Context: an optimization exercise on an open-source flow, tuned for small area. The choices shown serve that exercise and are no tape-out recipe.
The RTL was checked by simulation tests, not by an equivalence proof against the original design.
The series may have gaps, and a smaller design here may also do less where the tests do not look.
Power figures rest on the tool's default switching activity, not on a simulated workload.

==> design/flow/design.v <==
`timescale 1ns / 1ps
module sync_manager #
(
    parameter integer                       MM_ADDR_WIDTH       = 32,
    parameter integer                       DATA_WIDTH          = 32
)
(
    input  wire                             aclk,
    input  wire                             aresetn,
    output wire [3:0]                       combination,
    input  wire                             request,
    input  wire [4:0]                       log_length,
    input  wire [MM_ADDR_WIDTH-1:0]         base_address,
    input  wire                             reading,
    input  wire                             writing,
    output wire [MM_ADDR_WIDTH-1:0]         read_buffer,
    output wire [MM_ADDR_WIDTH-1:0]         write_buffer
);
    function [MM_ADDR_WIDTH-1:0] buffer_to_factor (input [3:0] value);
        begin
            if (value[0])
                buffer_to_factor = 0;
            else if (value[1])
                buffer_to_factor = 1;
            else if (value[2])
                buffer_to_factor = 2;
            else
                buffer_to_factor = 3;
        end
    endfunction
    localparam                              buffer_1            = 4'b0001, 
                                            buffer_2            = 4'b0010,
                                            buffer_3            = 4'b0100,
                                            buffer_4            = 4'b1000;
    logic  [3:0]                            state_read,         state_read_next;
    logic  [3:0]                            state_ready,        state_ready_next;
    logic  [3:0]                            state_lock,         state_lock_next;
    logic  [3:0]                            state_write,        state_write_next;
    logic  [MM_ADDR_WIDTH-1:0]              read_count,         read_count_next;
    logic  [MM_ADDR_WIDTH-1:0]              write_count,        write_count_next;
    logic                                   lock,               lock_next;
    logic  [MM_ADDR_WIDTH-1:0]              write_factor,       write_factor_next;
    logic  [31:0]                           write_buffer_tmp,   write_buffer_tmp_next;
    wire   [31:0]                           length;
    assign combination                      = state_read | state_ready | state_lock | state_write;
    assign length                           = 1 << log_length;
    assign read_buffer                      = base_address + ((buffer_to_factor(state_read) * (DATA_WIDTH / 8)) << log_length);
    assign write_buffer                     = write_buffer_tmp + ((write_factor * (DATA_WIDTH / 8)) << log_length);
    always_ff @(posedge aclk) begin
        if (~aresetn) begin
            state_read          <= buffer_1;
            state_ready         <= buffer_2;
            state_lock          <= buffer_3;
            state_write         <= buffer_3;
            read_count          <= 0;
            write_count         <= 0;
            lock                <= 0;
            write_factor        <= 0;
            write_buffer_tmp    <= 0;
        end else begin
            state_read          <= state_read_next;
            state_ready         <= state_ready_next;
            state_lock          <= state_lock_next;
            state_write         <= state_write_next;
            read_count          <= read_count_next;
            write_count         <= write_count_next;
            lock                <= lock_next;
            write_factor        <= write_factor_next;
            write_buffer_tmp    <= write_buffer_tmp_next;
        end
    end
    always_comb begin 
        lock_next               = request;
        read_count_next         = read_count;
        write_count_next        = write_count;
        state_read_next         = state_read;
        state_ready_next        = state_ready;
        state_lock_next         = state_lock;
        state_write_next        = state_write;
        if (reading) begin
            if (read_count + 1 >= length) begin
                read_count_next     = 0;
                if (combination[0] == 1'b0)
                    state_write_next = buffer_1;
                else if (combination[1] == 1'b0)
                    state_write_next = buffer_2;
                else if (combination[2] == 1'b0)
                    state_write_next = buffer_3;
                else if (combination[3] == 1'b0)
                    state_write_next = buffer_4;
                else begin
                    state_write_next = state_ready;
                    state_ready_next = state_read;
                end
            end else begin
                read_count_next = read_count + 1;
            end
        end
        write_factor_next       = buffer_to_factor(state_write_next);
        write_buffer_tmp_next   = base_address + read_count_next * (DATA_WIDTH / 8);
        if (writing) begin
            if (write_count + 1 >= length) begin
                write_count_next    = 0;
                state_lock_next     = state_write;
                state_ready_next    = state_lock;
            end else begin
                write_count_next    = write_count + 1;
            end
        end
        if (request) begin
            if (~lock) begin
                state_read_next = state_ready_next;
            end
        end
    end
endmodule
==> design/flow/run.sh <==
#!/bin/bash
# synth_recipe.tcl (not shown) runs the flow's synth.tcl, then flattens the netlist and writes it again
# the make line also repeats each setting of config.mk as NAME=value (left out here)
make -C /OpenROAD-flow-scripts/flow DESIGN_CONFIG=/design/flow/config.mk WORK_HOME=/design/flow/orfs CLKGATE_MAP_FILE= SYNTH_SCRIPT=/design/flow/synth_recipe.tcl finish
==> design/flow/config.mk <==
export PLATFORM = sky130hd
export DESIGN_NAME = sync_manager
export DESIGN_NICKNAME = sync_manager
export VERILOG_FILES = /design/flow/design.v
export SDC_FILE = /design/flow/constraint.sdc
export NUM_CORES = 4
export LEC_CHECK = 0
export CAP_MARGIN = 20
export CORE_MARGIN = 2
export CORE_UTILIZATION = 40
export SLEW_MARGIN = 20
==> design/flow/constraint.sdc <==
create_clock -name core_clock -period 10.0 [get_ports {aclk}]
set_input_delay 2.0000 -clock core_clock [delete_from_list [all_inputs] [get_ports {aclk}]]
set_output_delay 2.0000 -clock core_clock [all_outputs]
set_load 0.01 [all_outputs]
Figure 1. Supply network (run 1).
The bar under the picture is 50 um long. Pins as bars on the die edge.
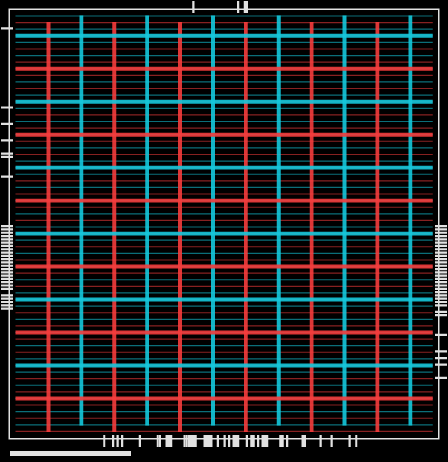
Key: cyan = VDD; red = VSS
64 met1 rails follow the rows. 12 straps on met4. 110 signal pins sit on the boundary. 12 straps on met5.

Figure 2. Congestion heat map (run 1).
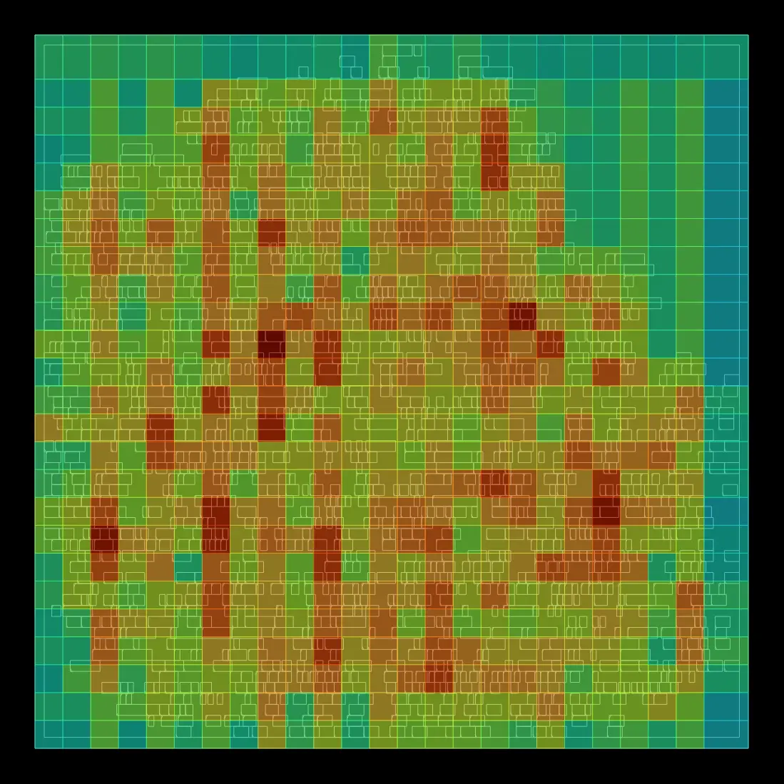
average detailed-routed wire length per instance: 17.5 um
met1 track demand over resource: 0.323
routing usage on met2: 0.367

==> flow_results.xml, run 1 <==
<?xml version="1.0" encoding="UTF-8"?>
<metrics>
  <group name="run_status">
    <metric name="outcome" unit="">finished clean</metric>
  </group>
  <group name="pwr">
    <metric name="pwr.group.clock" unit="W">0.000658</metric>
    <metric name="power_frac_comb" unit="">0.244</metric>
    <metric name="netSwitchingPower" unit="W">0.000462</metric>
    <metric name="p_leak" unit="nW">6.08</metric>
    <metric name="vdd_drop_max" unit="V">0.0000846</metric>
    <metric name="combinationalPower" unit="W">0.000372</metric>
    <metric name="power_sequential" unit="W">0.000496</metric>
    <metric name="power_frac_clock" unit="">0.431</metric>
    <metric name="switching_power_share_of_the_total" unit="">0.303</metric>
    <metric name="design_power_total" unit="W">0.00153</metric>
    <metric name="power_density" unit="nW/um2">110</metric>
  </group>
  <group name="timing">
    <metric name="tns" unit="ns">0</metric>
    <metric name="final-hold-violation-count" unit="">0</metric>
    <metric name="final.setup.worst_slack" unit="ns">0.667</metric>
    <metric name="timing.hold.ws" unit="ns">0.471</metric>
    <metric name="timing.final.setup_violations" unit="">0</metric>
    <metric name="worst_pin_slew" unit="ns">0.786</metric>
    <metric name="slew_headroom" unit="">0.471</metric>
    <metric name="tcrit_tclk_final" unit="">0.933</metric>
    <metric name="fin_crit" unit="ns">9.33</metric>
  </group>
  <group name="min_path">
    <metric name="worst_hold_path_startpoint" unit="">state_write[3]</metric>
    <metric name="min_path_type" unit="">reg -&gt; reg</metric>
  </group>
  <group name="worst_setup_path">
    <metric name="path_buf_inv" unit="">3</metric>
    <metric name="worst_r2r_startpoint" unit="">read_count[0]</metric>
    <metric name="worst_setup_path_start_kind" unit="">primary input</metric>
    <metric name="ff2ff_setup_slack" unit="ns">2.19</metric>
    <metric name="worst_path_max_delay_cell" unit="">clkdlybuf4s50_1</metric>
    <metric name="largest_stage_delay_worst_path" unit="ns">0.69</metric>
    <metric name="worst_r2r_end" unit="">write_buffer_tmp[31]</metric>
    <metric name="end_kind" unit="">output pin</metric>
    <metric name="crit_path_max_fanout" unit="">12</metric>
    <metric name="worst-endpoint-arrival" unit="ns">7.33</metric>
    <metric name="critical_path_depth" unit="">18</metric>
    <metric name="crit_required" unit="ns">8.00</metric>
    <metric name="critical_path.top_delay_family" unit="">compound AO/OA/AOI/OAI gates</metric>
  </group>
  <group name="grt">
    <metric name="vias_in_the_first_global_route" unit="">10500</metric>
    <metric name="global_route.overflow_total" unit="">0</metric>
    <metric name="grt_pass1_wl" unit="mm">56.5</metric>
    <metric name="grt_antenna_before_repair" unit="">0</metric>
    <metric name="grt_util_met3" unit="">0.0351</metric>
  </group>
  <group name="finish">
    <metric name="final_nets" unit="">1851</metric>
    <metric name="nFlopsAndLatches" unit="">115</metric>
    <metric name="fin_area" unit="um2">13900</metric>
    <metric name="clockBufferCount" unit="">21</metric>
    <metric name="area_share_clock_buf_inv" unit="">0.0443</metric>
    <metric name="mostFrequentLayoutCell" unit="">nor2_1</metric>
    <metric name="area_share_nonclk_buffers" unit="">0.0855</metric>
    <metric name="utilization" unit="">0.472</metric>
    <metric name="largestRegisters" unit="">read_count x32, write_buffer_tmp x32, write_count x32</metric>
    <metric name="fill_cells" unit="">2984</metric>
    <metric name="multi_input_cells" unit="">1361</metric>
    <metric name="antenna-diode-count" unit="">0</metric>
    <metric name="nNonClkInverters" unit="">35</metric>
    <metric name="syn_to_layout_area_delta" unit="%">17.0</metric>
    <metric name="drive_gt1_frac" unit="">0.0408</metric>
  </group>
  <group name="synth">
    <metric name="xor_xnor_share_of_the_synthesized_area" unit="">0.0956</metric>
    <metric name="netlist_top_cells_count" unit="">169 x nor2_1, 153 x ha_1, 149 x nand2_1</metric>
    <metric name="synth-compound-area-share" unit="">0.223</metric>
    <metric name="syn_inst" unit="">1578</metric>
    <metric name="dominant_combinational_cell_family_by_area_after_synthesis" unit="">simple AND/OR/NAND/NOR gates</metric>
    <metric name="synth-warning-count" unit="">1</metric>
    <metric name="yosys-top-cells-area" unit="">dfxtp_1 19%, ha_1 16%, xnor2_1 6.5%</metric>
    <metric name="postSynth.asyncResetShare" unit="">0</metric>
    <metric name="synth_edf_count" unit="">0</metric>
    <metric name="avgSynthCellArea" unit="um2">7.55</metric>
    <metric name="largest_area_contributor_in_the_netlist" unit="">dfxtp_1</metric>
    <metric name="ys_seq_area_frac" unit="">0.193</metric>
    <metric name="ys_seq_elements" unit="">115</metric>
    <metric name="synth.most_common_cell" unit="">nor2_1</metric>
    <metric name="synthMuxAreaShare" unit="">0.0146</metric>
    <metric name="synth.lib_cells_used.distinct" unit="">81</metric>
  </group>
  <group name="detailed_routing">
    <metric name="initialDrtViolationCount" unit="">967</metric>
    <metric name="drtPass1Iterations" unit="">5</metric>
    <metric name="detail-route-antenna-nets" unit="">0</metric>
    <metric name="routed-via-count" unit="">11600</metric>
    <metric name="drt_drc_violations_left" unit="">0</metric>
    <metric name="met2_length" unit="mm">16.1</metric>
    <metric name="detail_route.wirelength" unit="mm">36.0</metric>
    <metric name="viasPerCell" unit="">5.66</metric>
    <metric name="route.layer.met1.wl" unit="mm">17.4</metric>
  </group>
  <group name="cts">
    <metric name="cts_setup_buffers" unit="">0</metric>
    <metric name="cts_sinks" unit="">115</metric>
    <metric name="cts.path.max_buffers" unit="">2</metric>
    <metric name="path_clk_slew" unit="ns">0.05</metric>
    <metric name="ctsResizeCount" unit="">0</metric>
    <metric name="cts_tree" unit="">yes</metric>
    <metric name="cts-root-buf" unit="">clkbuf_16</metric>
    <metric name="cts_made_buffers" unit="">17</metric>
  </group>
  <group name="run">
    <metric name="max-cap-violations" unit="">0</metric>
  </group>
  <group name="floorplan">
    <metric name="die_width" unit="um">177</metric>
    <metric name="die_height" unit="um">177</metric>
    <metric name="io-pin-count" unit="">110</metric>
    <metric name="core-area" unit="um2">29500</metric>
    <metric name="tap_cells" unit="">390</metric>
  </group>
  <group name="place">
    <metric name="dp_area" unit="um2">13300</metric>
    <metric name="dpl_worst_slack" unit="ns">0.827</metric>
    <metric name="port_buffers" unit="">109</metric>
    <metric name="dp_hpwl" unit="mm">28.3</metric>
  </group>
</metrics>
Figure 3. A small window of the routed layout (run 1).
Region (117, 29) to (147, 59) um. Cells in grey, sequential cells in the stronger grey; small squares are vias.
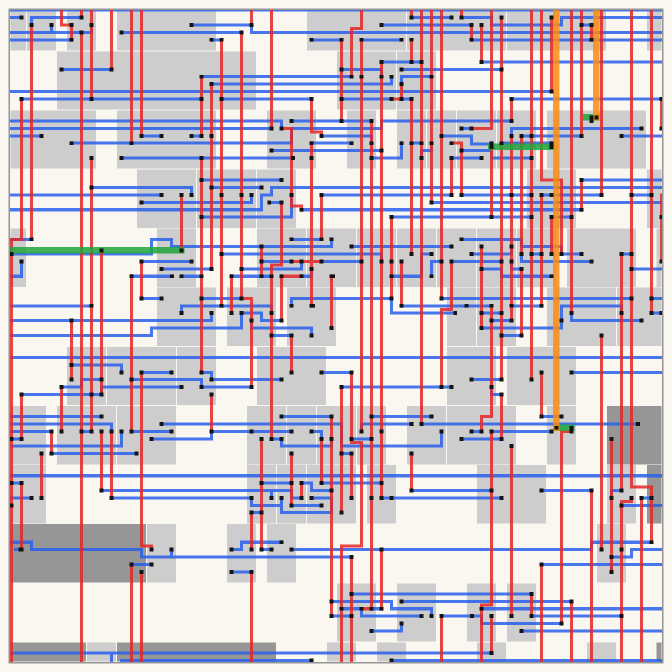
Key: orange = met4; green = met3; red = met2; blue = met1
Sequential cells in the window: 1. 72 logic cells have their middle in the window. Netlist names of flops here include write_buffer_tmp (1). Most frequent: nor2_1 (13), a21oi_1 (9).

==> inputs of run 2 (changes only) <==
==> design/flow/design.v (replaced) <==
`timescale 1ns / 1ps
module sync_manager #
(
    parameter integer                       MM_ADDR_WIDTH       = 32,
    parameter integer                       DATA_WIDTH          = 32
)
(
    input  wire                             aclk,
    input  wire                             aresetn,
    output wire [3:0]                       combination,
    input  wire                             request,
    input  wire [4:0]                       log_length,
    input  wire [MM_ADDR_WIDTH-1:0]         base_address,
    input  wire                             reading,
    input  wire                             writing,
    output wire [MM_ADDR_WIDTH-1:0]         read_buffer,
    output wire [MM_ADDR_WIDTH-1:0]         write_buffer
);
    logic [1:0]  idx_read, idx_ready, idx_lock, idx_write;
    logic [1:0]  idx_read_n, idx_ready_n, idx_lock_n, idx_write_n;
    logic [30:0] read_count, read_count_n;
    logic [30:0] write_count, write_count_n;
    logic        lock, lock_n;
    logic [1:0]  write_factor, write_factor_n;
    logic [31:0] write_buffer_tmp, write_buffer_tmp_n;
    logic [31:0] therm, onehot;
    always_comb
        for (int i = 0; i < 32; i++) begin
            therm[i]  = (log_length <= i);
            onehot[i] = (log_length == i);
        end
    function automatic [3:0] dec (input [1:0] v);
        dec = 4'b0001 << v;
    endfunction
    assign combination = dec(idx_read) | dec(idx_ready) | dec(idx_lock) | dec(idx_write);
    function automatic [31:0] add_at (input [31:0] base, input [1:0] f, input [31:0] oh);
        logic c, t, g, k;
        begin
            add_at[1:0] = base[1:0];
            c = 1'b0;
            for (int i = 2; i < 32; i++) begin
                t = (f[0] & oh[i-2]) | ((i >= 3) ? (f[1] & oh[i-3]) : 1'b0);
                k = (i >= 3) ? (f[0] & f[1] & oh[i-3] & base[i-1]) : 1'b0;
                g = (t & base[i]) | k;
                add_at[i] = base[i] ^ (t ^ c);
                c = (c & base[i]) | g;
            end
        end
    endfunction
    assign read_buffer  = add_at(base_address, idx_read, onehot);
    assign write_buffer = add_at(write_buffer_tmp, write_factor, onehot);
    logic [31:0] rinc, winc;
    logic        rwrap, wwrap;
    always_comb begin
        logic a;
        a = 1'b1;
        for (int i = 0; i < 31; i++) begin
            rinc[i] = read_count[i] ^ a;
            a = a & read_count[i];
        end
        rinc[31] = a;
        a = 1'b1;
        for (int i = 0; i < 31; i++) begin
            winc[i] = write_count[i] ^ a;
            a = a & write_count[i];
        end
        winc[31] = a;
        rwrap = |(rinc & therm);
        wwrap = |(winc & therm);
    end
    logic rturn, wturn, all_named;
    logic [1:0] free_idx;
    assign rturn     = reading & rwrap;
    assign wturn     = writing & wwrap;
    assign all_named = &combination;
    assign free_idx  = ~combination[0] ? 2'd0 : ~combination[1] ? 2'd1 : ~combination[2] ? 2'd2 : 2'd3;
    always_comb begin
        logic [1:0] ready1;
        idx_write_n = rturn ? (all_named ? idx_ready : free_idx) : idx_write;
        ready1      = (rturn & all_named) ? idx_read : idx_ready;
        idx_lock_n  = wturn ? idx_write : idx_lock;
        idx_ready_n = wturn ? idx_lock : ready1;
        idx_read_n  = (request & ~lock) ? idx_ready_n : idx_read;
        lock_n      = request;
        write_factor_n = idx_write_n;
        read_count_n  = rturn ? 31'd0 : reading ? rinc[30:0] : read_count;
        write_count_n = wturn ? 31'd0 : writing ? winc[30:0] : write_count;
        write_buffer_tmp_n[1:0] = base_address[1:0];
        begin
            logic c;
            c = reading;
            for (int i = 2; i < 32; i++) begin
                write_buffer_tmp_n[i] = base_address[i] ^ (~rturn & (read_count[i-2] ^ c));
                c = (base_address[i] & read_count[i-2]) | ((base_address[i] | read_count[i-2]) & c);
            end
        end
    end
    always_ff @(posedge aclk) begin
        if (~aresetn) begin
            idx_read         <= 2'd0;
            idx_ready        <= 2'd1;
            idx_lock         <= 2'd2;
            idx_write        <= 2'd2;
            read_count       <= 0;
            write_count      <= 0;
            lock             <= 0;
            write_factor     <= 0;
            write_buffer_tmp <= 0;
        end else begin
            idx_read         <= idx_read_n;
            idx_ready        <= idx_ready_n;
            idx_lock         <= idx_lock_n;
            idx_write        <= idx_write_n;
            read_count       <= read_count_n;
            write_count      <= write_count_n;
            lock             <= lock_n;
            write_factor     <= write_factor_n;
            write_buffer_tmp <= write_buffer_tmp_n;
        end
    end
endmodule
--- a/design/flow/config.mk
+++ b/design/flow/config.mk
@@ -5,7 +5,8 @@
 export SDC_FILE = /design/flow/constraint.sdc
 export NUM_CORES = 4
 export LEC_CHECK = 0
+export ABC_AREA = 1
 export CAP_MARGIN = 20
 export CORE_MARGIN = 2
-export CORE_UTILIZATION = 40
+export CORE_UTILIZATION = 60
 export SLEW_MARGIN = 20
Figure 4. Supply network (run 2).
The bar under the picture is 50 um long. Pins as bars on the die edge.
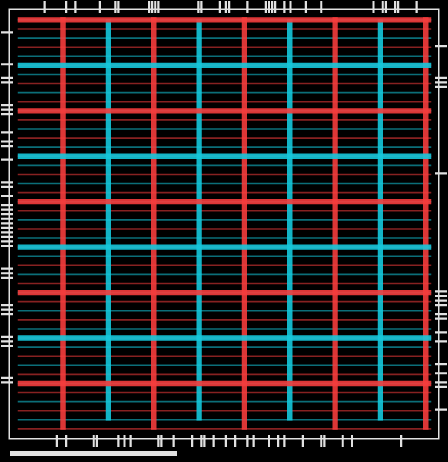
Key: red = VSS; cyan = VDD
9 straps on met4. 46 met1 rails follow the rows. The core has 45 rows. 110 signal pins sit on the boundary. 9 straps on met5.

Figure 5. A small window of the routed layout (run 2).
Region (81, 17) to (111, 47) um. Cells in grey, sequential cells in the stronger grey; small squares are vias.
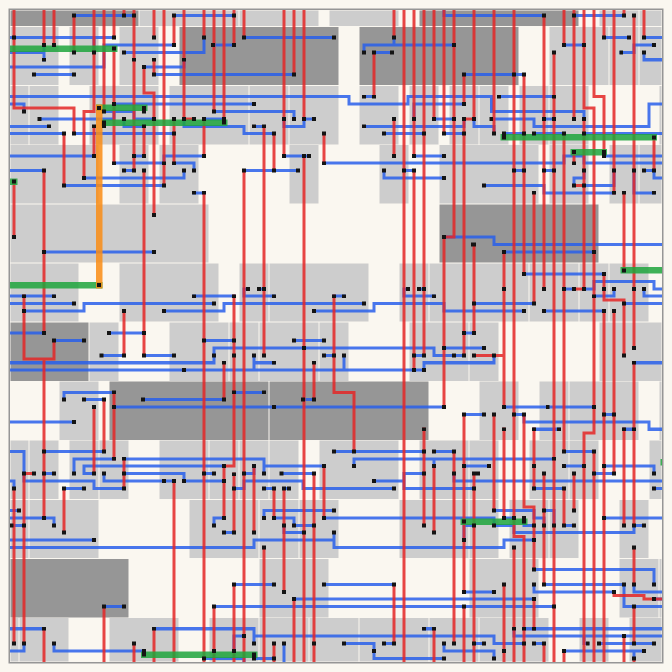
Key: blue = met1; red = met2; orange = met4; green = met3
Most frequent: nand2_1 (15), inv_1 (12), nor2_1 (7). Netlist names of flops here include read_count (4). 89 logic cells have their middle in the window. Sequential cells in the window: 6.

==> flow_results.xml, run 2 <==
<?xml version="1.0" encoding="UTF-8"?>
<metrics>
  <group name="run_status">
    <metric name="outcome" unit="">finished clean</metric>
  </group>
  <group name="finish">
    <metric name="utilization" unit="">0.711</metric>
    <metric name="antenna-diode-count" unit="">2</metric>
    <metric name="final_cell_mix" unit="">162 x inv_1, 157 x nand2_1, 138 x nor2_1</metric>
    <metric name="largest_register_ffs" unit="">32</metric>
    <metric name="register_area" unit="um2">2080</metric>
    <metric name="biggestCellCategory" unit="">multi-input gates</metric>
    <metric name="drive_gt1_frac" unit="">0.118</metric>
    <metric name="fin_area" unit="um2">10800</metric>
    <metric name="largestRegisters" unit="">write_buffer_tmp x32, read_count x31, write_count x31</metric>
    <metric name="multi_input_area" unit="um2">6240</metric>
    <metric name="area_share_nonclk_buffers" unit="">0.117</metric>
    <metric name="syn_to_layout_area_delta" unit="%">16.5</metric>
    <metric name="layoutNonFillerInstCount" unit="">1607</metric>
    <metric name="fill_cells" unit="">1331</metric>
    <metric name="non_clock_buffer_count" unit="">130</metric>
    <metric name="area_share_clock_buf_inv" unit="">0.0287</metric>
    <metric name="clockBufferCount" unit="">9</metric>
    <metric name="final_nets" unit="">1516</metric>
    <metric name="nNonClkInverters" unit="">170</metric>
    <metric name="mostFrequentLayoutCell" unit="">inv_1</metric>
    <metric name="fraction_of_standard_cell_area_in_multi_input_logic" unit="">0.579</metric>
    <metric name="top_register" unit="">write_buffer_tmp</metric>
    <metric name="nFlopsAndLatches" unit="">104</metric>
    <metric name="multi_input_cells" unit="">997</metric>
  </group>
  <group name="synth">
    <metric name="largest_area_contributor_in_the_netlist" unit="">dfxtp_1</metric>
    <metric name="dominant_combinational_cell_family_by_area_after_synthesis" unit="">simple AND/OR/NAND/NOR gates</metric>
    <metric name="ys_seq_elements" unit="">104</metric>
    <metric name="synth.most_common_cell" unit="">inv_1</metric>
    <metric name="synth_top_cell_area_share" unit="">0.225</metric>
    <metric name="post_synth_fa_ha_maj_area_fraction" unit="">0.0850</metric>
    <metric name="syn_inst" unit="">1326</metric>
    <metric name="avgSynthCellArea" unit="um2">6.97</metric>
    <metric name="synthMuxAreaShare" unit="">0.0119</metric>
    <metric name="netlist_top_cells_count" unit="">162 x inv_1, 158 x nand2_1, 138 x nor2_1</metric>
    <metric name="synth-warning-count" unit="">1</metric>
    <metric name="yosys-top-cells-area" unit="">dfxtp_1 23%, ha_1 8.4%, xnor2_1 7.8%</metric>
    <metric name="synth_edf_count" unit="">0</metric>
    <metric name="yosys.area_share.simple" unit="">0.252</metric>
    <metric name="postSynthNetCount" unit="">1430</metric>
    <metric name="synth-compound-area-share" unit="">0.212</metric>
    <metric name="postSynth.asyncResetShare" unit="">0</metric>
    <metric name="synth.lib_cells_used.distinct" unit="">41</metric>
    <metric name="dominantRegCellSynth" unit="">dfxtp_1</metric>
    <metric name="xor_xnor_share_of_the_synthesized_area" unit="">0.113</metric>
    <metric name="syn-cell-area" unit="um2">9240</metric>
    <metric name="ys_seq_area_frac" unit="">0.225</metric>
  </group>
  <group name="cts">
    <metric name="ctsResizeCount" unit="">0</metric>
    <metric name="hold_buffers" unit="">0</metric>
    <metric name="ctsHtreeMaxLevel" unit="">3</metric>
    <metric name="clock_latency" unit="ns">0.37</metric>
    <metric name="cts.path.max_buffers" unit="">2</metric>
    <metric name="cts_made_buffers" unit="">9</metric>
    <metric name="cts_setup_buffers" unit="">0</metric>
    <metric name="cts_sinks" unit="">104</metric>
    <metric name="cts-root-buf" unit="">clkbuf_16</metric>
    <metric name="path_clk_slew" unit="ns">0.08</metric>
    <metric name="cts_tree" unit="">yes</metric>
  </group>
  <group name="place">
    <metric name="gp_routability_congestion" unit="">0.902</metric>
    <metric name="dp_hpwl" unit="mm">18.5</metric>
    <metric name="dpl_worst_slack" unit="ns">0.190</metric>
    <metric name="port_buffers" unit="">109</metric>
    <metric name="dpl.cell_count" unit="">1586</metric>
    <metric name="dp_area" unit="um2">10400</metric>
  </group>
  <group name="pwr">
    <metric name="power_frac_comb" unit="">0.317</metric>
    <metric name="seq_power_share" unit="">0.384</metric>
    <metric name="switching_power_share_of_the_total" unit="">0.371</metric>
    <metric name="power_sequential" unit="W">0.000480</metric>
    <metric name="internal_power" unit="W">0.000787</metric>
    <metric name="vdd_drop_max" unit="V">0.0000927</metric>
    <metric name="p_leak" unit="nW">4.82</metric>
    <metric name="netSwitchingPower" unit="W">0.000464</metric>
    <metric name="power_density" unit="nW/um2">116</metric>
    <metric name="top_power_group" unit="">registers</metric>
    <metric name="design_power_total" unit="W">0.00125</metric>
    <metric name="pwr.group.clock" unit="W">0.000374</metric>
    <metric name="combinationalPower" unit="W">0.000397</metric>
    <metric name="power_frac_clock" unit="">0.299</metric>
  </group>
  <group name="worst_setup_path">
    <metric name="ff2ff_setup_slack" unit="ns">1.60</metric>
    <metric name="worst_r2r_end" unit="">idx_ready[0]</metric>
    <metric name="largest_stage_delay_worst_path" unit="ns">0.53</metric>
    <metric name="timing.critical_path.to" unit="">read_buffer[31]</metric>
    <metric name="crit_path_max_fanout" unit="">9</metric>
    <metric name="critical_path_depth" unit="">58</metric>
    <metric name="rr_worst_depth" unit="">41</metric>
    <metric name="crit_required" unit="ns">8.00</metric>
    <metric name="worst-endpoint-arrival" unit="ns">7.42</metric>
    <metric name="end_kind" unit="">output pin</metric>
    <metric name="worst_r2r_startpoint" unit="">read_count[0]</metric>
    <metric name="critical_path.top_delay_family" unit="">simple AND/OR/NAND/NOR gates</metric>
    <metric name="path_buf_inv" unit="">3</metric>
    <metric name="worst_setup_path_startpoint" unit="">log_length[2]</metric>
    <metric name="worst_path_max_delay_cell" unit="">clkdlybuf4s50_1</metric>
    <metric name="setup.worst_path.class" unit="">in -&gt; out</metric>
    <metric name="worst_setup_path_start_kind" unit="">primary input</metric>
    <metric name="timing.critical_path.mode_cell" unit="">nand2_2</metric>
  </group>
  <group name="grt">
    <metric name="grt_antenna_before_repair" unit="">3</metric>
    <metric name="groute.layer.met1.usage" unit="">0.423</metric>
    <metric name="global_route.overflow_total" unit="">0</metric>
    <metric name="grt_busiest_layer" unit="">met2</metric>
    <metric name="grt_pass1_wl" unit="mm">40.2</metric>
    <metric name="grt_max_degree" unit="">52</metric>
    <metric name="routing_usage_on_met2" unit="">0.491</metric>
    <metric name="vias_in_the_first_global_route" unit="">8279</metric>
    <metric name="groute.usage.overall" unit="">0.303</metric>
    <metric name="grt_util_met3" unit="">0.0476</metric>
  </group>
  <group name="floorplan">
    <metric name="die_height" unit="um">128</metric>
    <metric name="die_width" unit="um">128</metric>
    <metric name="initial_cell_density_of_the_core" unit="">0.610</metric>
    <metric name="die_area" unit="um2">16400</metric>
    <metric name="io-pin-count" unit="">110</metric>
    <metric name="tap_cells" unit="">188</metric>
    <metric name="core-area" unit="um2">15100</metric>
  </group>
  <group name="detailed_routing">
    <metric name="detail-route-antenna-nets" unit="">0</metric>
    <metric name="routed-via-count" unit="">9264</metric>
    <metric name="route.layer.met1.wl" unit="mm">11.8</metric>
    <metric name="initialDrtViolationCount" unit="">692</metric>
    <metric name="met2_length" unit="mm">11.5</metric>
    <metric name="drtPass1Iterations" unit="">7</metric>
    <metric name="routed_wire_length_per_instance" unit="um">15.6</metric>
    <metric name="met3RoutedLength" unit="mm">1.52</metric>
    <metric name="detail_route.wirelength" unit="mm">25.1</metric>
    <metric name="viasPerCell" unit="">5.76</metric>
    <metric name="drt_drc_violations_left" unit="">0</metric>
    <metric name="topRoutingLayerUsed" unit="">met5</metric>
  </group>
  <group name="timing">
    <metric name="worst_pin_slew" unit="ns">1.01</metric>
    <metric name="fin_crit" unit="ns">9.42</metric>
    <metric name="skew" unit="ns">0.0108</metric>
    <metric name="final.setup.worst_slack" unit="ns">0.582</metric>
    <metric name="tcrit_tclk_final" unit="">0.942</metric>
    <metric name="slew_headroom" unit="">0.325</metric>
    <metric name="timing.hold.ws" unit="ns">0.493</metric>
    <metric name="final-hold-violation-count" unit="">0</metric>
    <metric name="fmax" unit="MHz">106</metric>
    <metric name="number_of_max_slew_violations_in_the_final_report" unit="">0</metric>
    <metric name="grt_setup_unrepaired" unit="">no</metric>
    <metric name="tns" unit="ns">0</metric>
    <metric name="timing.final.setup_violations" unit="">0</metric>
  </group>
  <group name="min_path">
    <metric name="worst_hold_path_startpoint" unit="">write_count[14]</metric>
    <metric name="hold_path_depth" unit="">2</metric>
    <metric name="min_path_type" unit="">reg -&gt; reg</metric>
    <metric name="min_delay_worst_endpoint" unit="">write_count[14]</metric>
  </group>
  <group name="run">
    <metric name="max-cap-violations" unit="">0</metric>
  </group>
</metrics>
Figure 6. Placement by cell class (run 2).
Fill, decap, tap and diode cells in grey.
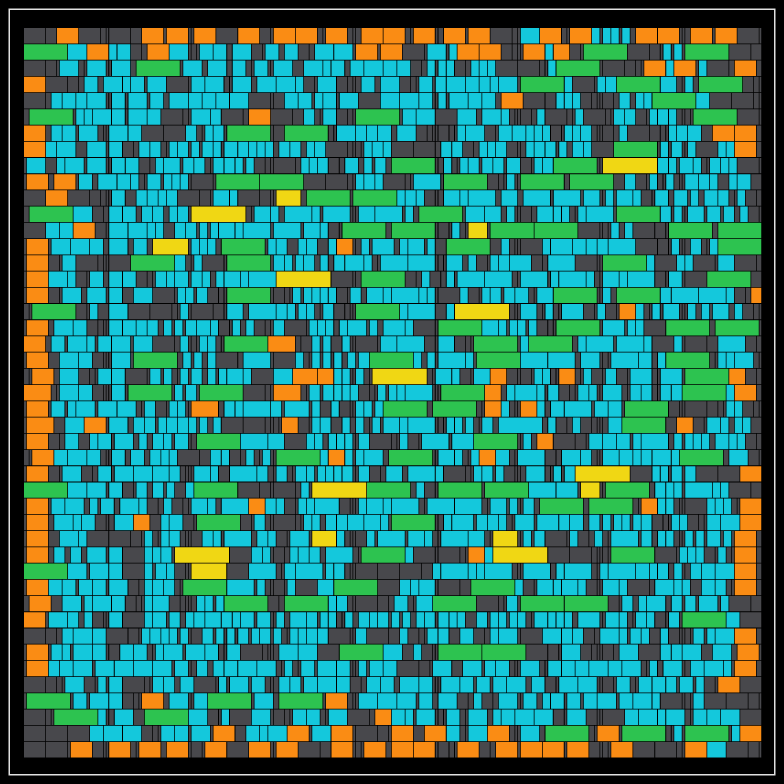
Key: orange = other buffers and delay cells [cells 130, share of their area 12%]; cyan = all other logic [cells 1167, share of their area 65%]; yellow = clock drivers and dummy loads [cells 16, share of their area 2.9%]; green = flip-flops [cells 104, share of their area 20%]
register fraction of the total cell area: 0.193
standard-cell row count: 45

==> inputs of run 3 (changes only) <==
==> design/flow/flow/run.sh (new file) <==
#!/bin/bash
# The standard layout, with the ports buffered by the smallest buffer
# (sky130_fd_sc_hd__buf_1) instead of the flow's default pick.
set -euo pipefail
export BUFFER_PORTS_ARGS="-buffer_cell sky130_fd_sc_hd__buf_1"
bash standard.sh > standard.log 2>&1
test -s out/final.def
==> design/flow/standard.sh (new file) <==
#!/bin/bash
# synth_recipe.tcl (not shown) runs the flow's synth.tcl, then flattens the netlist and writes it again
# the make line also repeats each setting of config.mk as NAME=value (left out here)
make -C /OpenROAD-flow-scripts/flow DESIGN_CONFIG=/design/flow/config.mk WORK_HOME=/design/flow/orfs CLKGATE_MAP_FILE= SYNTH_SCRIPT=/design/flow/synth_recipe.tcl "${@:-finish}"
removed: design/flow/run.sh
Figure 7. Placement by cell class (run 3).
Fill, decap, tap and diode cells in grey.
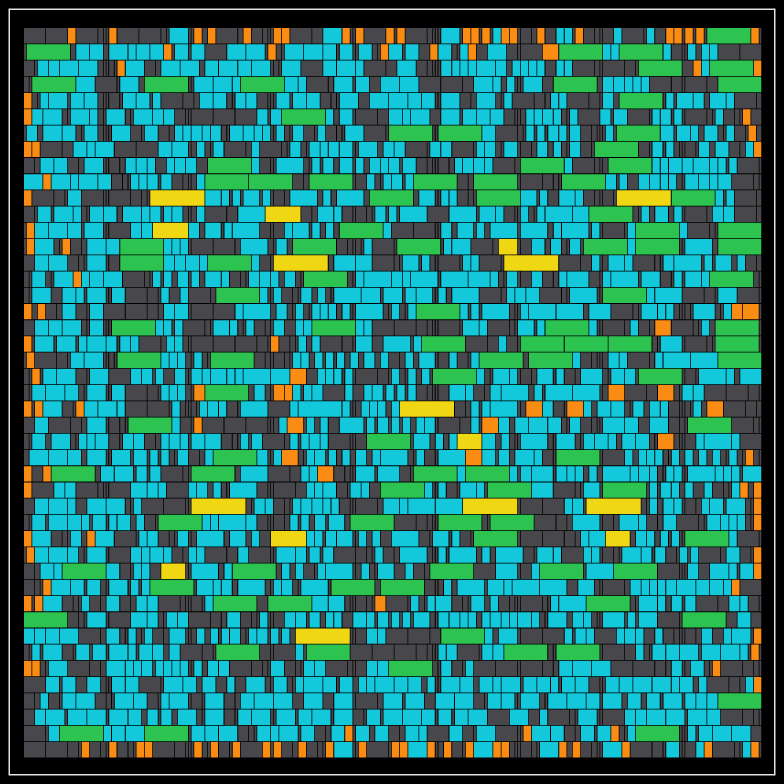
Key: orange = other buffers and delay cells [cells 124, share of their area 5.4%]; green = flip-flops [cells 104, share of their area 21%]; cyan = all other logic [cells 1167, share of their area 70%]; yellow = clock drivers and dummy loads [cells 16, share of their area 3.2%]
register fraction of the total cell area: 0.208
final design area excluding fillers: 10000 um2
placeable core region: 15100 um2
fraction of the core area covered by cells at the end of the flow: 0.662

Figure 8. Critical path on the layout (run 3).
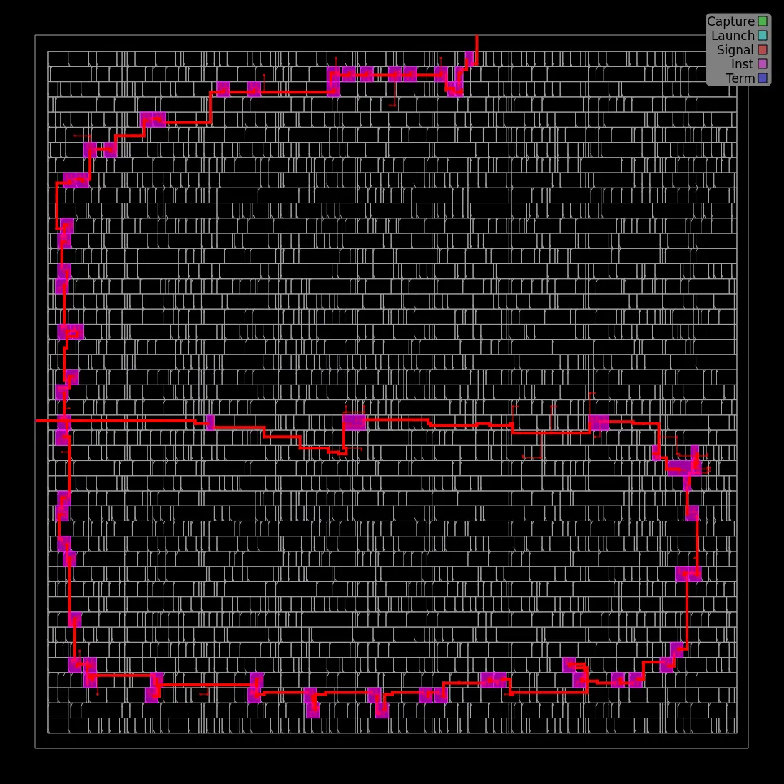
Final Worst Setup Slack: 0.870 ns
Final Non-Filler Cells: 1599
post-layout minimum cycle time: 9.13 ns
Setup TNS: 0 ns

==> flow_results.xml, run 3 <==
<?xml version="1.0" encoding="UTF-8"?>
<metrics>
  <group name="run_status">
    <metric name="outcome" unit="">finished clean</metric>
  </group>
  <group name="finish">
    <metric name="final_cell_mix" unit="">162 x inv_1, 158 x nand2_1, 138 x nor2_1</metric>
    <metric name="syn_to_layout_area_delta" unit="%">8.55</metric>
    <metric name="top_register" unit="">write_buffer_tmp</metric>
    <metric name="biggestCellCategory" unit="">multi-input gates</metric>
    <metric name="nFlopsAndLatches" unit="">104</metric>
    <metric name="final_nets" unit="">1510</metric>
    <metric name="nNonClkInverters" unit="">170</metric>
    <metric name="fraction_of_standard_cell_area_in_multi_input_logic" unit="">0.621</metric>
    <metric name="clockBufferCount" unit="">9</metric>
    <metric name="drive_gt1_frac" unit="">0.116</metric>
    <metric name="multi_input_area" unit="um2">6230</metric>
    <metric name="non_clock_buffer_count" unit="">124</metric>
    <metric name="area_share_nonclk_buffers" unit="">0.0525</metric>
  </group>
  <group name="timing">
    <metric name="timing.final.setup_violations" unit="">0</metric>
    <metric name="number_of_max_slew_violations_in_the_final_report" unit="">0</metric>
    <metric name="skew" unit="ns">0.0120</metric>
    <metric name="fmax" unit="MHz">110</metric>
    <metric name="slew_headroom" unit="">0.416</metric>
    <metric name="grt_setup_unrepaired" unit="">no</metric>
  </group>
  <group name="place">
    <metric name="dpl_worst_slack" unit="ns">0.730</metric>
    <metric name="dp_hpwl" unit="mm">18.4</metric>
    <metric name="gp_routability_congestion" unit="">0.897</metric>
  </group>
  <group name="grt">
    <metric name="routing_usage_on_met2" unit="">0.471</metric>
    <metric name="grt_max_degree" unit="">52</metric>
  </group>
  <group name="worst_setup_path">
    <metric name="setup.worst_path.class" unit="">in -&gt; out</metric>
    <metric name="worst_path_max_delay_cell" unit="">nor2_4</metric>
    <metric name="rr_worst_depth" unit="">41</metric>
    <metric name="worst_r2r_startpoint" unit="">read_count[0]</metric>
    <metric name="worst_setup_path_start_kind" unit="">primary input</metric>
    <metric name="timing.critical_path.mode_cell" unit="">nand2_2</metric>
    <metric name="critical_path.top_delay_family" unit="">simple AND/OR/NAND/NOR gates</metric>
    <metric name="worst_setup_path_startpoint" unit="">log_length[4]</metric>
    <metric name="critical_path_depth" unit="">66</metric>
    <metric name="worst-endpoint-arrival" unit="ns">7.13</metric>
  </group>
  <group name="detailed_routing">
    <metric name="detail_route.wirelength" unit="mm">24.7</metric>
    <metric name="viasPerCell" unit="">5.70</metric>
    <metric name="drt_drc_violations_left" unit="">0</metric>
    <metric name="initialDrtViolationCount" unit="">720</metric>
    <metric name="route.layer.met1.wl" unit="mm">11.7</metric>
  </group>
  <group name="run">
    <metric name="max-cap-violations" unit="">0</metric>
  </group>
  <group name="cts">
    <metric name="path_clk_slew" unit="ns">0.08</metric>
    <metric name="cts_made_buffers" unit="">9</metric>
    <metric name="cts_sinks" unit="">104</metric>
    <metric name="ctsResizeCount" unit="">0</metric>
  </group>
  <group name="floorplan">
    <metric name="io-pin-count" unit="">110</metric>
    <metric name="die_height" unit="um">128</metric>
    <metric name="initial_cell_density_of_the_core" unit="">0.610</metric>
    <metric name="tap_cells" unit="">188</metric>
  </group>
  <group name="synth">
    <metric name="netlist_top_cells_count" unit="">162 x inv_1, 158 x nand2_1, 138 x nor2_1</metric>
    <metric name="synth.most_common_cell" unit="">inv_1</metric>
    <metric name="synth_top_cell_area_share" unit="">0.225</metric>
    <metric name="dominant_combinational_cell_family_by_area_after_synthesis" unit="">simple AND/OR/NAND/NOR gates</metric>
    <metric name="avgSynthCellArea" unit="um2">6.97</metric>
    <metric name="synth-warning-count" unit="">1</metric>
    <metric name="syn_inst" unit="">1326</metric>
    <metric name="ys_seq_area_frac" unit="">0.225</metric>
    <metric name="synth-compound-area-share" unit="">0.212</metric>
    <metric name="synthMuxAreaShare" unit="">0.0119</metric>
  </group>
  <group name="pwr">
    <metric name="power_frac_clock" unit="">0.313</metric>
    <metric name="design_power_total" unit="W">0.00120</metric>
    <metric name="p_leak" unit="nW">4.46</metric>
    <metric name="power_density" unit="nW/um2">120</metric>
    <metric name="top_power_group" unit="">registers</metric>
    <metric name="internal_power" unit="W">0.000741</metric>
    <metric name="combinationalPower" unit="W">0.000345</metric>
    <metric name="switching_power_share_of_the_total" unit="">0.384</metric>
  </group>
  <group name="min_path">
    <metric name="hold_path_depth" unit="">2</metric>
  </group>
</metrics>
Figure 9. Signal wires by layer (run 3).
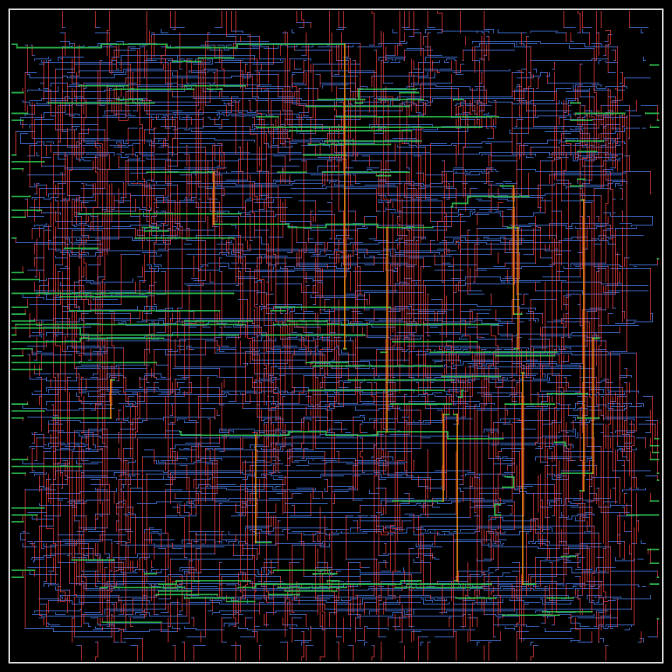
Key: red = met2 [wire length 11000 um]; green = met3 [wire length 1580 um]; blue = met1 [wire length 11700 um]; orange = met4 [wire length 362 um]
routed vias: 9118
aggregate global-route resource usage: 0.298

==> inputs of run 4 (changes only) <==
--- a/design/flow/design.v
+++ b/design/flow/design.v
@@ -21,50 +21,51 @@
     logic [30:0] read_count, read_count_n;
     logic [30:0] write_count, write_count_n;
     logic        lock, lock_n;
-    logic [1:0]  write_factor, write_factor_n;
+    logic        fresh;           
+    logic [1:0]  write_factor;    
     logic [31:0] write_buffer_tmp, write_buffer_tmp_n;
     logic [31:0] therm, onehot;
     always_comb
         for (int i = 0; i < 32; i++) begin
             therm[i]  = (log_length <= i);
-            onehot[i] = (log_length == i);
+            onehot[i] = (i >= 2) && (log_length == 5'(i - 2));
         end
     function automatic [3:0] dec (input [1:0] v);
         dec = 4'b0001 << v;
     endfunction
     assign combination = dec(idx_read) | dec(idx_ready) | dec(idx_lock) | dec(idx_write);
     function automatic [31:0] add_at (input [31:0] base, input [1:0] f, input [31:0] oh);
-        logic c, t, g, k;
+        logic bp, bp1, x, cy, run;
         begin
-            add_at[1:0] = base[1:0];
-            c = 1'b0;
-            for (int i = 2; i < 32; i++) begin
-                t = (f[0] & oh[i-2]) | ((i >= 3) ? (f[1] & oh[i-3]) : 1'b0);
-                k = (i >= 3) ? (f[0] & f[1] & oh[i-3] & base[i-1]) : 1'b0;
-                g = (t & base[i]) | k;
-                add_at[i] = base[i] ^ (t ^ c);
-                c = (c & base[i]) | g;
+            bp  = |(base & oh);
+            bp1 = |(base & (oh << 1));
+            x   = f[1] ^ (f[0] & bp);
+            cy  = (f[1] & bp1) | ((f[1] | bp1) & f[0] & bp);
+            run = 1'b0;
+            for (int i = 0; i < 32; i++) begin
+                run = (i >= 3) ? ((run & base[i-1]) | oh[i-2]) : 1'b0;
+                add_at[i] = base[i] ^ ((cy & run) | ((i >= 1) ? (oh[i-1] & x) : 1'b0) | (oh[i] & f[0]));
             end
         end
     endfunction
+    assign write_factor = {idx_write[1] & ~fresh, idx_write[0]};
     assign read_buffer  = add_at(base_address, idx_read, onehot);
     assign write_buffer = add_at(write_buffer_tmp, write_factor, onehot);
-    logic [31:0] rinc, winc;
+    logic [31:0] rinc, winc, ra, wa;
     logic        rwrap, wwrap;
     always_comb begin
-        logic a;
-        a = 1'b1;
+        ra[0] = 1'b1;
+        wa[0] = 1'b1;
         for (int i = 0; i < 31; i++) begin
-            rinc[i] = read_count[i] ^ a;
-            a = a & read_count[i];
+            ra[i+1] = ra[i] & read_count[i];
+            wa[i+1] = wa[i] & write_count[i];
         end
-        rinc[31] = a;
-        a = 1'b1;
         for (int i = 0; i < 31; i++) begin
-            winc[i] = write_count[i] ^ a;
-            a = a & write_count[i];
+            rinc[i] = read_count[i] ^ (reading & ra[i]);
+            winc[i] = write_count[i] ^ (writing & wa[i]);
         end
-        winc[31] = a;
+        rinc[31] = reading & ra[31];
+        winc[31] = writing & wa[31];
         rwrap = |(rinc & therm);
         wwrap = |(winc & therm);
     end
@@ -82,9 +83,8 @@
         idx_ready_n = wturn ? idx_lock : ready1;
         idx_read_n  = (request & ~lock) ? idx_ready_n : idx_read;
         lock_n      = request;
-        write_factor_n = idx_write_n;
-        read_count_n  = rturn ? 31'd0 : reading ? rinc[30:0] : read_count;
-        write_count_n = wturn ? 31'd0 : writing ? winc[30:0] : write_count;
+        read_count_n  = rturn ? 31'd0 : rinc[30:0];
+        write_count_n = wturn ? 31'd0 : winc[30:0];
         write_buffer_tmp_n[1:0] = base_address[1:0];
         begin
             logic c;
@@ -104,7 +104,7 @@
             read_count       <= 0;
             write_count      <= 0;
             lock             <= 0;
-            write_factor     <= 0;
+            fresh            <= 1'b1;
             write_buffer_tmp <= 0;
         end else begin
             idx_read         <= idx_read_n;
@@ -114,7 +114,7 @@
             read_count       <= read_count_n;
             write_count      <= write_count_n;
             lock             <= lock_n;
-            write_factor     <= write_factor_n;
+            fresh            <= 1'b0;
             write_buffer_tmp <= write_buffer_tmp_n;
         end
     end
Figure 10. Congestion heat map (run 4).
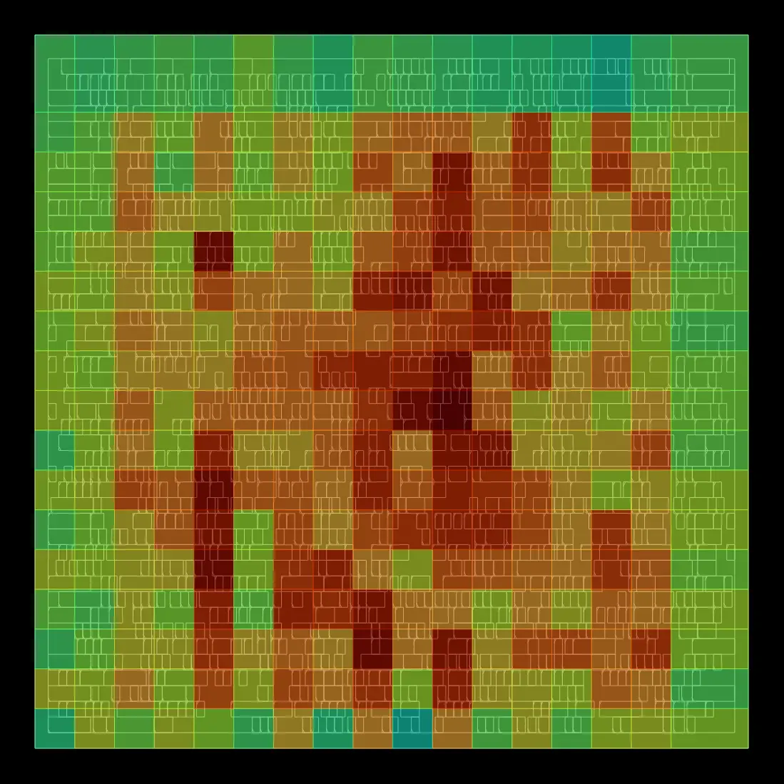
met3 routing resource usage after global routing: 0.0508
met1 track demand over resource: 0.499

Figure 11. Signal wires by layer (run 4).
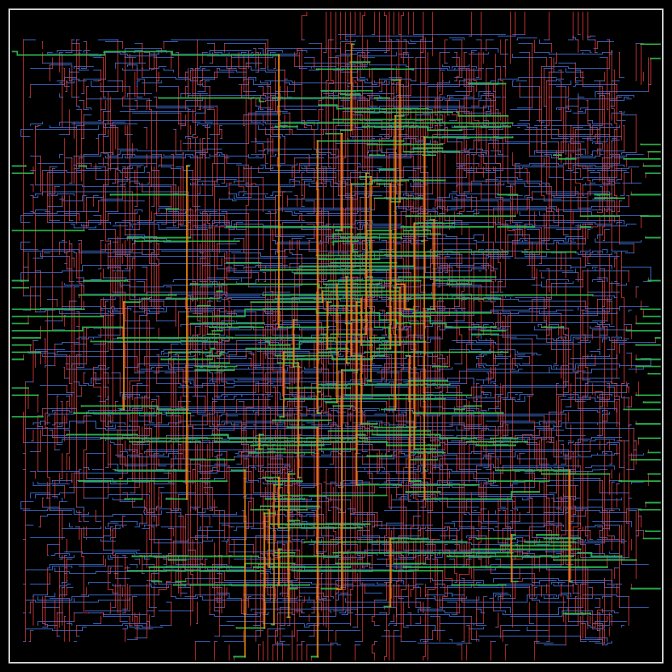
Key: orange = met4 [wire length 1020 um]; green = met3 [wire length 2800 um]; red = met2 [wire length 11800 um]; blue = met1 [wire length 11800 um]
Final Routed Wirelength: 27.4 mm
routed vias: 9767
aggregate global-route resource usage: 0.359

==> flow_results.xml, run 4 <==
<?xml version="1.0" encoding="UTF-8"?>
<metrics>
  <group name="run_status">
    <metric name="outcome" unit="">finished clean</metric>
  </group>
  <group name="synth">
    <metric name="synth.lib_cells_used.distinct" unit="">52</metric>
    <metric name="dominantRegCellSynth" unit="">dfxtp_1</metric>
    <metric name="largest_area_contributor_in_the_netlist" unit="">dfxtp_1</metric>
    <metric name="dominant_combinational_cell_family_by_area_after_synthesis" unit="">simple AND/OR/NAND/NOR gates</metric>
    <metric name="post_synth_fa_ha_maj_area_fraction" unit="">0.00291</metric>
    <metric name="synthMuxAreaShare" unit="">0</metric>
    <metric name="avgSynthCellArea" unit="um2">6.13</metric>
    <metric name="synth-compound-area-share" unit="">0.198</metric>
    <metric name="synth_top_cell_area_share" unit="">0.242</metric>
    <metric name="yosys-top-cells-area" unit="">dfxtp_1 24%, nand2_1 17%, xor2_1 8.0%</metric>
    <metric name="syn_inst" unit="">1404</metric>
    <metric name="synth.most_common_cell" unit="">nand2_1</metric>
    <metric name="ys_seq_area_frac" unit="">0.242</metric>
    <metric name="netlist_top_cells_count" unit="">398 x nand2_1, 183 x inv_1, 141 x nor2_1</metric>
    <metric name="synth-warning-count" unit="">1</metric>
  </group>
  <group name="min_path">
    <metric name="hold_path_depth" unit="">2</metric>
    <metric name="worst_hold_path_startpoint" unit="">idx_lock[1]</metric>
  </group>
  <group name="grt">
    <metric name="routing_usage_on_met2" unit="">0.565</metric>
    <metric name="grt_max_degree" unit="">40</metric>
    <metric name="grt_busiest_layer" unit="">met2</metric>
  </group>
  <group name="worst_setup_path">
    <metric name="largest_stage_delay_worst_path" unit="ns">0.24</metric>
    <metric name="critical_path.top_delay_family" unit="">simple AND/OR/NAND/NOR gates</metric>
    <metric name="worst_setup_path_startpoint" unit="">log_length[4]</metric>
    <metric name="critical_path_depth" unit="">59</metric>
    <metric name="rr_worst_depth" unit="">41</metric>
    <metric name="setup.worst_path.class" unit="">in -&gt; out</metric>
    <metric name="worst_setup_path_start_kind" unit="">primary input</metric>
    <metric name="worst-endpoint-arrival" unit="ns">7.10</metric>
    <metric name="worst_r2r_startpoint" unit="">read_count[1]</metric>
    <metric name="worst_path_max_delay_cell" unit="">buf_1</metric>
    <metric name="timing.critical_path.mode_cell" unit="">nand2_1</metric>
    <metric name="timing.critical_path.to" unit="">read_buffer[31]</metric>
  </group>
  <group name="pwr">
    <metric name="p_leak" unit="nW">4.29</metric>
    <metric name="power_frac_clock" unit="">0.367</metric>
    <metric name="pwr.group.clock" unit="W">0.000360</metric>
    <metric name="internal_power" unit="W">0.000651</metric>
    <metric name="combinationalPower" unit="W">0.000182</metric>
    <metric name="top_power_group" unit="">registers</metric>
    <metric name="switching_power_share_of_the_total" unit="">0.334</metric>
    <metric name="power_density" unit="nW/um2">104</metric>
    <metric name="design_power_total" unit="W">0.000979</metric>
  </group>
  <group name="detailed_routing">
    <metric name="initialDrtViolationCount" unit="">1139</metric>
    <metric name="drt_drc_violations_left" unit="">0</metric>
    <metric name="viasPerCell" unit="">5.84</metric>
    <metric name="route.layer.met1.wl" unit="mm">11.8</metric>
    <metric name="routed_wire_length_per_instance" unit="um">16.4</metric>
  </group>
  <group name="finish">
    <metric name="top_register" unit="">write_buffer_tmp</metric>
    <metric name="area_share_nonclk_buffers" unit="">0.0511</metric>
    <metric name="final_cell_mix" unit="">398 x nand2_1, 183 x inv_1, 141 x nor2_1</metric>
    <metric name="multi_input_cells" unit="">1051</metric>
    <metric name="clockBufferCount" unit="">10</metric>
    <metric name="layoutNonFillerInstCount" unit="">1672</metric>
    <metric name="fraction_of_standard_cell_area_in_multi_input_logic" unit="">0.589</metric>
    <metric name="multi_input_area" unit="um2">5520</metric>
    <metric name="syn_to_layout_area_delta" unit="%">8.79</metric>
    <metric name="drive_gt1_frac" unit="">0.0777</metric>
    <metric name="non_clock_buffer_count" unit="">116</metric>
    <metric name="seqAreaFraction" unit="">0.222</metric>
    <metric name="nNonClkInverters" unit="">205</metric>
    <metric name="nFlopsAndLatches" unit="">104</metric>
    <metric name="biggestCellCategory" unit="">multi-input gates</metric>
    <metric name="final_nets" unit="">1531</metric>
  </group>
  <group name="floorplan">
    <metric name="io-pin-count" unit="">110</metric>
    <metric name="die_height" unit="um">124</metric>
    <metric name="initial_cell_density_of_the_core" unit="">0.618</metric>
    <metric name="tap_cells" unit="">180</metric>
  </group>
  <group name="place">
    <metric name="dpl_worst_slack" unit="ns">1.00</metric>
    <metric name="gp_routability_congestion" unit="">1.01</metric>
    <metric name="dp_hpwl" unit="mm">21.2</metric>
  </group>
  <group name="cts">
    <metric name="path_clk_slew" unit="ns">0.07</metric>
    <metric name="cts_sinks" unit="">104</metric>
    <metric name="ctsResizeCount" unit="">0</metric>
    <metric name="cts_made_buffers" unit="">9</metric>
  </group>
  <group name="timing">
    <metric name="skew" unit="ns">0.00946</metric>
    <metric name="fmax" unit="MHz">110</metric>
    <metric name="tcrit_tclk_final" unit="">0.910</metric>
    <metric name="final.setup.worst_slack" unit="ns">0.896</metric>
    <metric name="fin_crit" unit="ns">9.10</metric>
    <metric name="timing.final.setup_violations" unit="">0</metric>
    <metric name="tns" unit="ns">0</metric>
    <metric name="grt_setup_unrepaired" unit="">no</metric>
    <metric name="slew_headroom" unit="">0.327</metric>
    <metric name="number_of_max_slew_violations_in_the_final_report" unit="">0</metric>
  </group>
  <group name="run">
    <metric name="max-cap-violations" unit="">0</metric>
  </group>
</metrics>
Figure 12. Placement by cell class (run 4).
Fill, decap, tap and diode cells in grey.
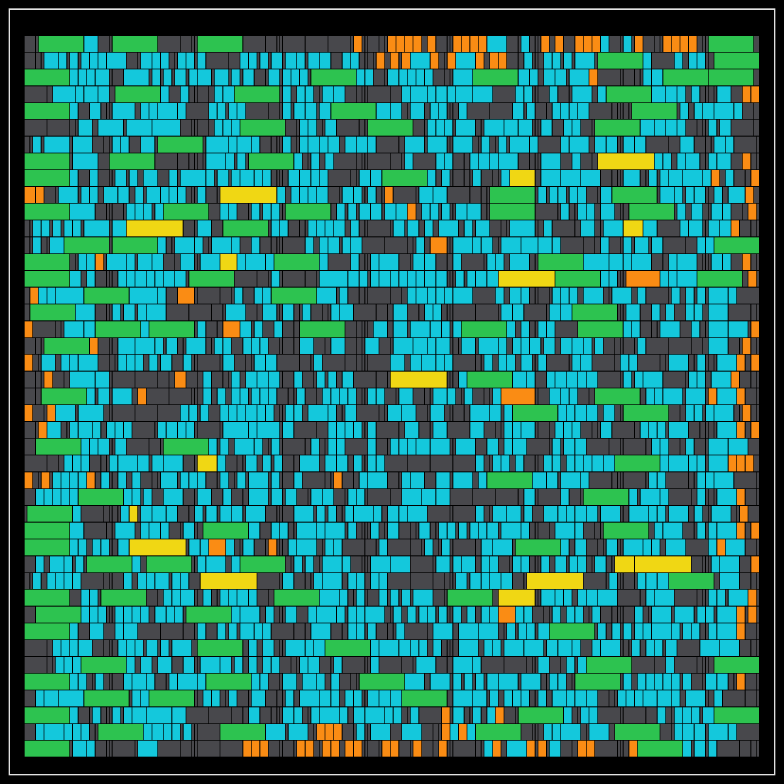
final design area excluding fillers: 9370 um2
placeable core region: 13900 um2
fraction of the core area covered by cells at the end of the flow: 0.672

==> inputs of run 5 (changes only) <==
==> design/flow/flow/run.sh (replaced) <==
#!/bin/bash
# The standard layout (standard.sh) with two changes:
#  - synthesis: the standard flow's own synthesis script, but ABC maps with flow/abc.script
#    (area-oriented mapping under a delay target) instead of ORFS's area script;
#  - the ports are buffered with the smallest buffer, sky130_fd_sc_hd__buf_1.
# Each tool's full output stays in this folder: standard.log (make) and ORFS's
# per-step logs under orfs/logs/.
set -euo pipefail
W=$(pwd)
cat flow/abc_override.tcl synth_recipe.tcl > my_synth.tcl
export MY_ABC_SCRIPT=$W/flow/abc.script
export BUFFER_PORTS_ARGS="-buffer_cell sky130_fd_sc_hd__buf_1"
bash standard.sh SYNTH_SCRIPT=$W/my_synth.tcl finish > standard.log 2>&1
test -s out/final.def
==> design/flow/flow/abc.script (new file) <==
strash
dc2
dch -f
map -D 4500
topo
stime -c
==> design/flow/flow/abc_override.tcl (new file) <==
# Run ABC with this flow's mapping script (MY_ABC_SCRIPT) in place of ORFS's
# abc_area.script; every other argument the standard flow's synthesis gives it is kept.
proc abc {args} {
  set i [lsearch -exact $args -script]
  if {$i >= 0} { lset args [expr {$i + 1}] $::env(MY_ABC_SCRIPT) }
  yosys abc {*}$args
}
Figure 13. Signal wires by layer (run 5).
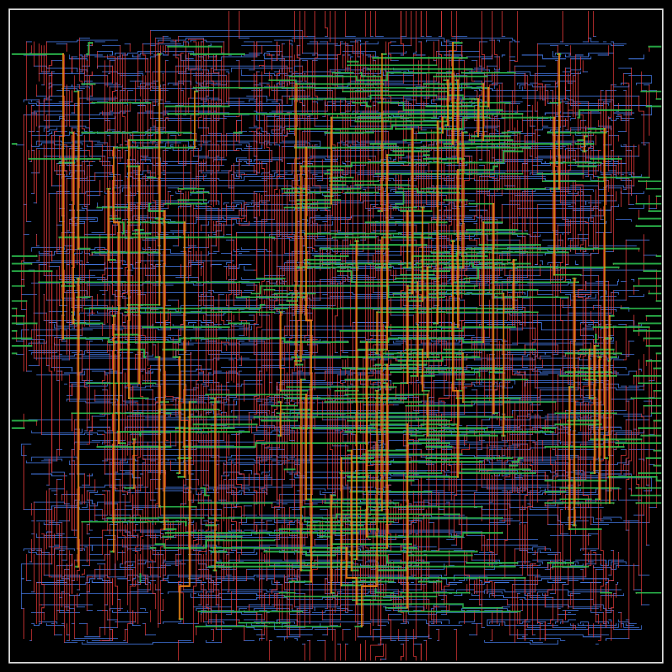
Key: green = met3 [wire length 3960 um]; orange = met4 [wire length 2010 um]; blue = met1 [wire length 12000 um]; red = met2 [wire length 13800 um]
routed vias: 10100
average detailed-routed wire length per instance: 19.5 um
Final Routed Wirelength: 31.7 mm

Figure 14. A small window of the routed layout (run 5).
Region (74, 15) to (104, 45) um. Cells in grey, sequential cells in the stronger grey; small squares are vias.
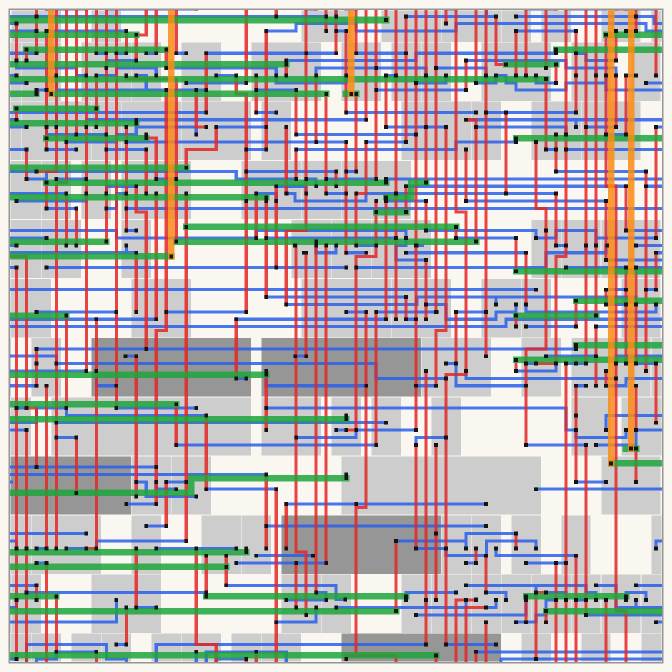
Key: orange = met4; blue = met1; red = met2; green = met3
Most frequent: nand2_1 (16), clkinv_1 (14). 92 logic cells have their middle in the window. Sequential cells in the window: 4. Netlist names of flops here include write_buffer_tmp (3), read_count (1).

==> flow_results.xml, run 5 <==
<?xml version="1.0" encoding="UTF-8"?>
<metrics>
  <group name="synth">
    <metric name="synth-warning-count" unit="">1</metric>
    <metric name="post_synth_fa_ha_maj_area_fraction" unit="">0.00318</metric>
    <metric name="syn_inst" unit="">1277</metric>
    <metric name="synth.most_common_cell" unit="">nand2_1</metric>
    <metric name="synth-compound-area-share" unit="">0.252</metric>
    <metric name="yosys-top-cells-area" unit="">dfxtp_1 26%, nand2_1 11%, clkinv_1 10%</metric>
    <metric name="synth.lib_cells_used.distinct" unit="">30</metric>
    <metric name="synth_top_cell_area_share" unit="">0.265</metric>
    <metric name="ys_seq_area_frac" unit="">0.265</metric>
    <metric name="avgSynthCellArea" unit="um2">6.16</metric>
    <metric name="largest_area_contributor_in_the_netlist" unit="">dfxtp_1</metric>
    <metric name="synthMuxAreaShare" unit="">0</metric>
  </group>
  <group name="pwr">
    <metric name="internal_power" unit="W">0.000661</metric>
    <metric name="switching_power_share_of_the_total" unit="">0.347</metric>
    <metric name="power_density" unit="nW/um2">110</metric>
    <metric name="power_frac_clock" unit="">0.369</metric>
    <metric name="top_power_group" unit="">registers</metric>
    <metric name="combinationalPower" unit="W">0.000197</metric>
    <metric name="design_power_total" unit="W">0.00101</metric>
  </group>
  <group name="finish">
    <metric name="area_share_nonclk_buffers" unit="">0.0938</metric>
    <metric name="biggestCellCategory" unit="">multi-input gates</metric>
    <metric name="multi_input_cells" unit="">953</metric>
    <metric name="fin_area" unit="um2">9240</metric>
    <metric name="clockBufferCount" unit="">9</metric>
    <metric name="seqAreaFraction" unit="">0.225</metric>
    <metric name="non_clock_buffer_count" unit="">170</metric>
    <metric name="drive_gt1_frac" unit="">0.0637</metric>
    <metric name="top_register" unit="">write_buffer_tmp</metric>
    <metric name="nFlopsAndLatches" unit="">104</metric>
    <metric name="multi_input_area" unit="um2">4960</metric>
    <metric name="syn_to_layout_area_delta" unit="%">17.5</metric>
    <metric name="fraction_of_standard_cell_area_in_multi_input_logic" unit="">0.537</metric>
    <metric name="final_cell_mix" unit="">231 x nand2_1, 216 x clkinv_1, 197 x nor2_1</metric>
  </group>
  <group name="grt">
    <metric name="grt_busiest_layer" unit="">met2</metric>
    <metric name="grt_util_met3" unit="">0.107</metric>
    <metric name="groute.layer.met1.usage" unit="">0.544</metric>
    <metric name="groute.usage.overall" unit="">0.441</metric>
  </group>
  <group name="worst_setup_path">
    <metric name="worst_r2r_startpoint" unit="">write_count[0]</metric>
    <metric name="worst-endpoint-arrival" unit="ns">7.42</metric>
    <metric name="rr_worst_depth" unit="">41</metric>
    <metric name="worst_path_max_delay_cell" unit="">nor3_1</metric>
    <metric name="critical_path_depth" unit="">33</metric>
    <metric name="largest_stage_delay_worst_path" unit="ns">0.46</metric>
    <metric name="critical_path.top_delay_family" unit="">compound AO/OA/AOI/OAI gates</metric>
  </group>
  <group name="timing">
    <metric name="fmax" unit="MHz">106</metric>
    <metric name="final.setup.worst_slack" unit="ns">0.585</metric>
    <metric name="tcrit_tclk_final" unit="">0.942</metric>
    <metric name="number_of_max_slew_violations_in_the_final_report" unit="">0</metric>
    <metric name="slew_headroom" unit="">0.325</metric>
    <metric name="timing.final.setup_violations" unit="">0</metric>
  </group>
  <group name="cts">
    <metric name="path_clk_slew" unit="ns">0.07</metric>
    <metric name="cts_made_buffers" unit="">9</metric>
  </group>
  <group name="detailed_routing">
    <metric name="initialDrtViolationCount" unit="">1195</metric>
    <metric name="route.layer.met1.wl" unit="mm">12.0</metric>
    <metric name="viasPerCell" unit="">6.22</metric>
  </group>
  <group name="floorplan">
    <metric name="core-area" unit="um2">12700</metric>
    <metric name="initial_cell_density_of_the_core" unit="">0.618</metric>
    <metric name="io-pin-count" unit="">110</metric>
  </group>
  <group name="min_path">
    <metric name="worst_hold_path_startpoint" unit="">idx_ready[0]</metric>
  </group>
  <group name="place">
    <metric name="dpl_worst_slack" unit="ns">-0.0513</metric>
  </group>
  <group name="run_status">
    <metric name="outcome" unit="">finished clean</metric>
  </group>
</metrics>
Figure 15. Critical path on the layout (run 5).
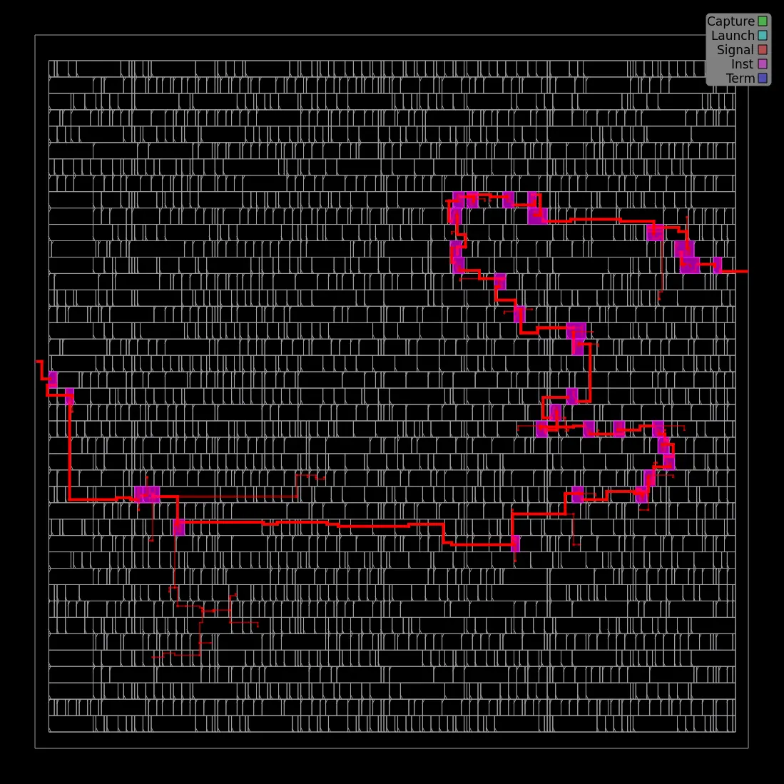
post-layout minimum cycle time: 9.42 ns
fraction of the core area covered by cells at the end of the flow: 0.726
Final Non-Filler Cells: 1631

==> inputs of run 6 (changes only) <==
==> design/flow/flow/abc.script (replaced) <==
strash
dc2
dch -f
&get -n
&nf -R 1000
&put
topo
upsize -D 4500
dnsize -D 4500
stime -c
--- a/design/flow/config.mk
+++ b/design/flow/config.mk
@@ -9,4 +9,6 @@
 export CAP_MARGIN = 20
 export CORE_MARGIN = 2
 export CORE_UTILIZATION = 60
+export CTS_BUF_LIST = sky130_fd_sc_hd__clkbuf_8
+export GPL_TIMING_DRIVEN = 0
 export SLEW_MARGIN = 20
Figure 16. Critical path on the layout (run 6).
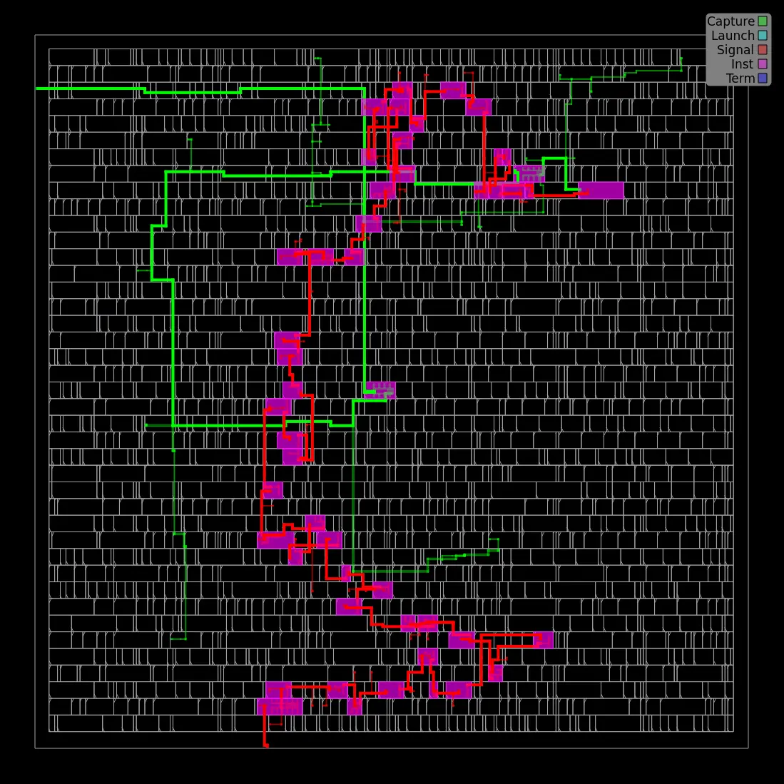
Final Non-Filler Cells: 1331
Final Worst Setup Slack: -0.854 ns
post-layout minimum cycle time: 10.85 ns

Figure 17. Signal wires by layer (run 6).
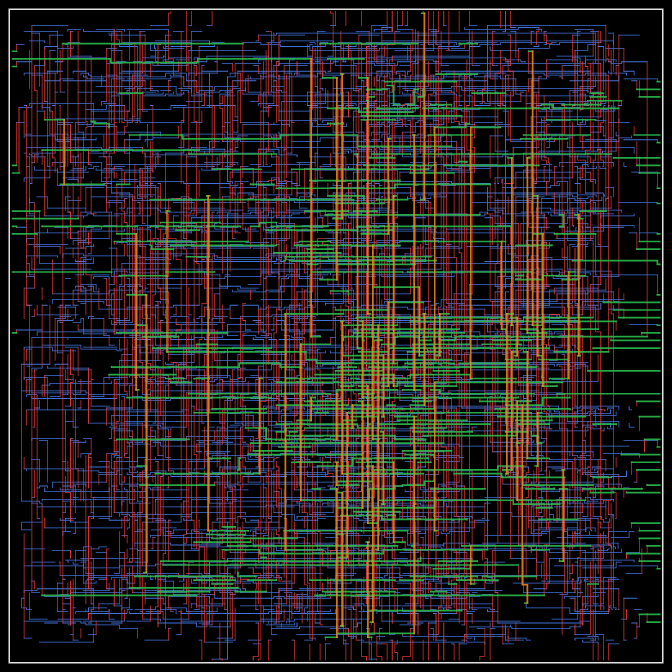
routed vias: 8957
average detailed-routed wire length per instance: 21.2 um

==> flow_results.xml, run 6 <==
<?xml version="1.0" encoding="UTF-8"?>
<metrics>
  <group name="worst_setup_path">
    <metric name="path_buf_inv" unit="">1</metric>
    <metric name="worst_r2r_end" unit="">write_buffer_tmp[31]</metric>
    <metric name="worst_path_max_delay_cell" unit="">maj3_2</metric>
    <metric name="crit_required" unit="ns">10.35</metric>
    <metric name="rr_worst_depth" unit="">46</metric>
    <metric name="worst-endpoint-arrival" unit="ns">11.21</metric>
    <metric name="largest_stage_delay_worst_path" unit="ns">0.35</metric>
    <metric name="critical_path.top_delay_family" unit="">adder cells</metric>
    <metric name="worst_r2r_startpoint" unit="">read_count[0]</metric>
    <metric name="critical_path_depth" unit="">47</metric>
    <metric name="setup.worst_path.class" unit="">in -&gt; reg</metric>
    <metric name="crit_path_max_fanout" unit="">3</metric>
  </group>
  <group name="grt">
    <metric name="grt_busiest_layer" unit="">met2</metric>
    <metric name="groute.usage.overall" unit="">0.409</metric>
    <metric name="vias_in_the_first_global_route" unit="">7879</metric>
    <metric name="grt_pass1_wl" unit="mm">42.2</metric>
  </group>
  <group name="detailed_routing">
    <metric name="drtPass1Iterations" unit="">13</metric>
    <metric name="detail_route.wirelength" unit="mm">28.2</metric>
    <metric name="route.layer.met1.wl" unit="mm">10.9</metric>
    <metric name="initialDrtViolationCount" unit="">1492</metric>
    <metric name="viasPerCell" unit="">6.73</metric>
  </group>
  <group name="synth">
    <metric name="synth_top_cell_area_share" unit="">0.274</metric>
    <metric name="yosys-top-cells-area" unit="">dfxtp_1 27%, xnor2_1 11%, nor2_1 6.5%</metric>
    <metric name="avgSynthCellArea" unit="um2">7.67</metric>
    <metric name="ys_seq_area_frac" unit="">0.274</metric>
    <metric name="synthMuxAreaShare" unit="">0.00527</metric>
    <metric name="syn_inst" unit="">990</metric>
    <metric name="synth.lib_cells_used.distinct" unit="">57</metric>
    <metric name="synth-compound-area-share" unit="">0.309</metric>
    <metric name="dominant_combinational_cell_family_by_area_after_synthesis" unit="">compound AO/OA/AOI/OAI gates</metric>
    <metric name="synth-warning-count" unit="">1</metric>
    <metric name="synth.most_common_cell" unit="">nor2_1</metric>
    <metric name="largest_area_contributor_in_the_netlist" unit="">dfxtp_1</metric>
    <metric name="post_synth_fa_ha_maj_area_fraction" unit="">0.0270</metric>
  </group>
  <group name="run_status">
    <metric name="outcome" unit="">finished with violations</metric>
    <metric name="violatedChecks" unit="">setup timing</metric>
  </group>
  <group name="timing">
    <metric name="final.setup.worst_slack" unit="ns">-0.854</metric>
    <metric name="final-hold-violation-count" unit="">0</metric>
    <metric name="fmax" unit="MHz">92.1</metric>
    <metric name="timing.final.setup_violations" unit="">5</metric>
    <metric name="number_of_max_slew_violations_in_the_final_report" unit="">0</metric>
    <metric name="tcrit_tclk_final" unit="">1.09</metric>
    <metric name="slew_headroom" unit="">0.250</metric>
  </group>
  <group name="pwr">
    <metric name="power_density" unit="nW/um2">101</metric>
    <metric name="switching_power_share_of_the_total" unit="">0.337</metric>
    <metric name="power_frac_clock" unit="">0.310</metric>
    <metric name="design_power_total" unit="W">0.000927</metric>
    <metric name="pwr.group.clock" unit="W">0.000287</metric>
    <metric name="top_power_group" unit="">registers</metric>
    <metric name="internal_power" unit="W">0.000614</metric>
    <metric name="combinationalPower" unit="W">0.000193</metric>
  </group>
  <group name="finish">
    <metric name="top_register" unit="">write_buffer_tmp</metric>
    <metric name="fraction_of_standard_cell_area_in_multi_input_logic" unit="">0.605</metric>
    <metric name="fin_area" unit="um2">9140</metric>
    <metric name="biggestCellCategory" unit="">multi-input gates</metric>
    <metric name="drive_gt1_frac" unit="">0.139</metric>
    <metric name="syn_to_layout_area_delta" unit="%">20.3</metric>
    <metric name="nFlopsAndLatches" unit="">104</metric>
    <metric name="clockBufferCount" unit="">9</metric>
    <metric name="final_cell_mix" unit="">127 x nor2_1, 102 x dfxtp_1, 99 x buf_1</metric>
    <metric name="non_clock_buffer_count" unit="">157</metric>
    <metric name="utilization" unit="">0.733</metric>
    <metric name="multi_input_area" unit="um2">5530</metric>
    <metric name="area_share_nonclk_buffers" unit="">0.100</metric>
    <metric name="multi_input_cells" unit="">833</metric>
    <metric name="antenna-diode-count" unit="">0</metric>
    <metric name="fill_cells" unit="">1031</metric>
    <metric name="seqAreaFraction" unit="">0.228</metric>
  </group>
  <group name="cts">
    <metric name="clock_latency" unit="ns">0.41</metric>
    <metric name="path_clk_slew" unit="ns">0.11</metric>
    <metric name="cts_made_buffers" unit="">9</metric>
    <metric name="ctsResizeCount" unit="">47</metric>
  </group>
  <group name="min_path">
    <metric name="worst_hold_path_startpoint" unit="">write_count[30]</metric>
  </group>
  <group name="floorplan">
    <metric name="core-area" unit="um2">12500</metric>
    <metric name="die_width" unit="um">117</metric>
    <metric name="initial_cell_density_of_the_core" unit="">0.609</metric>
    <metric name="io-pin-count" unit="">110</metric>
  </group>
  <group name="run">
    <metric name="max-cap-violations" unit="">0</metric>
  </group>
  <group name="place">
    <metric name="dpl_worst_slack" unit="ns">-1.39</metric>
  </group>
</metrics>
Figure 18. Congestion heat map (run 6).
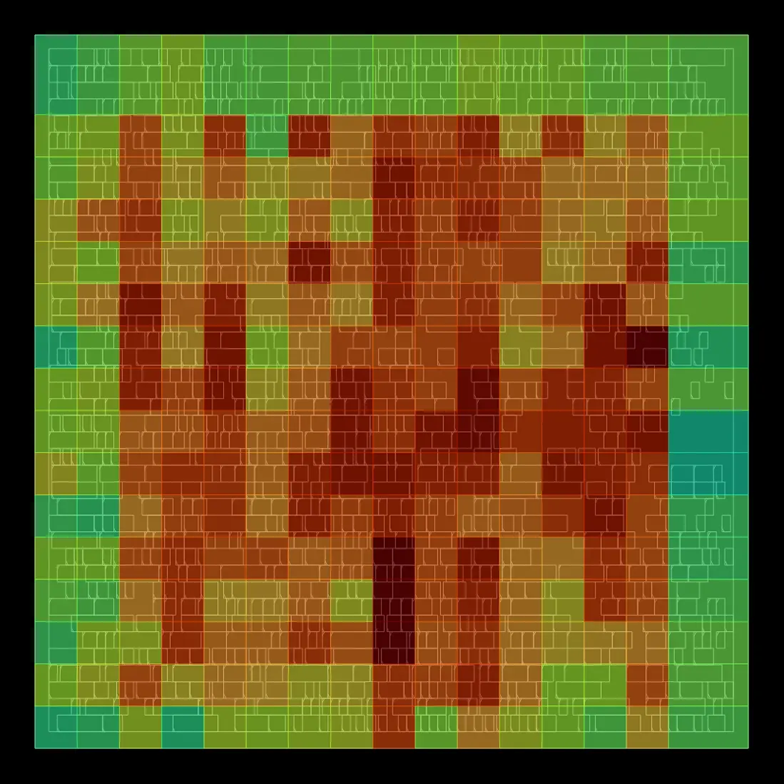
met3 routing resource usage after global routing: 0.0815
met1 track demand over resource: 0.553

==> inputs of run 7 (changes only) <==
==> design/flow/flow/abc.script (replaced) <==
strash
dc2
dch -f
map -D 4500
topo
stime -c
--- a/design/flow/config.mk
+++ b/design/flow/config.mk
@@ -8,7 +8,7 @@
 export ABC_AREA = 1
 export CAP_MARGIN = 20
 export CORE_MARGIN = 2
-export CORE_UTILIZATION = 60
+export CORE_UTILIZATION = 70
 export CTS_BUF_LIST = sky130_fd_sc_hd__clkbuf_8
 export GPL_TIMING_DRIVEN = 0
 export SLEW_MARGIN = 20
Figure 19. Signal wires by layer (run 7).
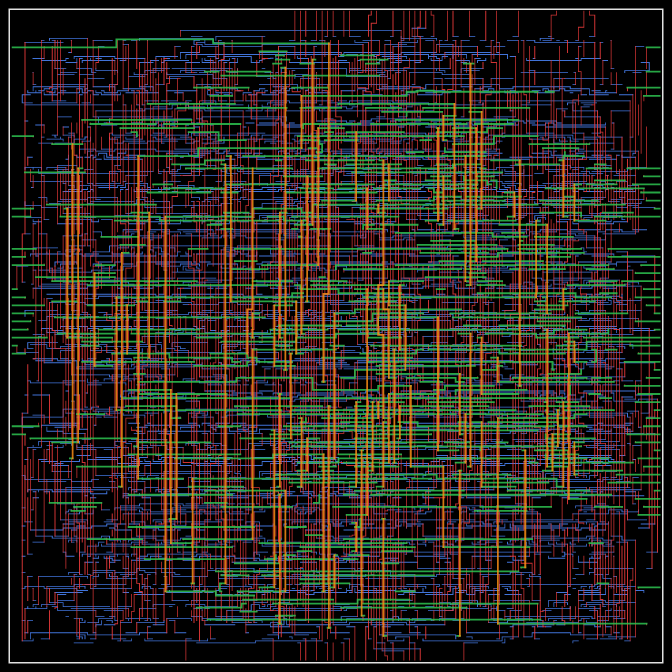
Key: blue = met1 [wire length 10400 um]; orange = met4 [wire length 1820 um]; green = met3 [wire length 4530 um]; red = met2 [wire length 12300 um]
Final Routed Wirelength: 29.1 mm
routed vias: 10100
aggregate global-route resource usage: 0.478
average detailed-routed wire length per instance: 18.8 um

Figure 20. Critical path on the layout (run 7).
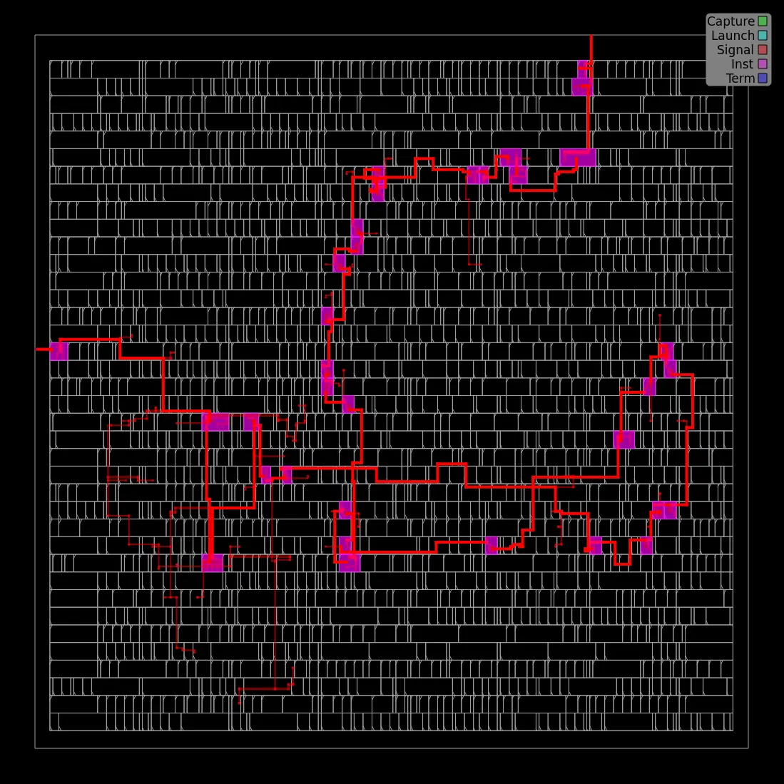
Final Worst Setup Slack: 0.340 ns
fraction of the core area covered by cells at the end of the flow: 0.815
Final Non-Filler Cells: 1553

==> flow_results.xml, run 7 <==
<?xml version="1.0" encoding="UTF-8"?>
<metrics>
  <group name="detailed_routing">
    <metric name="route.layer.met1.wl" unit="mm">10.4</metric>
    <metric name="met3RoutedLength" unit="mm">4.53</metric>
    <metric name="viasPerCell" unit="">6.52</metric>
    <metric name="drt_drc_violations_left" unit="">0</metric>
    <metric name="drtPass1Iterations" unit="">12</metric>
    <metric name="topRoutingLayerUsed" unit="">met4</metric>
    <metric name="initialDrtViolationCount" unit="">1862</metric>
    <metric name="met2_length" unit="mm">12.3</metric>
    <metric name="detail-route-antenna-nets" unit="">0</metric>
  </group>
  <group name="synth">
    <metric name="syn_inst" unit="">1277</metric>
    <metric name="xor_xnor_share_of_the_synthesized_area" unit="">0.0879</metric>
    <metric name="avgSynthCellArea" unit="um2">6.16</metric>
    <metric name="dominantRegCellSynth" unit="">dfxtp_1</metric>
    <metric name="syn-cell-area" unit="um2">7870</metric>
    <metric name="synth.most_common_cell" unit="">nand2_1</metric>
    <metric name="synth-warning-count" unit="">1</metric>
    <metric name="netlist_top_cells_count" unit="">232 x nand2_1, 216 x clkinv_1, 198 x nor2_1</metric>
    <metric name="dominant_combinational_cell_family_by_area_after_synthesis" unit="">simple AND/OR/NAND/NOR gates</metric>
    <metric name="yosys-top-cells-area" unit="">dfxtp_1 26%, nand2_1 11%, clkinv_1 10%</metric>
    <metric name="synth_edf_count" unit="">0</metric>
    <metric name="synth-compound-area-share" unit="">0.252</metric>
    <metric name="largest_area_contributor_in_the_netlist" unit="">dfxtp_1</metric>
    <metric name="synthMuxAreaShare" unit="">0</metric>
    <metric name="postSynthNetCount" unit="">1321</metric>
    <metric name="postSynth.asyncResetShare" unit="">0</metric>
    <metric name="synth_top_cell_area_share" unit="">0.265</metric>
    <metric name="ys_seq_area_frac" unit="">0.265</metric>
    <metric name="synth.lib_cells_used.distinct" unit="">30</metric>
    <metric name="yosys.area_share.simple" unit="">0.285</metric>
    <metric name="ys_seq_elements" unit="">104</metric>
    <metric name="post_synth_fa_ha_maj_area_fraction" unit="">0.00318</metric>
  </group>
  <group name="finish">
    <metric name="non_clock_buffer_count" unit="">123</metric>
    <metric name="fin_area" unit="um2">8880</metric>
    <metric name="area_share_clock_buf_inv" unit="">0.0247</metric>
    <metric name="syn_to_layout_area_delta" unit="%">12.8</metric>
    <metric name="multi_input_cells" unit="">953</metric>
    <metric name="top_register" unit="">write_buffer_tmp</metric>
    <metric name="multi_input_area" unit="um2">5060</metric>
    <metric name="fill_cells" unit="">807</metric>
    <metric name="fraction_of_standard_cell_area_in_multi_input_logic" unit="">0.570</metric>
    <metric name="biggestCellCategory" unit="">multi-input gates</metric>
    <metric name="clockBufferCount" unit="">9</metric>
    <metric name="final_nets" unit="">1451</metric>
    <metric name="antenna-diode-count" unit="">1</metric>
    <metric name="seqAreaFraction" unit="">0.234</metric>
    <metric name="nFlopsAndLatches" unit="">104</metric>
    <metric name="final_cell_mix" unit="">231 x nand2_1, 209 x clkinv_1, 189 x nor2_1</metric>
    <metric name="drive_gt1_frac" unit="">0.0559</metric>
    <metric name="area_share_nonclk_buffers" unit="">0.0589</metric>
  </group>
  <group name="timing">
    <metric name="final-hold-violation-count" unit="">0</metric>
    <metric name="number_of_max_slew_violations_in_the_final_report" unit="">0</metric>
    <metric name="fmax" unit="MHz">104</metric>
    <metric name="slew_headroom" unit="">0.209</metric>
    <metric name="skew" unit="ns">0.0127</metric>
    <metric name="tns" unit="ns">0</metric>
    <metric name="tcrit_tclk_final" unit="">0.966</metric>
    <metric name="timing.final.setup_violations" unit="">0</metric>
    <metric name="fin_crit" unit="ns">9.66</metric>
  </group>
  <group name="min_path">
    <metric name="min_path_type" unit="">reg -&gt; reg</metric>
    <metric name="hold_path_depth" unit="">2</metric>
    <metric name="worst_hold_path_startpoint" unit="">idx_ready[0]</metric>
  </group>
  <group name="worst_setup_path">
    <metric name="path_buf_inv" unit="">4</metric>
    <metric name="worst_setup_path_start_kind" unit="">primary input</metric>
    <metric name="timing.critical_path.mode_cell" unit="">a21oi_1</metric>
    <metric name="setup.worst_path.class" unit="">in -&gt; out</metric>
    <metric name="worst_setup_path_startpoint" unit="">log_length[4]</metric>
    <metric name="crit_required" unit="ns">8.00</metric>
    <metric name="worst_path_max_delay_cell" unit="">nor2_1</metric>
    <metric name="ff2ff_setup_slack" unit="ns">2.56</metric>
    <metric name="worst-endpoint-arrival" unit="ns">7.66</metric>
    <metric name="rr_worst_depth" unit="">39</metric>
    <metric name="crit_path_max_fanout" unit="">18</metric>
    <metric name="end_kind" unit="">output pin</metric>
    <metric name="worst_r2r_startpoint" unit="">write_count[0]</metric>
    <metric name="worst_r2r_end" unit="">write_count[5]</metric>
    <metric name="largest_stage_delay_worst_path" unit="ns">0.47</metric>
    <metric name="timing.critical_path.to" unit="">read_buffer[31]</metric>
    <metric name="critical_path_depth" unit="">34</metric>
    <metric name="critical_path.top_delay_family" unit="">compound AO/OA/AOI/OAI gates</metric>
  </group>
  <group name="cts">
    <metric name="cts_sinks" unit="">104</metric>
    <metric name="cts_tree" unit="">yes</metric>
    <metric name="cts_made_buffers" unit="">9</metric>
    <metric name="cts.path.max_buffers" unit="">2</metric>
    <metric name="cts-root-buf" unit="">clkbuf_8</metric>
    <metric name="ctsResizeCount" unit="">23</metric>
    <metric name="cts_setup_buffers" unit="">0</metric>
    <metric name="path_clk_slew" unit="ns">0.10</metric>
    <metric name="clock_latency" unit="ns">0.42</metric>
  </group>
  <group name="place">
    <metric name="port_buffers" unit="">109</metric>
    <metric name="dp_area" unit="um2">8470</metric>
    <metric name="dpl.cell_count" unit="">1527</metric>
    <metric name="dp_hpwl" unit="mm">21.4</metric>
    <metric name="gp_routability_congestion" unit="">1.16</metric>
    <metric name="dpl_worst_slack" unit="ns">-0.981</metric>
  </group>
  <group name="pwr">
    <metric name="power_sequential" unit="W">0.000441</metric>
    <metric name="power_density" unit="nW/um2">105</metric>
    <metric name="top_power_group" unit="">registers</metric>
    <metric name="combinationalPower" unit="W">0.000189</metric>
    <metric name="pwr.group.clock" unit="W">0.000302</metric>
    <metric name="p_leak" unit="nW">3.34</metric>
    <metric name="switching_power_share_of_the_total" unit="">0.357</metric>
    <metric name="design_power_total" unit="W">0.000932</metric>
    <metric name="seq_power_share" unit="">0.473</metric>
    <metric name="power_frac_clock" unit="">0.323</metric>
    <metric name="internal_power" unit="W">0.000599</metric>
  </group>
  <group name="floorplan">
    <metric name="initial_cell_density_of_the_core" unit="">0.723</metric>
    <metric name="die_width" unit="um">110</metric>
    <metric name="tap_cells" unit="">140</metric>
    <metric name="core-area" unit="um2">10900</metric>
    <metric name="io-pin-count" unit="">110</metric>
  </group>
  <group name="grt">
    <metric name="grt_busiest_layer" unit="">met2</metric>
    <metric name="groute.layer.met1.usage" unit="">0.593</metric>
    <metric name="grt_pass1_wl" unit="mm">43.9</metric>
    <metric name="vias_in_the_first_global_route" unit="">8673</metric>
    <metric name="grt_antenna_before_repair" unit="">0</metric>
    <metric name="grt_util_met3" unit="">0.171</metric>
    <metric name="routing_usage_on_met2" unit="">0.733</metric>
    <metric name="global_route.overflow_total" unit="">0</metric>
  </group>
  <group name="run">
    <metric name="max-cap-violations" unit="">0</metric>
  </group>
  <group name="run_status">
    <metric name="outcome" unit="">finished clean</metric>
  </group>
</metrics>
Figure 21. A small window of the routed layout (run 7).
Region (68, 13) to (98, 43) um. Cells in grey, sequential cells in the stronger grey; small squares are vias.
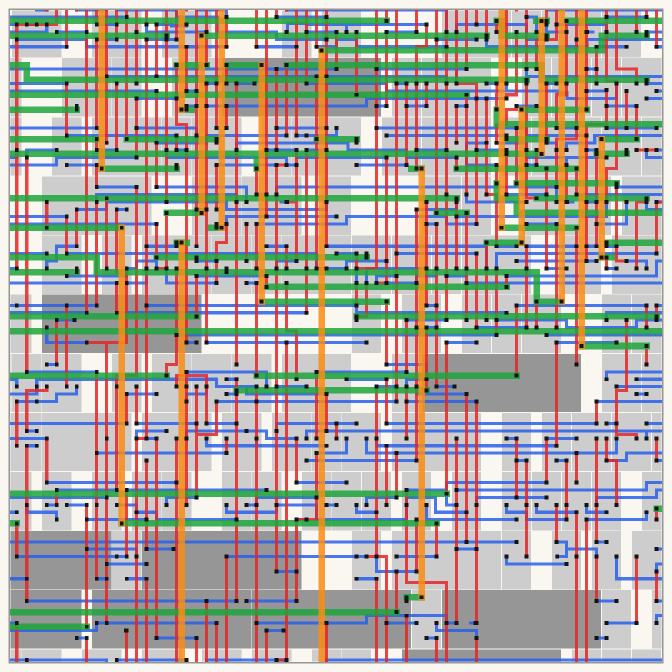
Key: green = met3; blue = met1; orange = met4; red = met2
Sequential cells in the window: 8. Netlist names of flops here include write_buffer_tmp (5), read_count (3). 116 logic cells have their middle in the window. Most frequent: nand2_1 (31), clkinv_1 (15), a21oi_1 (11).

==> inputs of run 8 (changes only) <==
--- a/design/flow/config.mk
+++ b/design/flow/config.mk
@@ -8,7 +8,8 @@
 export ABC_AREA = 1
 export CAP_MARGIN = 20
 export CORE_MARGIN = 2
-export CORE_UTILIZATION = 70
+export CORE_UTILIZATION = 60
 export CTS_BUF_LIST = sky130_fd_sc_hd__clkbuf_8
+export CTS_CLUSTER_SIZE = 30
 export GPL_TIMING_DRIVEN = 0
 export SLEW_MARGIN = 20
Figure 22. Signal wires by layer (run 8).
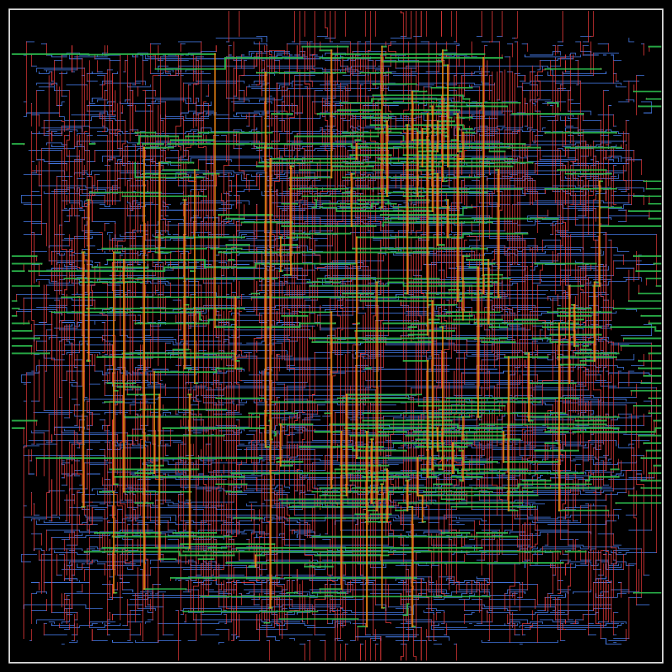
Key: orange = met4 [wire length 1600 um]; blue = met1 [wire length 11600 um]; green = met3 [wire length 3990 um]; red = met2 [wire length 13100 um]
aggregate global-route resource usage: 0.417
Final Routed Wirelength: 30.3 mm
average detailed-routed wire length per instance: 19.0 um
routed vias: 9889

Figure 23. Congestion heat map (run 8).
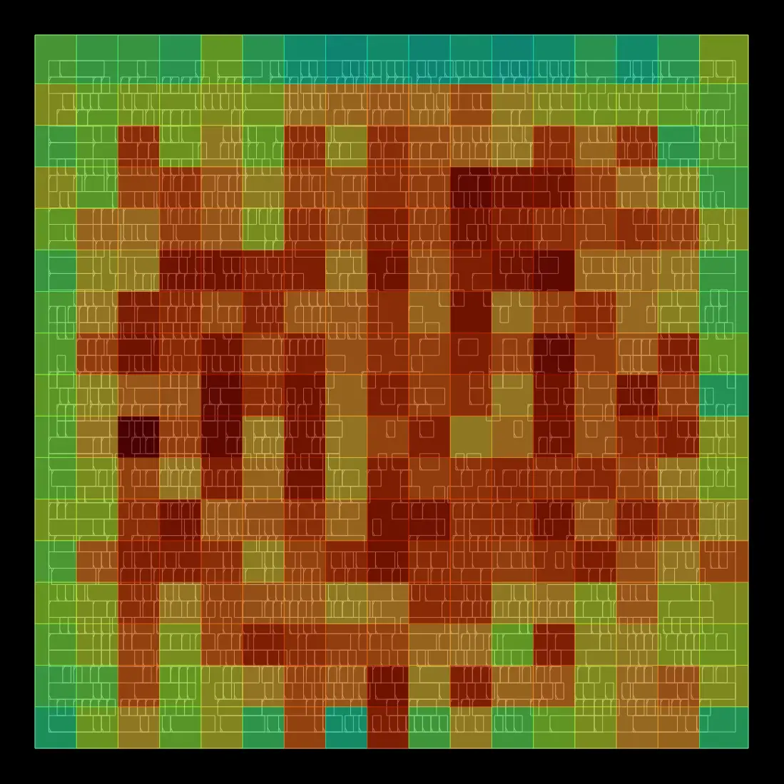
met1 track demand over resource: 0.532
routing usage on met2: 0.646

==> flow_results.xml, run 8 <==
<?xml version="1.0" encoding="UTF-8"?>
<metrics>
  <group name="worst_setup_path">
    <metric name="worst-endpoint-arrival" unit="ns">7.68</metric>
    <metric name="worst_r2r_end" unit="">write_count[6]</metric>
    <metric name="crit_required" unit="ns">8.00</metric>
    <metric name="timing.critical_path.to" unit="">write_buffer[31]</metric>
    <metric name="worst_path_max_delay_cell" unit="">nor2_2</metric>
    <metric name="timing.critical_path.mode_cell" unit="">o21ai_1</metric>
    <metric name="path_buf_inv" unit="">5</metric>
    <metric name="worst_setup_path_startpoint" unit="">log_length[0]</metric>
    <metric name="crit_path_max_fanout" unit="">7</metric>
    <metric name="ff2ff_setup_slack" unit="ns">2.70</metric>
    <metric name="rr_worst_depth" unit="">38</metric>
    <metric name="worst_setup_path_start_kind" unit="">primary input</metric>
    <metric name="setup.worst_path.class" unit="">in -&gt; out</metric>
    <metric name="largest_stage_delay_worst_path" unit="ns">0.49</metric>
    <metric name="worst_r2r_startpoint" unit="">write_count[1]</metric>
    <metric name="critical_path_depth" unit="">31</metric>
  </group>
  <group name="finish">
    <metric name="non_clock_buffer_count" unit="">128</metric>
    <metric name="seqAreaFraction" unit="">0.232</metric>
    <metric name="top_register" unit="">write_buffer_tmp</metric>
    <metric name="utilization" unit="">0.706</metric>
    <metric name="multi_input_cells" unit="">953</metric>
    <metric name="nFlopsAndLatches" unit="">104</metric>
    <metric name="biggestCellCategory" unit="">multi-input gates</metric>
    <metric name="multi_input_area" unit="um2">5110</metric>
    <metric name="fill_cells" unit="">1156</metric>
    <metric name="final_nets" unit="">1456</metric>
    <metric name="syn_to_layout_area_delta" unit="%">14.1</metric>
    <metric name="area_share_clock_buf_inv" unit="">0.0212</metric>
    <metric name="fraction_of_standard_cell_area_in_multi_input_logic" unit="">0.569</metric>
    <metric name="drive_gt1_frac" unit="">0.0685</metric>
    <metric name="fin_area" unit="um2">8980</metric>
    <metric name="final_cell_mix" unit="">229 x nand2_1, 208 x clkinv_1, 187 x nor2_1</metric>
    <metric name="clockBufferCount" unit="">9</metric>
    <metric name="area_share_nonclk_buffers" unit="">0.0626</metric>
  </group>
  <group name="synth">
    <metric name="dominantRegCellSynth" unit="">dfxtp_1</metric>
    <metric name="synth.lib_cells_used.distinct" unit="">30</metric>
    <metric name="netlist_top_cells_count" unit="">232 x nand2_1, 216 x clkinv_1, 198 x nor2_1</metric>
    <metric name="synth_top_cell_area_share" unit="">0.265</metric>
    <metric name="syn-cell-area" unit="um2">7870</metric>
    <metric name="syn_inst" unit="">1277</metric>
    <metric name="largest_area_contributor_in_the_netlist" unit="">dfxtp_1</metric>
    <metric name="dominant_combinational_cell_family_by_area_after_synthesis" unit="">simple AND/OR/NAND/NOR gates</metric>
    <metric name="synth-warning-count" unit="">1</metric>
    <metric name="post_synth_fa_ha_maj_area_fraction" unit="">0.00318</metric>
    <metric name="postSynth.asyncResetShare" unit="">0</metric>
    <metric name="yosys.area_share.simple" unit="">0.285</metric>
    <metric name="synth-compound-area-share" unit="">0.252</metric>
    <metric name="ys_seq_area_frac" unit="">0.265</metric>
    <metric name="postSynthNetCount" unit="">1321</metric>
    <metric name="yosys-top-cells-area" unit="">dfxtp_1 26%, nand2_1 11%, clkinv_1 10%</metric>
    <metric name="synth_edf_count" unit="">0</metric>
  </group>
  <group name="detailed_routing">
    <metric name="topRoutingLayerUsed" unit="">met4</metric>
    <metric name="viasPerCell" unit="">6.22</metric>
    <metric name="met3RoutedLength" unit="mm">3.99</metric>
    <metric name="route.layer.met1.wl" unit="mm">11.6</metric>
    <metric name="initialDrtViolationCount" unit="">1336</metric>
    <metric name="drt_drc_violations_left" unit="">0</metric>
    <metric name="detail-route-antenna-nets" unit="">0</metric>
    <metric name="met2_length" unit="mm">13.1</metric>
    <metric name="drtPass1Iterations" unit="">7</metric>
  </group>
  <group name="floorplan">
    <metric name="tap_cells" unit="">172</metric>
    <metric name="core-area" unit="um2">12700</metric>
    <metric name="die_width" unit="um">119</metric>
    <metric name="initial_cell_density_of_the_core" unit="">0.618</metric>
  </group>
  <group name="grt">
    <metric name="grt_pass1_wl" unit="mm">45.8</metric>
    <metric name="global_route.overflow_total" unit="">0</metric>
    <metric name="grt_util_met3" unit="">0.113</metric>
    <metric name="grt_busiest_layer" unit="">met2</metric>
    <metric name="vias_in_the_first_global_route" unit="">8801</metric>
  </group>
  <group name="timing">
    <metric name="fmax" unit="MHz">103</metric>
    <metric name="final-hold-violation-count" unit="">0</metric>
    <metric name="timing.final.setup_violations" unit="">0</metric>
    <metric name="final.setup.worst_slack" unit="ns">0.317</metric>
    <metric name="slew_headroom" unit="">0.311</metric>
    <metric name="tcrit_tclk_final" unit="">0.968</metric>
    <metric name="tns" unit="ns">0</metric>
    <metric name="fin_crit" unit="ns">9.68</metric>
    <metric name="number_of_max_slew_violations_in_the_final_report" unit="">0</metric>
    <metric name="skew" unit="ns">0.0126</metric>
  </group>
  <group name="min_path">
    <metric name="worst_hold_path_startpoint" unit="">idx_ready[0]</metric>
    <metric name="hold_path_depth" unit="">2</metric>
    <metric name="min_path_type" unit="">reg -&gt; reg</metric>
  </group>
  <group name="cts">
    <metric name="ctsResizeCount" unit="">29</metric>
    <metric name="cts_made_buffers" unit="">9</metric>
    <metric name="cts.path.max_buffers" unit="">2</metric>
    <metric name="cts_sinks" unit="">104</metric>
    <metric name="cts-root-buf" unit="">clkbuf_8</metric>
    <metric name="clock_latency" unit="ns">0.41</metric>
    <metric name="cts_setup_buffers" unit="">2</metric>
    <metric name="cts_tree" unit="">yes</metric>
    <metric name="path_clk_slew" unit="ns">0.10</metric>
  </group>
  <group name="place">
    <metric name="dpl.cell_count" unit="">1559</metric>
    <metric name="port_buffers" unit="">109</metric>
    <metric name="dp_hpwl" unit="mm">22.8</metric>
    <metric name="dpl_worst_slack" unit="ns">-1.26</metric>
    <metric name="dp_area" unit="um2">8510</metric>
    <metric name="gp_routability_congestion" unit="">1.07</metric>
  </group>
  <group name="pwr">
    <metric name="p_leak" unit="nW">3.36</metric>
    <metric name="seq_power_share" unit="">0.492</metric>
    <metric name="internal_power" unit="W">0.000572</metric>
    <metric name="power_frac_clock" unit="">0.294</metric>
    <metric name="power_density" unit="nW/um2">100</metric>
    <metric name="combinationalPower" unit="W">0.000192</metric>
    <metric name="switching_power_share_of_the_total" unit="">0.363</metric>
  </group>
  <group name="run">
    <metric name="max-cap-violations" unit="">0</metric>
  </group>
  <group name="run_status">
    <metric name="outcome" unit="">finished clean</metric>
  </group>
</metrics>
Figure 24. Supply network (run 8).
The bar under the picture is 20 um long. Pins as bars on the die edge.
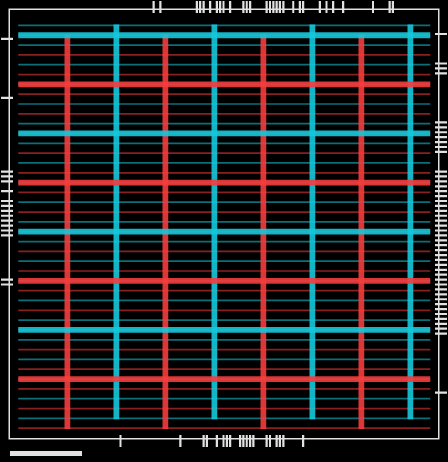
Key: cyan = VDD; red = VSS
110 signal pins sit on the boundary. The core has 41 rows. 8 straps on met5. 42 met1 rails follow the rows. 8 straps on met4.

==> inputs of run 9 (changes only) <==
--- a/design/flow/config.mk
+++ b/design/flow/config.mk
@@ -10,6 +10,5 @@
 export CORE_MARGIN = 2
 export CORE_UTILIZATION = 60
 export CTS_BUF_LIST = sky130_fd_sc_hd__clkbuf_8
-export CTS_CLUSTER_SIZE = 30
 export GPL_TIMING_DRIVEN = 0
 export SLEW_MARGIN = 20
Figure 25. Placement by cell class (run 9).
Fill, decap, tap and diode cells in grey.
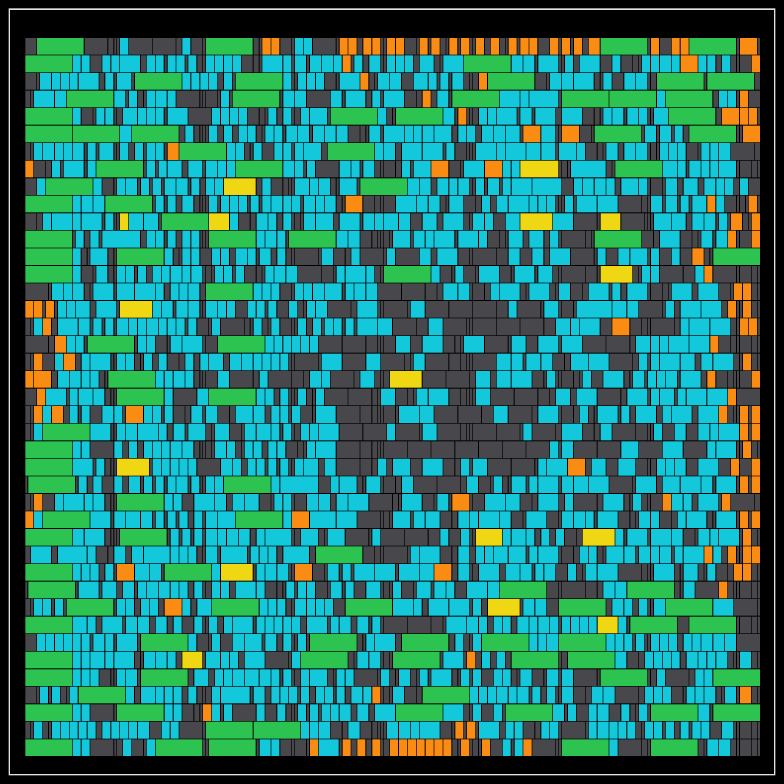
Key: green = flip-flops [cells 104, share of their area 24%]; cyan = all other logic [cells 1169, share of their area 68%]; orange = other buffers and delay cells [cells 128, share of their area 6.4%]; yellow = clock drivers and dummy loads [cells 16, share of their area 2.2%]

Figure 26. A small window of the routed layout (run 9).
Region (74, 15) to (104, 45) um. Cells in grey, sequential cells in the stronger grey; small squares are vias.
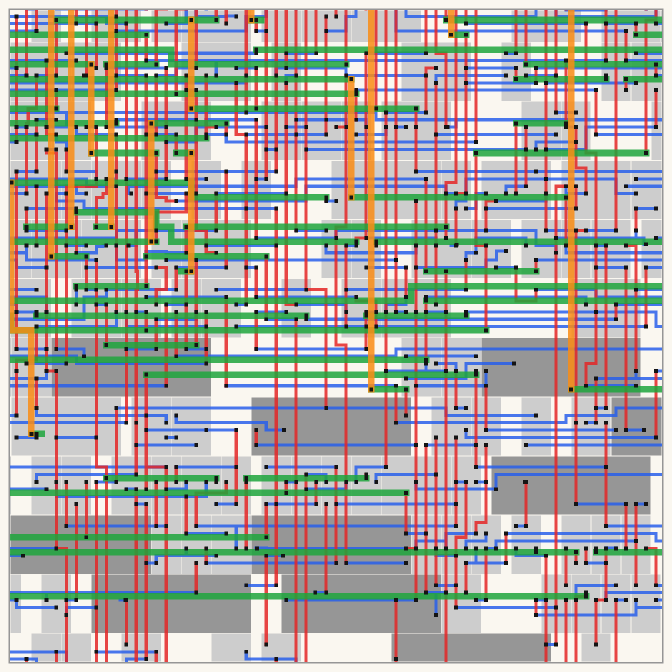
Key: orange = met4; blue = met1; red = met2; green = met3
Sequential cells in the window: 8. 105 logic cells have their middle in the window. Most frequent: nand2_1 (27), clkinv_1 (13), a21oi_1 (9). Netlist names of flops here include write_buffer_tmp (5), read_count (3).

==> flow_results.xml, run 9 <==
<?xml version="1.0" encoding="UTF-8"?>
<metrics>
  <group name="worst_setup_path">
    <metric name="worst_path_max_delay_cell" unit="">nor2_2</metric>
    <metric name="path_buf_inv" unit="">5</metric>
    <metric name="timing.critical_path.mode_cell" unit="">o21ai_1</metric>
    <metric name="worst_r2r_end" unit="">write_count[6]</metric>
    <metric name="setup.worst_path.class" unit="">in -&gt; out</metric>
    <metric name="critical_path_depth" unit="">31</metric>
    <metric name="worst_setup_path_start_kind" unit="">primary input</metric>
    <metric name="timing.critical_path.to" unit="">write_buffer[31]</metric>
    <metric name="crit_required" unit="ns">8.00</metric>
    <metric name="worst-endpoint-arrival" unit="ns">7.68</metric>
    <metric name="rr_worst_depth" unit="">38</metric>
    <metric name="crit_path_max_fanout" unit="">7</metric>
    <metric name="worst_r2r_startpoint" unit="">write_count[1]</metric>
    <metric name="worst_setup_path_startpoint" unit="">log_length[0]</metric>
    <metric name="largest_stage_delay_worst_path" unit="ns">0.49</metric>
    <metric name="ff2ff_setup_slack" unit="ns">2.70</metric>
  </group>
  <group name="synth">
    <metric name="ys_seq_area_frac" unit="">0.265</metric>
    <metric name="netlist_top_cells_count" unit="">232 x nand2_1, 216 x clkinv_1, 198 x nor2_1</metric>
    <metric name="synth-warning-count" unit="">1</metric>
    <metric name="syn_inst" unit="">1277</metric>
    <metric name="synth_top_cell_area_share" unit="">0.265</metric>
    <metric name="synth.lib_cells_used.distinct" unit="">30</metric>
    <metric name="dominant_combinational_cell_family_by_area_after_synthesis" unit="">simple AND/OR/NAND/NOR gates</metric>
    <metric name="largest_area_contributor_in_the_netlist" unit="">dfxtp_1</metric>
    <metric name="postSynth.asyncResetShare" unit="">0</metric>
    <metric name="yosys-top-cells-area" unit="">dfxtp_1 26%, nand2_1 11%, clkinv_1 10%</metric>
    <metric name="syn-cell-area" unit="um2">7870</metric>
    <metric name="post_synth_fa_ha_maj_area_fraction" unit="">0.00318</metric>
    <metric name="postSynthNetCount" unit="">1321</metric>
    <metric name="synth-compound-area-share" unit="">0.252</metric>
    <metric name="yosys.area_share.simple" unit="">0.285</metric>
  </group>
  <group name="detailed_routing">
    <metric name="routed-via-count" unit="">9889</metric>
    <metric name="detail_route.wirelength" unit="mm">30.3</metric>
    <metric name="met2_length" unit="mm">13.1</metric>
    <metric name="viasPerCell" unit="">6.22</metric>
    <metric name="routed_wire_length_per_instance" unit="um">19.0</metric>
    <metric name="route.layer.met1.wl" unit="mm">11.6</metric>
    <metric name="initialDrtViolationCount" unit="">1336</metric>
    <metric name="met3RoutedLength" unit="mm">3.99</metric>
    <metric name="topRoutingLayerUsed" unit="">met4</metric>
    <metric name="drt_drc_violations_left" unit="">0</metric>
    <metric name="detail-route-antenna-nets" unit="">0</metric>
  </group>
  <group name="cts">
    <metric name="cts_made_buffers" unit="">9</metric>
    <metric name="cts-root-buf" unit="">clkbuf_8</metric>
    <metric name="path_clk_slew" unit="ns">0.10</metric>
    <metric name="ctsResizeCount" unit="">29</metric>
    <metric name="cts_tree" unit="">yes</metric>
    <metric name="cts_sinks" unit="">104</metric>
    <metric name="clock_latency" unit="ns">0.41</metric>
  </group>
  <group name="place">
    <metric name="dpl_worst_slack" unit="ns">-1.26</metric>
    <metric name="dp_area" unit="um2">8510</metric>
    <metric name="dpl.cell_count" unit="">1559</metric>
    <metric name="gp_routability_congestion" unit="">1.07</metric>
    <metric name="port_buffers" unit="">109</metric>
  </group>
  <group name="timing">
    <metric name="number_of_max_slew_violations_in_the_final_report" unit="">0</metric>
    <metric name="worst_pin_slew" unit="ns">1.03</metric>
    <metric name="skew" unit="ns">0.0126</metric>
    <metric name="final-hold-violation-count" unit="">0</metric>
    <metric name="slew_headroom" unit="">0.311</metric>
    <metric name="tns" unit="ns">0</metric>
    <metric name="fmax" unit="MHz">103</metric>
    <metric name="fin_crit" unit="ns">9.68</metric>
    <metric name="tcrit_tclk_final" unit="">0.968</metric>
  </group>
  <group name="grt">
    <metric name="routing_usage_on_met2" unit="">0.646</metric>
    <metric name="grt_util_met3" unit="">0.113</metric>
    <metric name="global_route.overflow_total" unit="">0</metric>
  </group>
  <group name="finish">
    <metric name="fraction_of_standard_cell_area_in_multi_input_logic" unit="">0.569</metric>
    <metric name="seqAreaFraction" unit="">0.232</metric>
    <metric name="clockBufferCount" unit="">9</metric>
    <metric name="syn_to_layout_area_delta" unit="%">14.1</metric>
    <metric name="multi_input_cells" unit="">953</metric>
    <metric name="area_share_nonclk_buffers" unit="">0.0626</metric>
    <metric name="biggestCellCategory" unit="">multi-input gates</metric>
    <metric name="multi_input_area" unit="um2">5110</metric>
    <metric name="drive_gt1_frac" unit="">0.0685</metric>
    <metric name="nFlopsAndLatches" unit="">104</metric>
    <metric name="top_register" unit="">write_buffer_tmp</metric>
    <metric name="non_clock_buffer_count" unit="">128</metric>
    <metric name="fill_cells" unit="">1156</metric>
    <metric name="final_nets" unit="">1456</metric>
  </group>
  <group name="floorplan">
    <metric name="tap_cells" unit="">172</metric>
    <metric name="core-area" unit="um2">12700</metric>
    <metric name="die_width" unit="um">119</metric>
    <metric name="initial_cell_density_of_the_core" unit="">0.618</metric>
  </group>
  <group name="min_path">
    <metric name="min_path_type" unit="">reg -&gt; reg</metric>
    <metric name="hold_path_depth" unit="">2</metric>
    <metric name="worst_hold_path_startpoint" unit="">idx_ready[0]</metric>
  </group>
  <group name="pwr">
    <metric name="internal_power" unit="W">0.000572</metric>
    <metric name="p_leak" unit="nW">3.36</metric>
    <metric name="combinationalPower" unit="W">0.000192</metric>
    <metric name="switching_power_share_of_the_total" unit="">0.363</metric>
    <metric name="seq_power_share" unit="">0.492</metric>
    <metric name="power_frac_clock" unit="">0.294</metric>
    <metric name="pwr.group.clock" unit="W">0.000264</metric>
    <metric name="power_density" unit="nW/um2">100</metric>
  </group>
  <group name="run_status">
    <metric name="outcome" unit="">finished clean</metric>
  </group>
</metrics>
Figure 27. Critical path on the layout (run 9).
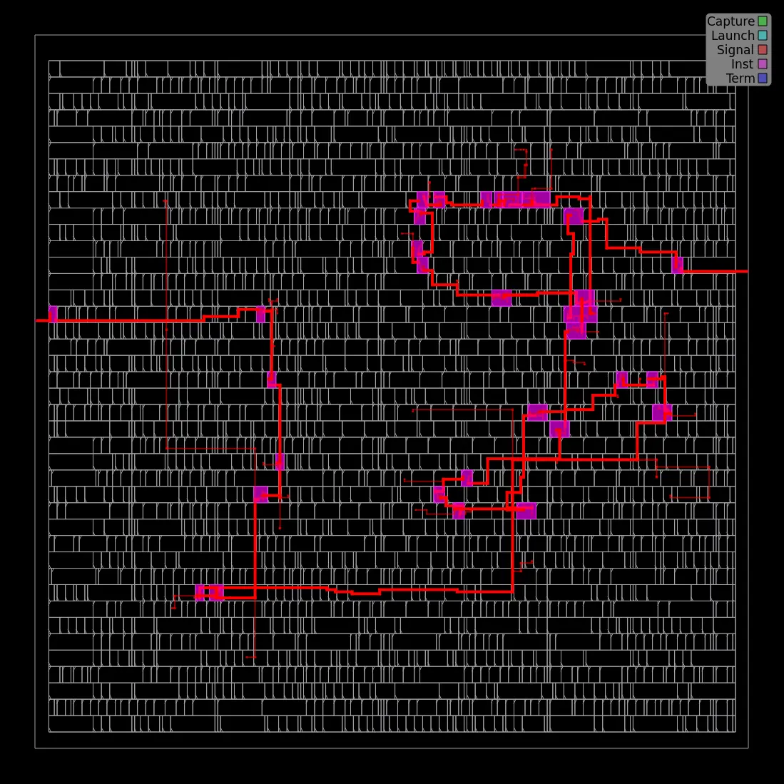
Final Worst Setup Slack: 0.317 ns
fraction of the core area covered by cells at the end of the flow: 0.706

==> inputs of run 10 (changes only) <==
==> design/flow/flow/run.sh (replaced) <==
#!/bin/bash
# The standard layout (standard.sh) with two changes:
#  - synthesis: the standard flow's own synthesis script, but ABC maps with flow/abc.script
#    (area-oriented mapping under a delay target) instead of ORFS's area script;
#  - the ports are buffered with the smallest buffer, sky130_fd_sc_hd__buf_1;
#  - clock tree synthesis inserts no dummy loads.
# Each tool's full output stays in this folder: standard.log (make) and ORFS's
# per-step logs under orfs/logs/.
set -euo pipefail
W=$(pwd)
cat flow/abc_override.tcl synth_recipe.tcl > my_synth.tcl
export MY_ABC_SCRIPT=$W/flow/abc.script
export BUFFER_PORTS_ARGS="-buffer_cell sky130_fd_sc_hd__buf_1"
# clock tree: ORFS's default arguments and buffer list, without dummy loads
export CTS_ARGS="-sink_clustering_enable -repair_clock_nets -buf_list sky130_fd_sc_hd__clkbuf_8 -dont_use_dummy_load"
bash standard.sh SYNTH_SCRIPT=$W/my_synth.tcl finish > standard.log 2>&1
test -s out/final.def
--- a/design/flow/config.mk
+++ b/design/flow/config.mk
@@ -8,7 +8,7 @@
 export ABC_AREA = 1
 export CAP_MARGIN = 20
 export CORE_MARGIN = 2
-export CORE_UTILIZATION = 60
+export CORE_UTILIZATION = 70
 export CTS_BUF_LIST = sky130_fd_sc_hd__clkbuf_8
 export GPL_TIMING_DRIVEN = 0
 export SLEW_MARGIN = 20
Figure 28. Signal wires by layer (run 10).
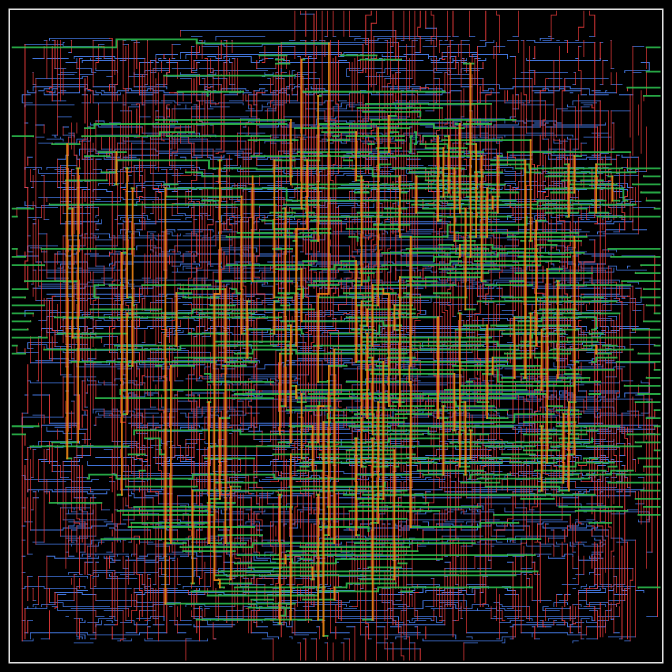
Final Routed Wirelength: 28.8 mm
routed vias: 10100
average detailed-routed wire length per instance: 18.6 um

Figure 29. A small window of the routed layout (run 10).
Region (68, 13) to (98, 43) um. Cells in grey, sequential cells in the stronger grey; small squares are vias.
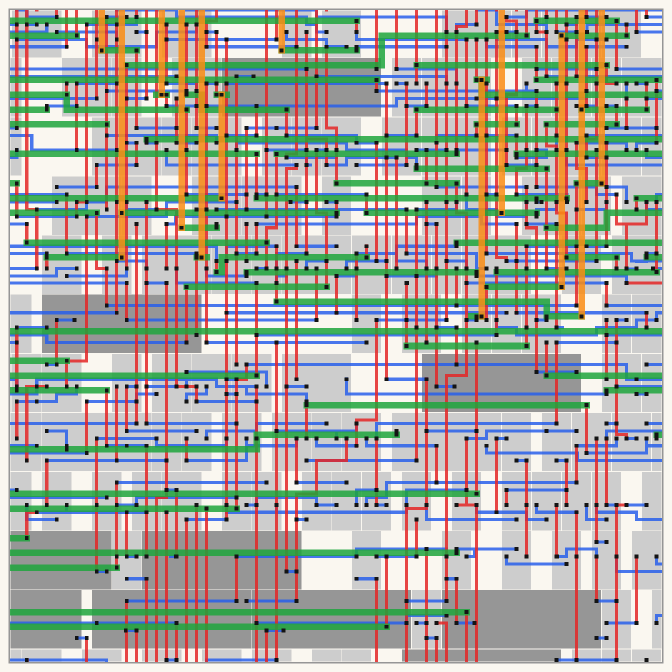

==> flow_results.xml, run 10 <==
<?xml version="1.0" encoding="UTF-8"?>
<metrics>
  <group name="run_status">
    <metric name="outcome" unit="">finished clean</metric>
  </group>
  <group name="synth">
    <metric name="synth-warning-count" unit="">1</metric>
    <metric name="synth-compound-area-share" unit="">0.252</metric>
    <metric name="ys_seq_area_frac" unit="">0.265</metric>
    <metric name="synth_top_cell_area_share" unit="">0.265</metric>
    <metric name="post_synth_fa_ha_maj_area_fraction" unit="">0.00318</metric>
    <metric name="netlist_top_cells_count" unit="">232 x nand2_1, 216 x clkinv_1, 198 x nor2_1</metric>
    <metric name="syn_inst" unit="">1277</metric>
    <metric name="dominant_combinational_cell_family_by_area_after_synthesis" unit="">simple AND/OR/NAND/NOR gates</metric>
  </group>
  <group name="timing">
    <metric name="number_of_max_slew_violations_in_the_final_report" unit="">0</metric>
    <metric name="fmax" unit="MHz">104</metric>
    <metric name="worst_pin_slew" unit="ns">1.01</metric>
    <metric name="skew" unit="ns">0.0288</metric>
    <metric name="tcrit_tclk_final" unit="">0.964</metric>
  </group>
  <group name="worst_setup_path">
    <metric name="worst_setup_path_start_kind" unit="">primary input</metric>
    <metric name="worst_path_max_delay_cell" unit="">xor2_1</metric>
    <metric name="timing.critical_path.mode_cell" unit="">o21ai_1</metric>
    <metric name="largest_stage_delay_worst_path" unit="ns">0.25</metric>
    <metric name="worst-endpoint-arrival" unit="ns">7.64</metric>
    <metric name="path_buf_inv" unit="">2</metric>
    <metric name="timing.critical_path.to" unit="">write_buffer[30]</metric>
  </group>
  <group name="pwr">
    <metric name="power_frac_clock" unit="">0.259</metric>
    <metric name="switching_power_share_of_the_total" unit="">0.346</metric>
    <metric name="seq_power_share" unit="">0.518</metric>
    <metric name="pwr.group.clock" unit="W">0.000220</metric>
    <metric name="internal_power" unit="W">0.000557</metric>
    <metric name="power_density" unit="nW/um2">96.8</metric>
  </group>
  <group name="finish">
    <metric name="nFlopsAndLatches" unit="">104</metric>
    <metric name="fraction_of_standard_cell_area_in_multi_input_logic" unit="">0.575</metric>
    <metric name="biggestCellCategory" unit="">multi-input gates</metric>
    <metric name="multi_input_area" unit="um2">5060</metric>
    <metric name="top_register" unit="">write_buffer_tmp</metric>
    <metric name="syn_to_layout_area_delta" unit="%">11.8</metric>
    <metric name="seqAreaFraction" unit="">0.237</metric>
  </group>
  <group name="grt">
    <metric name="grt_util_met3" unit="">0.172</metric>
  </group>
  <group name="min_path">
    <metric name="min_path_type" unit="">reg -&gt; reg</metric>
    <metric name="worst_hold_path_startpoint" unit="">idx_ready[0]</metric>
  </group>
  <group name="detailed_routing">
    <metric name="detail-route-antenna-nets" unit="">0</metric>
    <metric name="route.layer.met1.wl" unit="mm">10.3</metric>
    <metric name="met2_length" unit="mm">12.1</metric>
    <metric name="viasPerCell" unit="">6.54</metric>
    <metric name="met3RoutedLength" unit="mm">4.52</metric>
    <metric name="topRoutingLayerUsed" unit="">met4</metric>
  </group>
  <group name="cts">
    <metric name="cts_tree" unit="">yes</metric>
    <metric name="cts-root-buf" unit="">clkbuf_8</metric>
    <metric name="path_clk_slew" unit="ns">0.08</metric>
    <metric name="cts_made_buffers" unit="">9</metric>
    <metric name="clock_latency" unit="ns">0.40</metric>
  </group>
  <group name="place">
    <metric name="port_buffers" unit="">109</metric>
    <metric name="dp_area" unit="um2">8470</metric>
    <metric name="gp_routability_congestion" unit="">1.16</metric>
    <metric name="dpl_worst_slack" unit="ns">-0.981</metric>
  </group>
  <group name="floorplan">
    <metric name="die_width" unit="um">110</metric>
    <metric name="initial_cell_density_of_the_core" unit="">0.723</metric>
  </group>
</metrics>
Figure 30. Critical path on the layout (run 10).
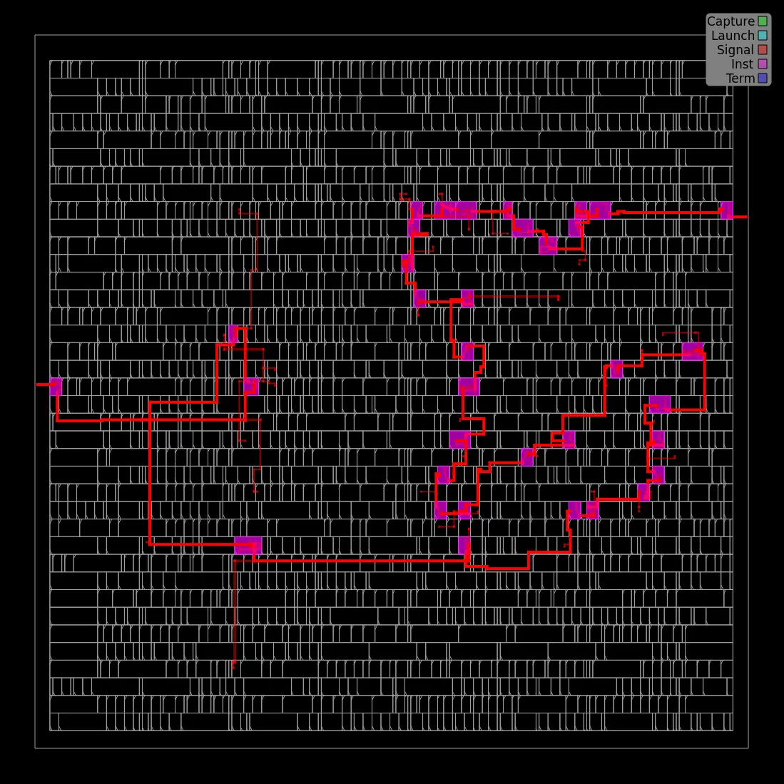
post-layout minimum cycle time: 9.64 ns
Final Worst Setup Slack: 0.360 ns
Final Non-Filler Cells: 1546
fraction of the core area covered by cells at the end of the flow: 0.808


==> screenshots <==
Placement by cell class.
Fill, decap, tap and diode cells in grey.
image #1
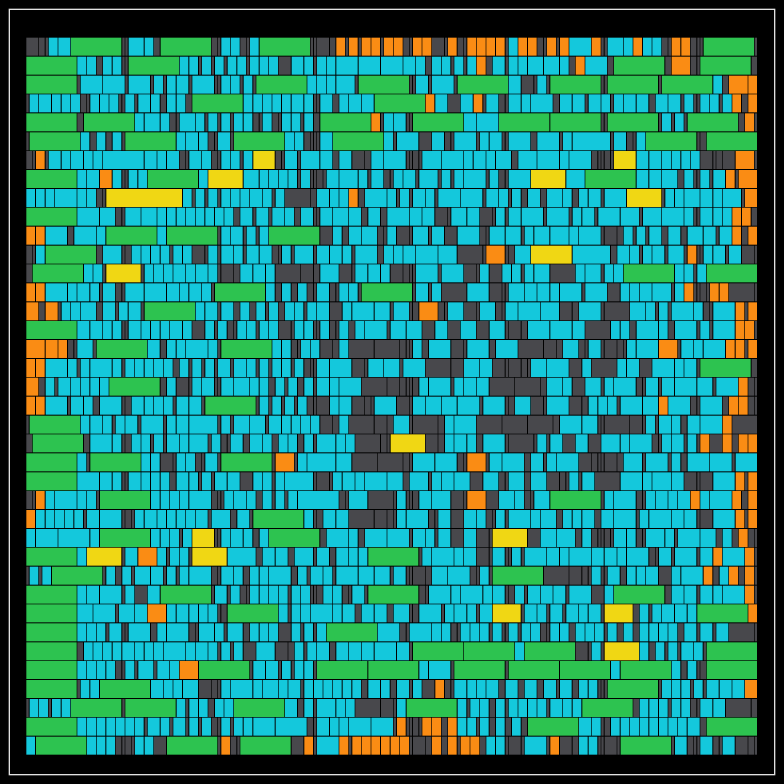
image #2
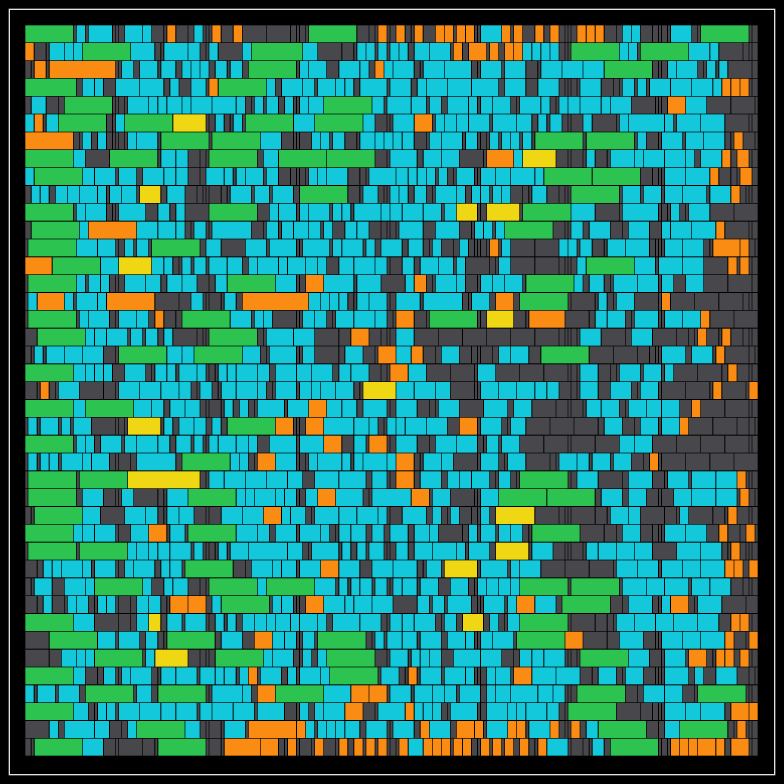
image #3
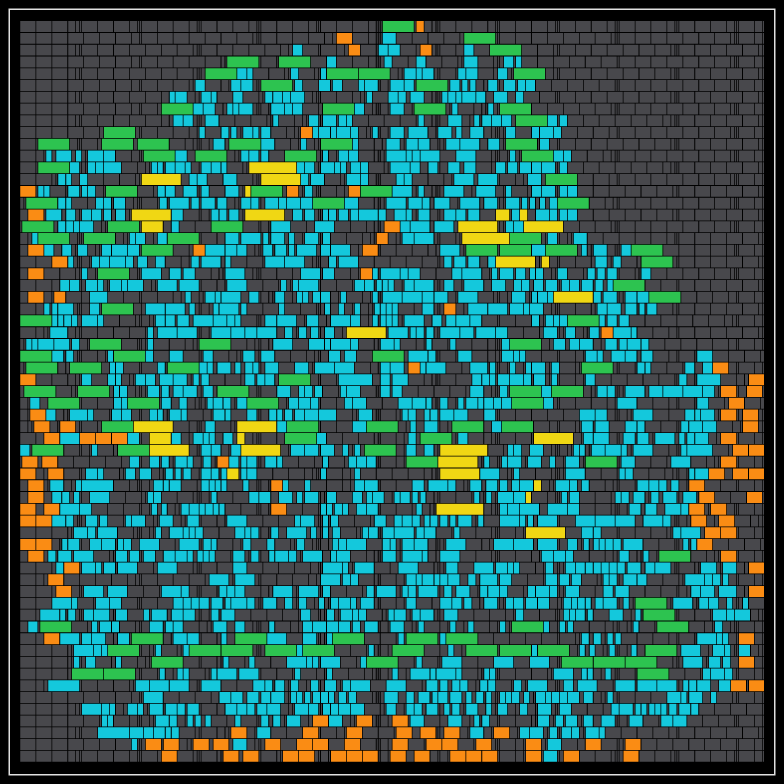
image #4
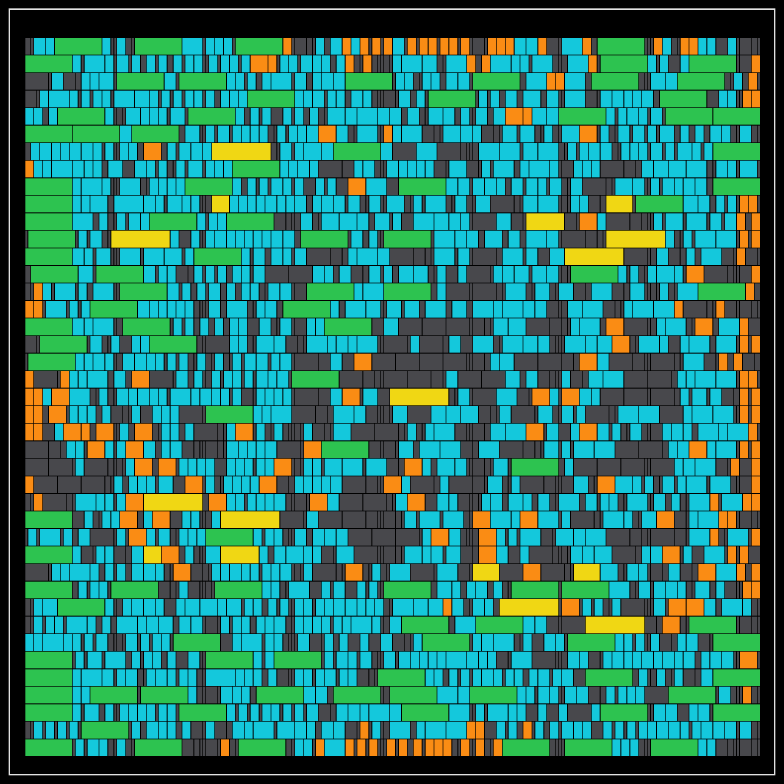
- image #2 = run 6
- image #3 = run 1
- image #1 = run 7
- image #4 = run 5
- fewest cells: image #2

port drivers added, routing unchanged:
In the flow no input, the clock included, has a driving cell. The finished layouts below were timed again as built, in two steps.
Step 1, drivers: a clkbuf_16 drives aclk and a buf_2 each remaining input, both assumed.
Step 2 times the ports against the registers' clock, not the clock port: input delays grow and output delays shrink by t, the midpoint of the rising clock arrivals with the driver on.
Slacks: ideal / step 1 / step 2; pairs: ideal / step 1.
run | t (ns) | slack for setup (ns) | worst setup path at the end | clock arrival spread, ns | slew at the worst register clock pin (ns)
run 1 | 0.465 | 0.667 / 0.616 / 0.616 | input to output | 0.012 / 0.012 | 0.06 / 0.06
run 2 | 0.410 | 0.582 / 0.522 / 0.522 | input to output | 0.011 / 0.011 | 0.09 / 0.09
run 3 | 0.407 | 0.870 / 0.798 / 0.798 | input to output | 0.013 / 0.013 | 0.09 / 0.09
run 4 | 0.409 | 0.896 / 0.850 / 0.850 | input to output | 0.010 / 0.010 | 0.08 / 0.08
run 5 | 0.413 | 0.585 / 0.564 / 0.564 | input to output | 0.016 / 0.015 | 0.09 / 0.09
run 6 | 0.434 | -0.854 / -0.864 / -1.298 | input to register | 0.023 / 0.023 | 0.11 / 0.11
run 7 | 0.456 | 0.340 / 0.320 / 0.320 | input to output | 0.013 / 0.013 | 0.12 / 0.12
run 8 | 0.439 | 0.317 / 0.296 / 0.296 | input to output | 0.013 / 0.013 | 0.11 / 0.11
run 9 | 0.439 | 0.317 / 0.296 / 0.296 | input to output | 0.013 / 0.013 | 0.11 / 0.11
run 10 | 0.426 | 0.360 / 0.340 / 0.340 | input to output | 0.029 / 0.029 | 0.11 / 0.11
The setup slack of run 6, which loses most, moves by -0.010 ns with the drivers and by -0.444 ns with both steps.
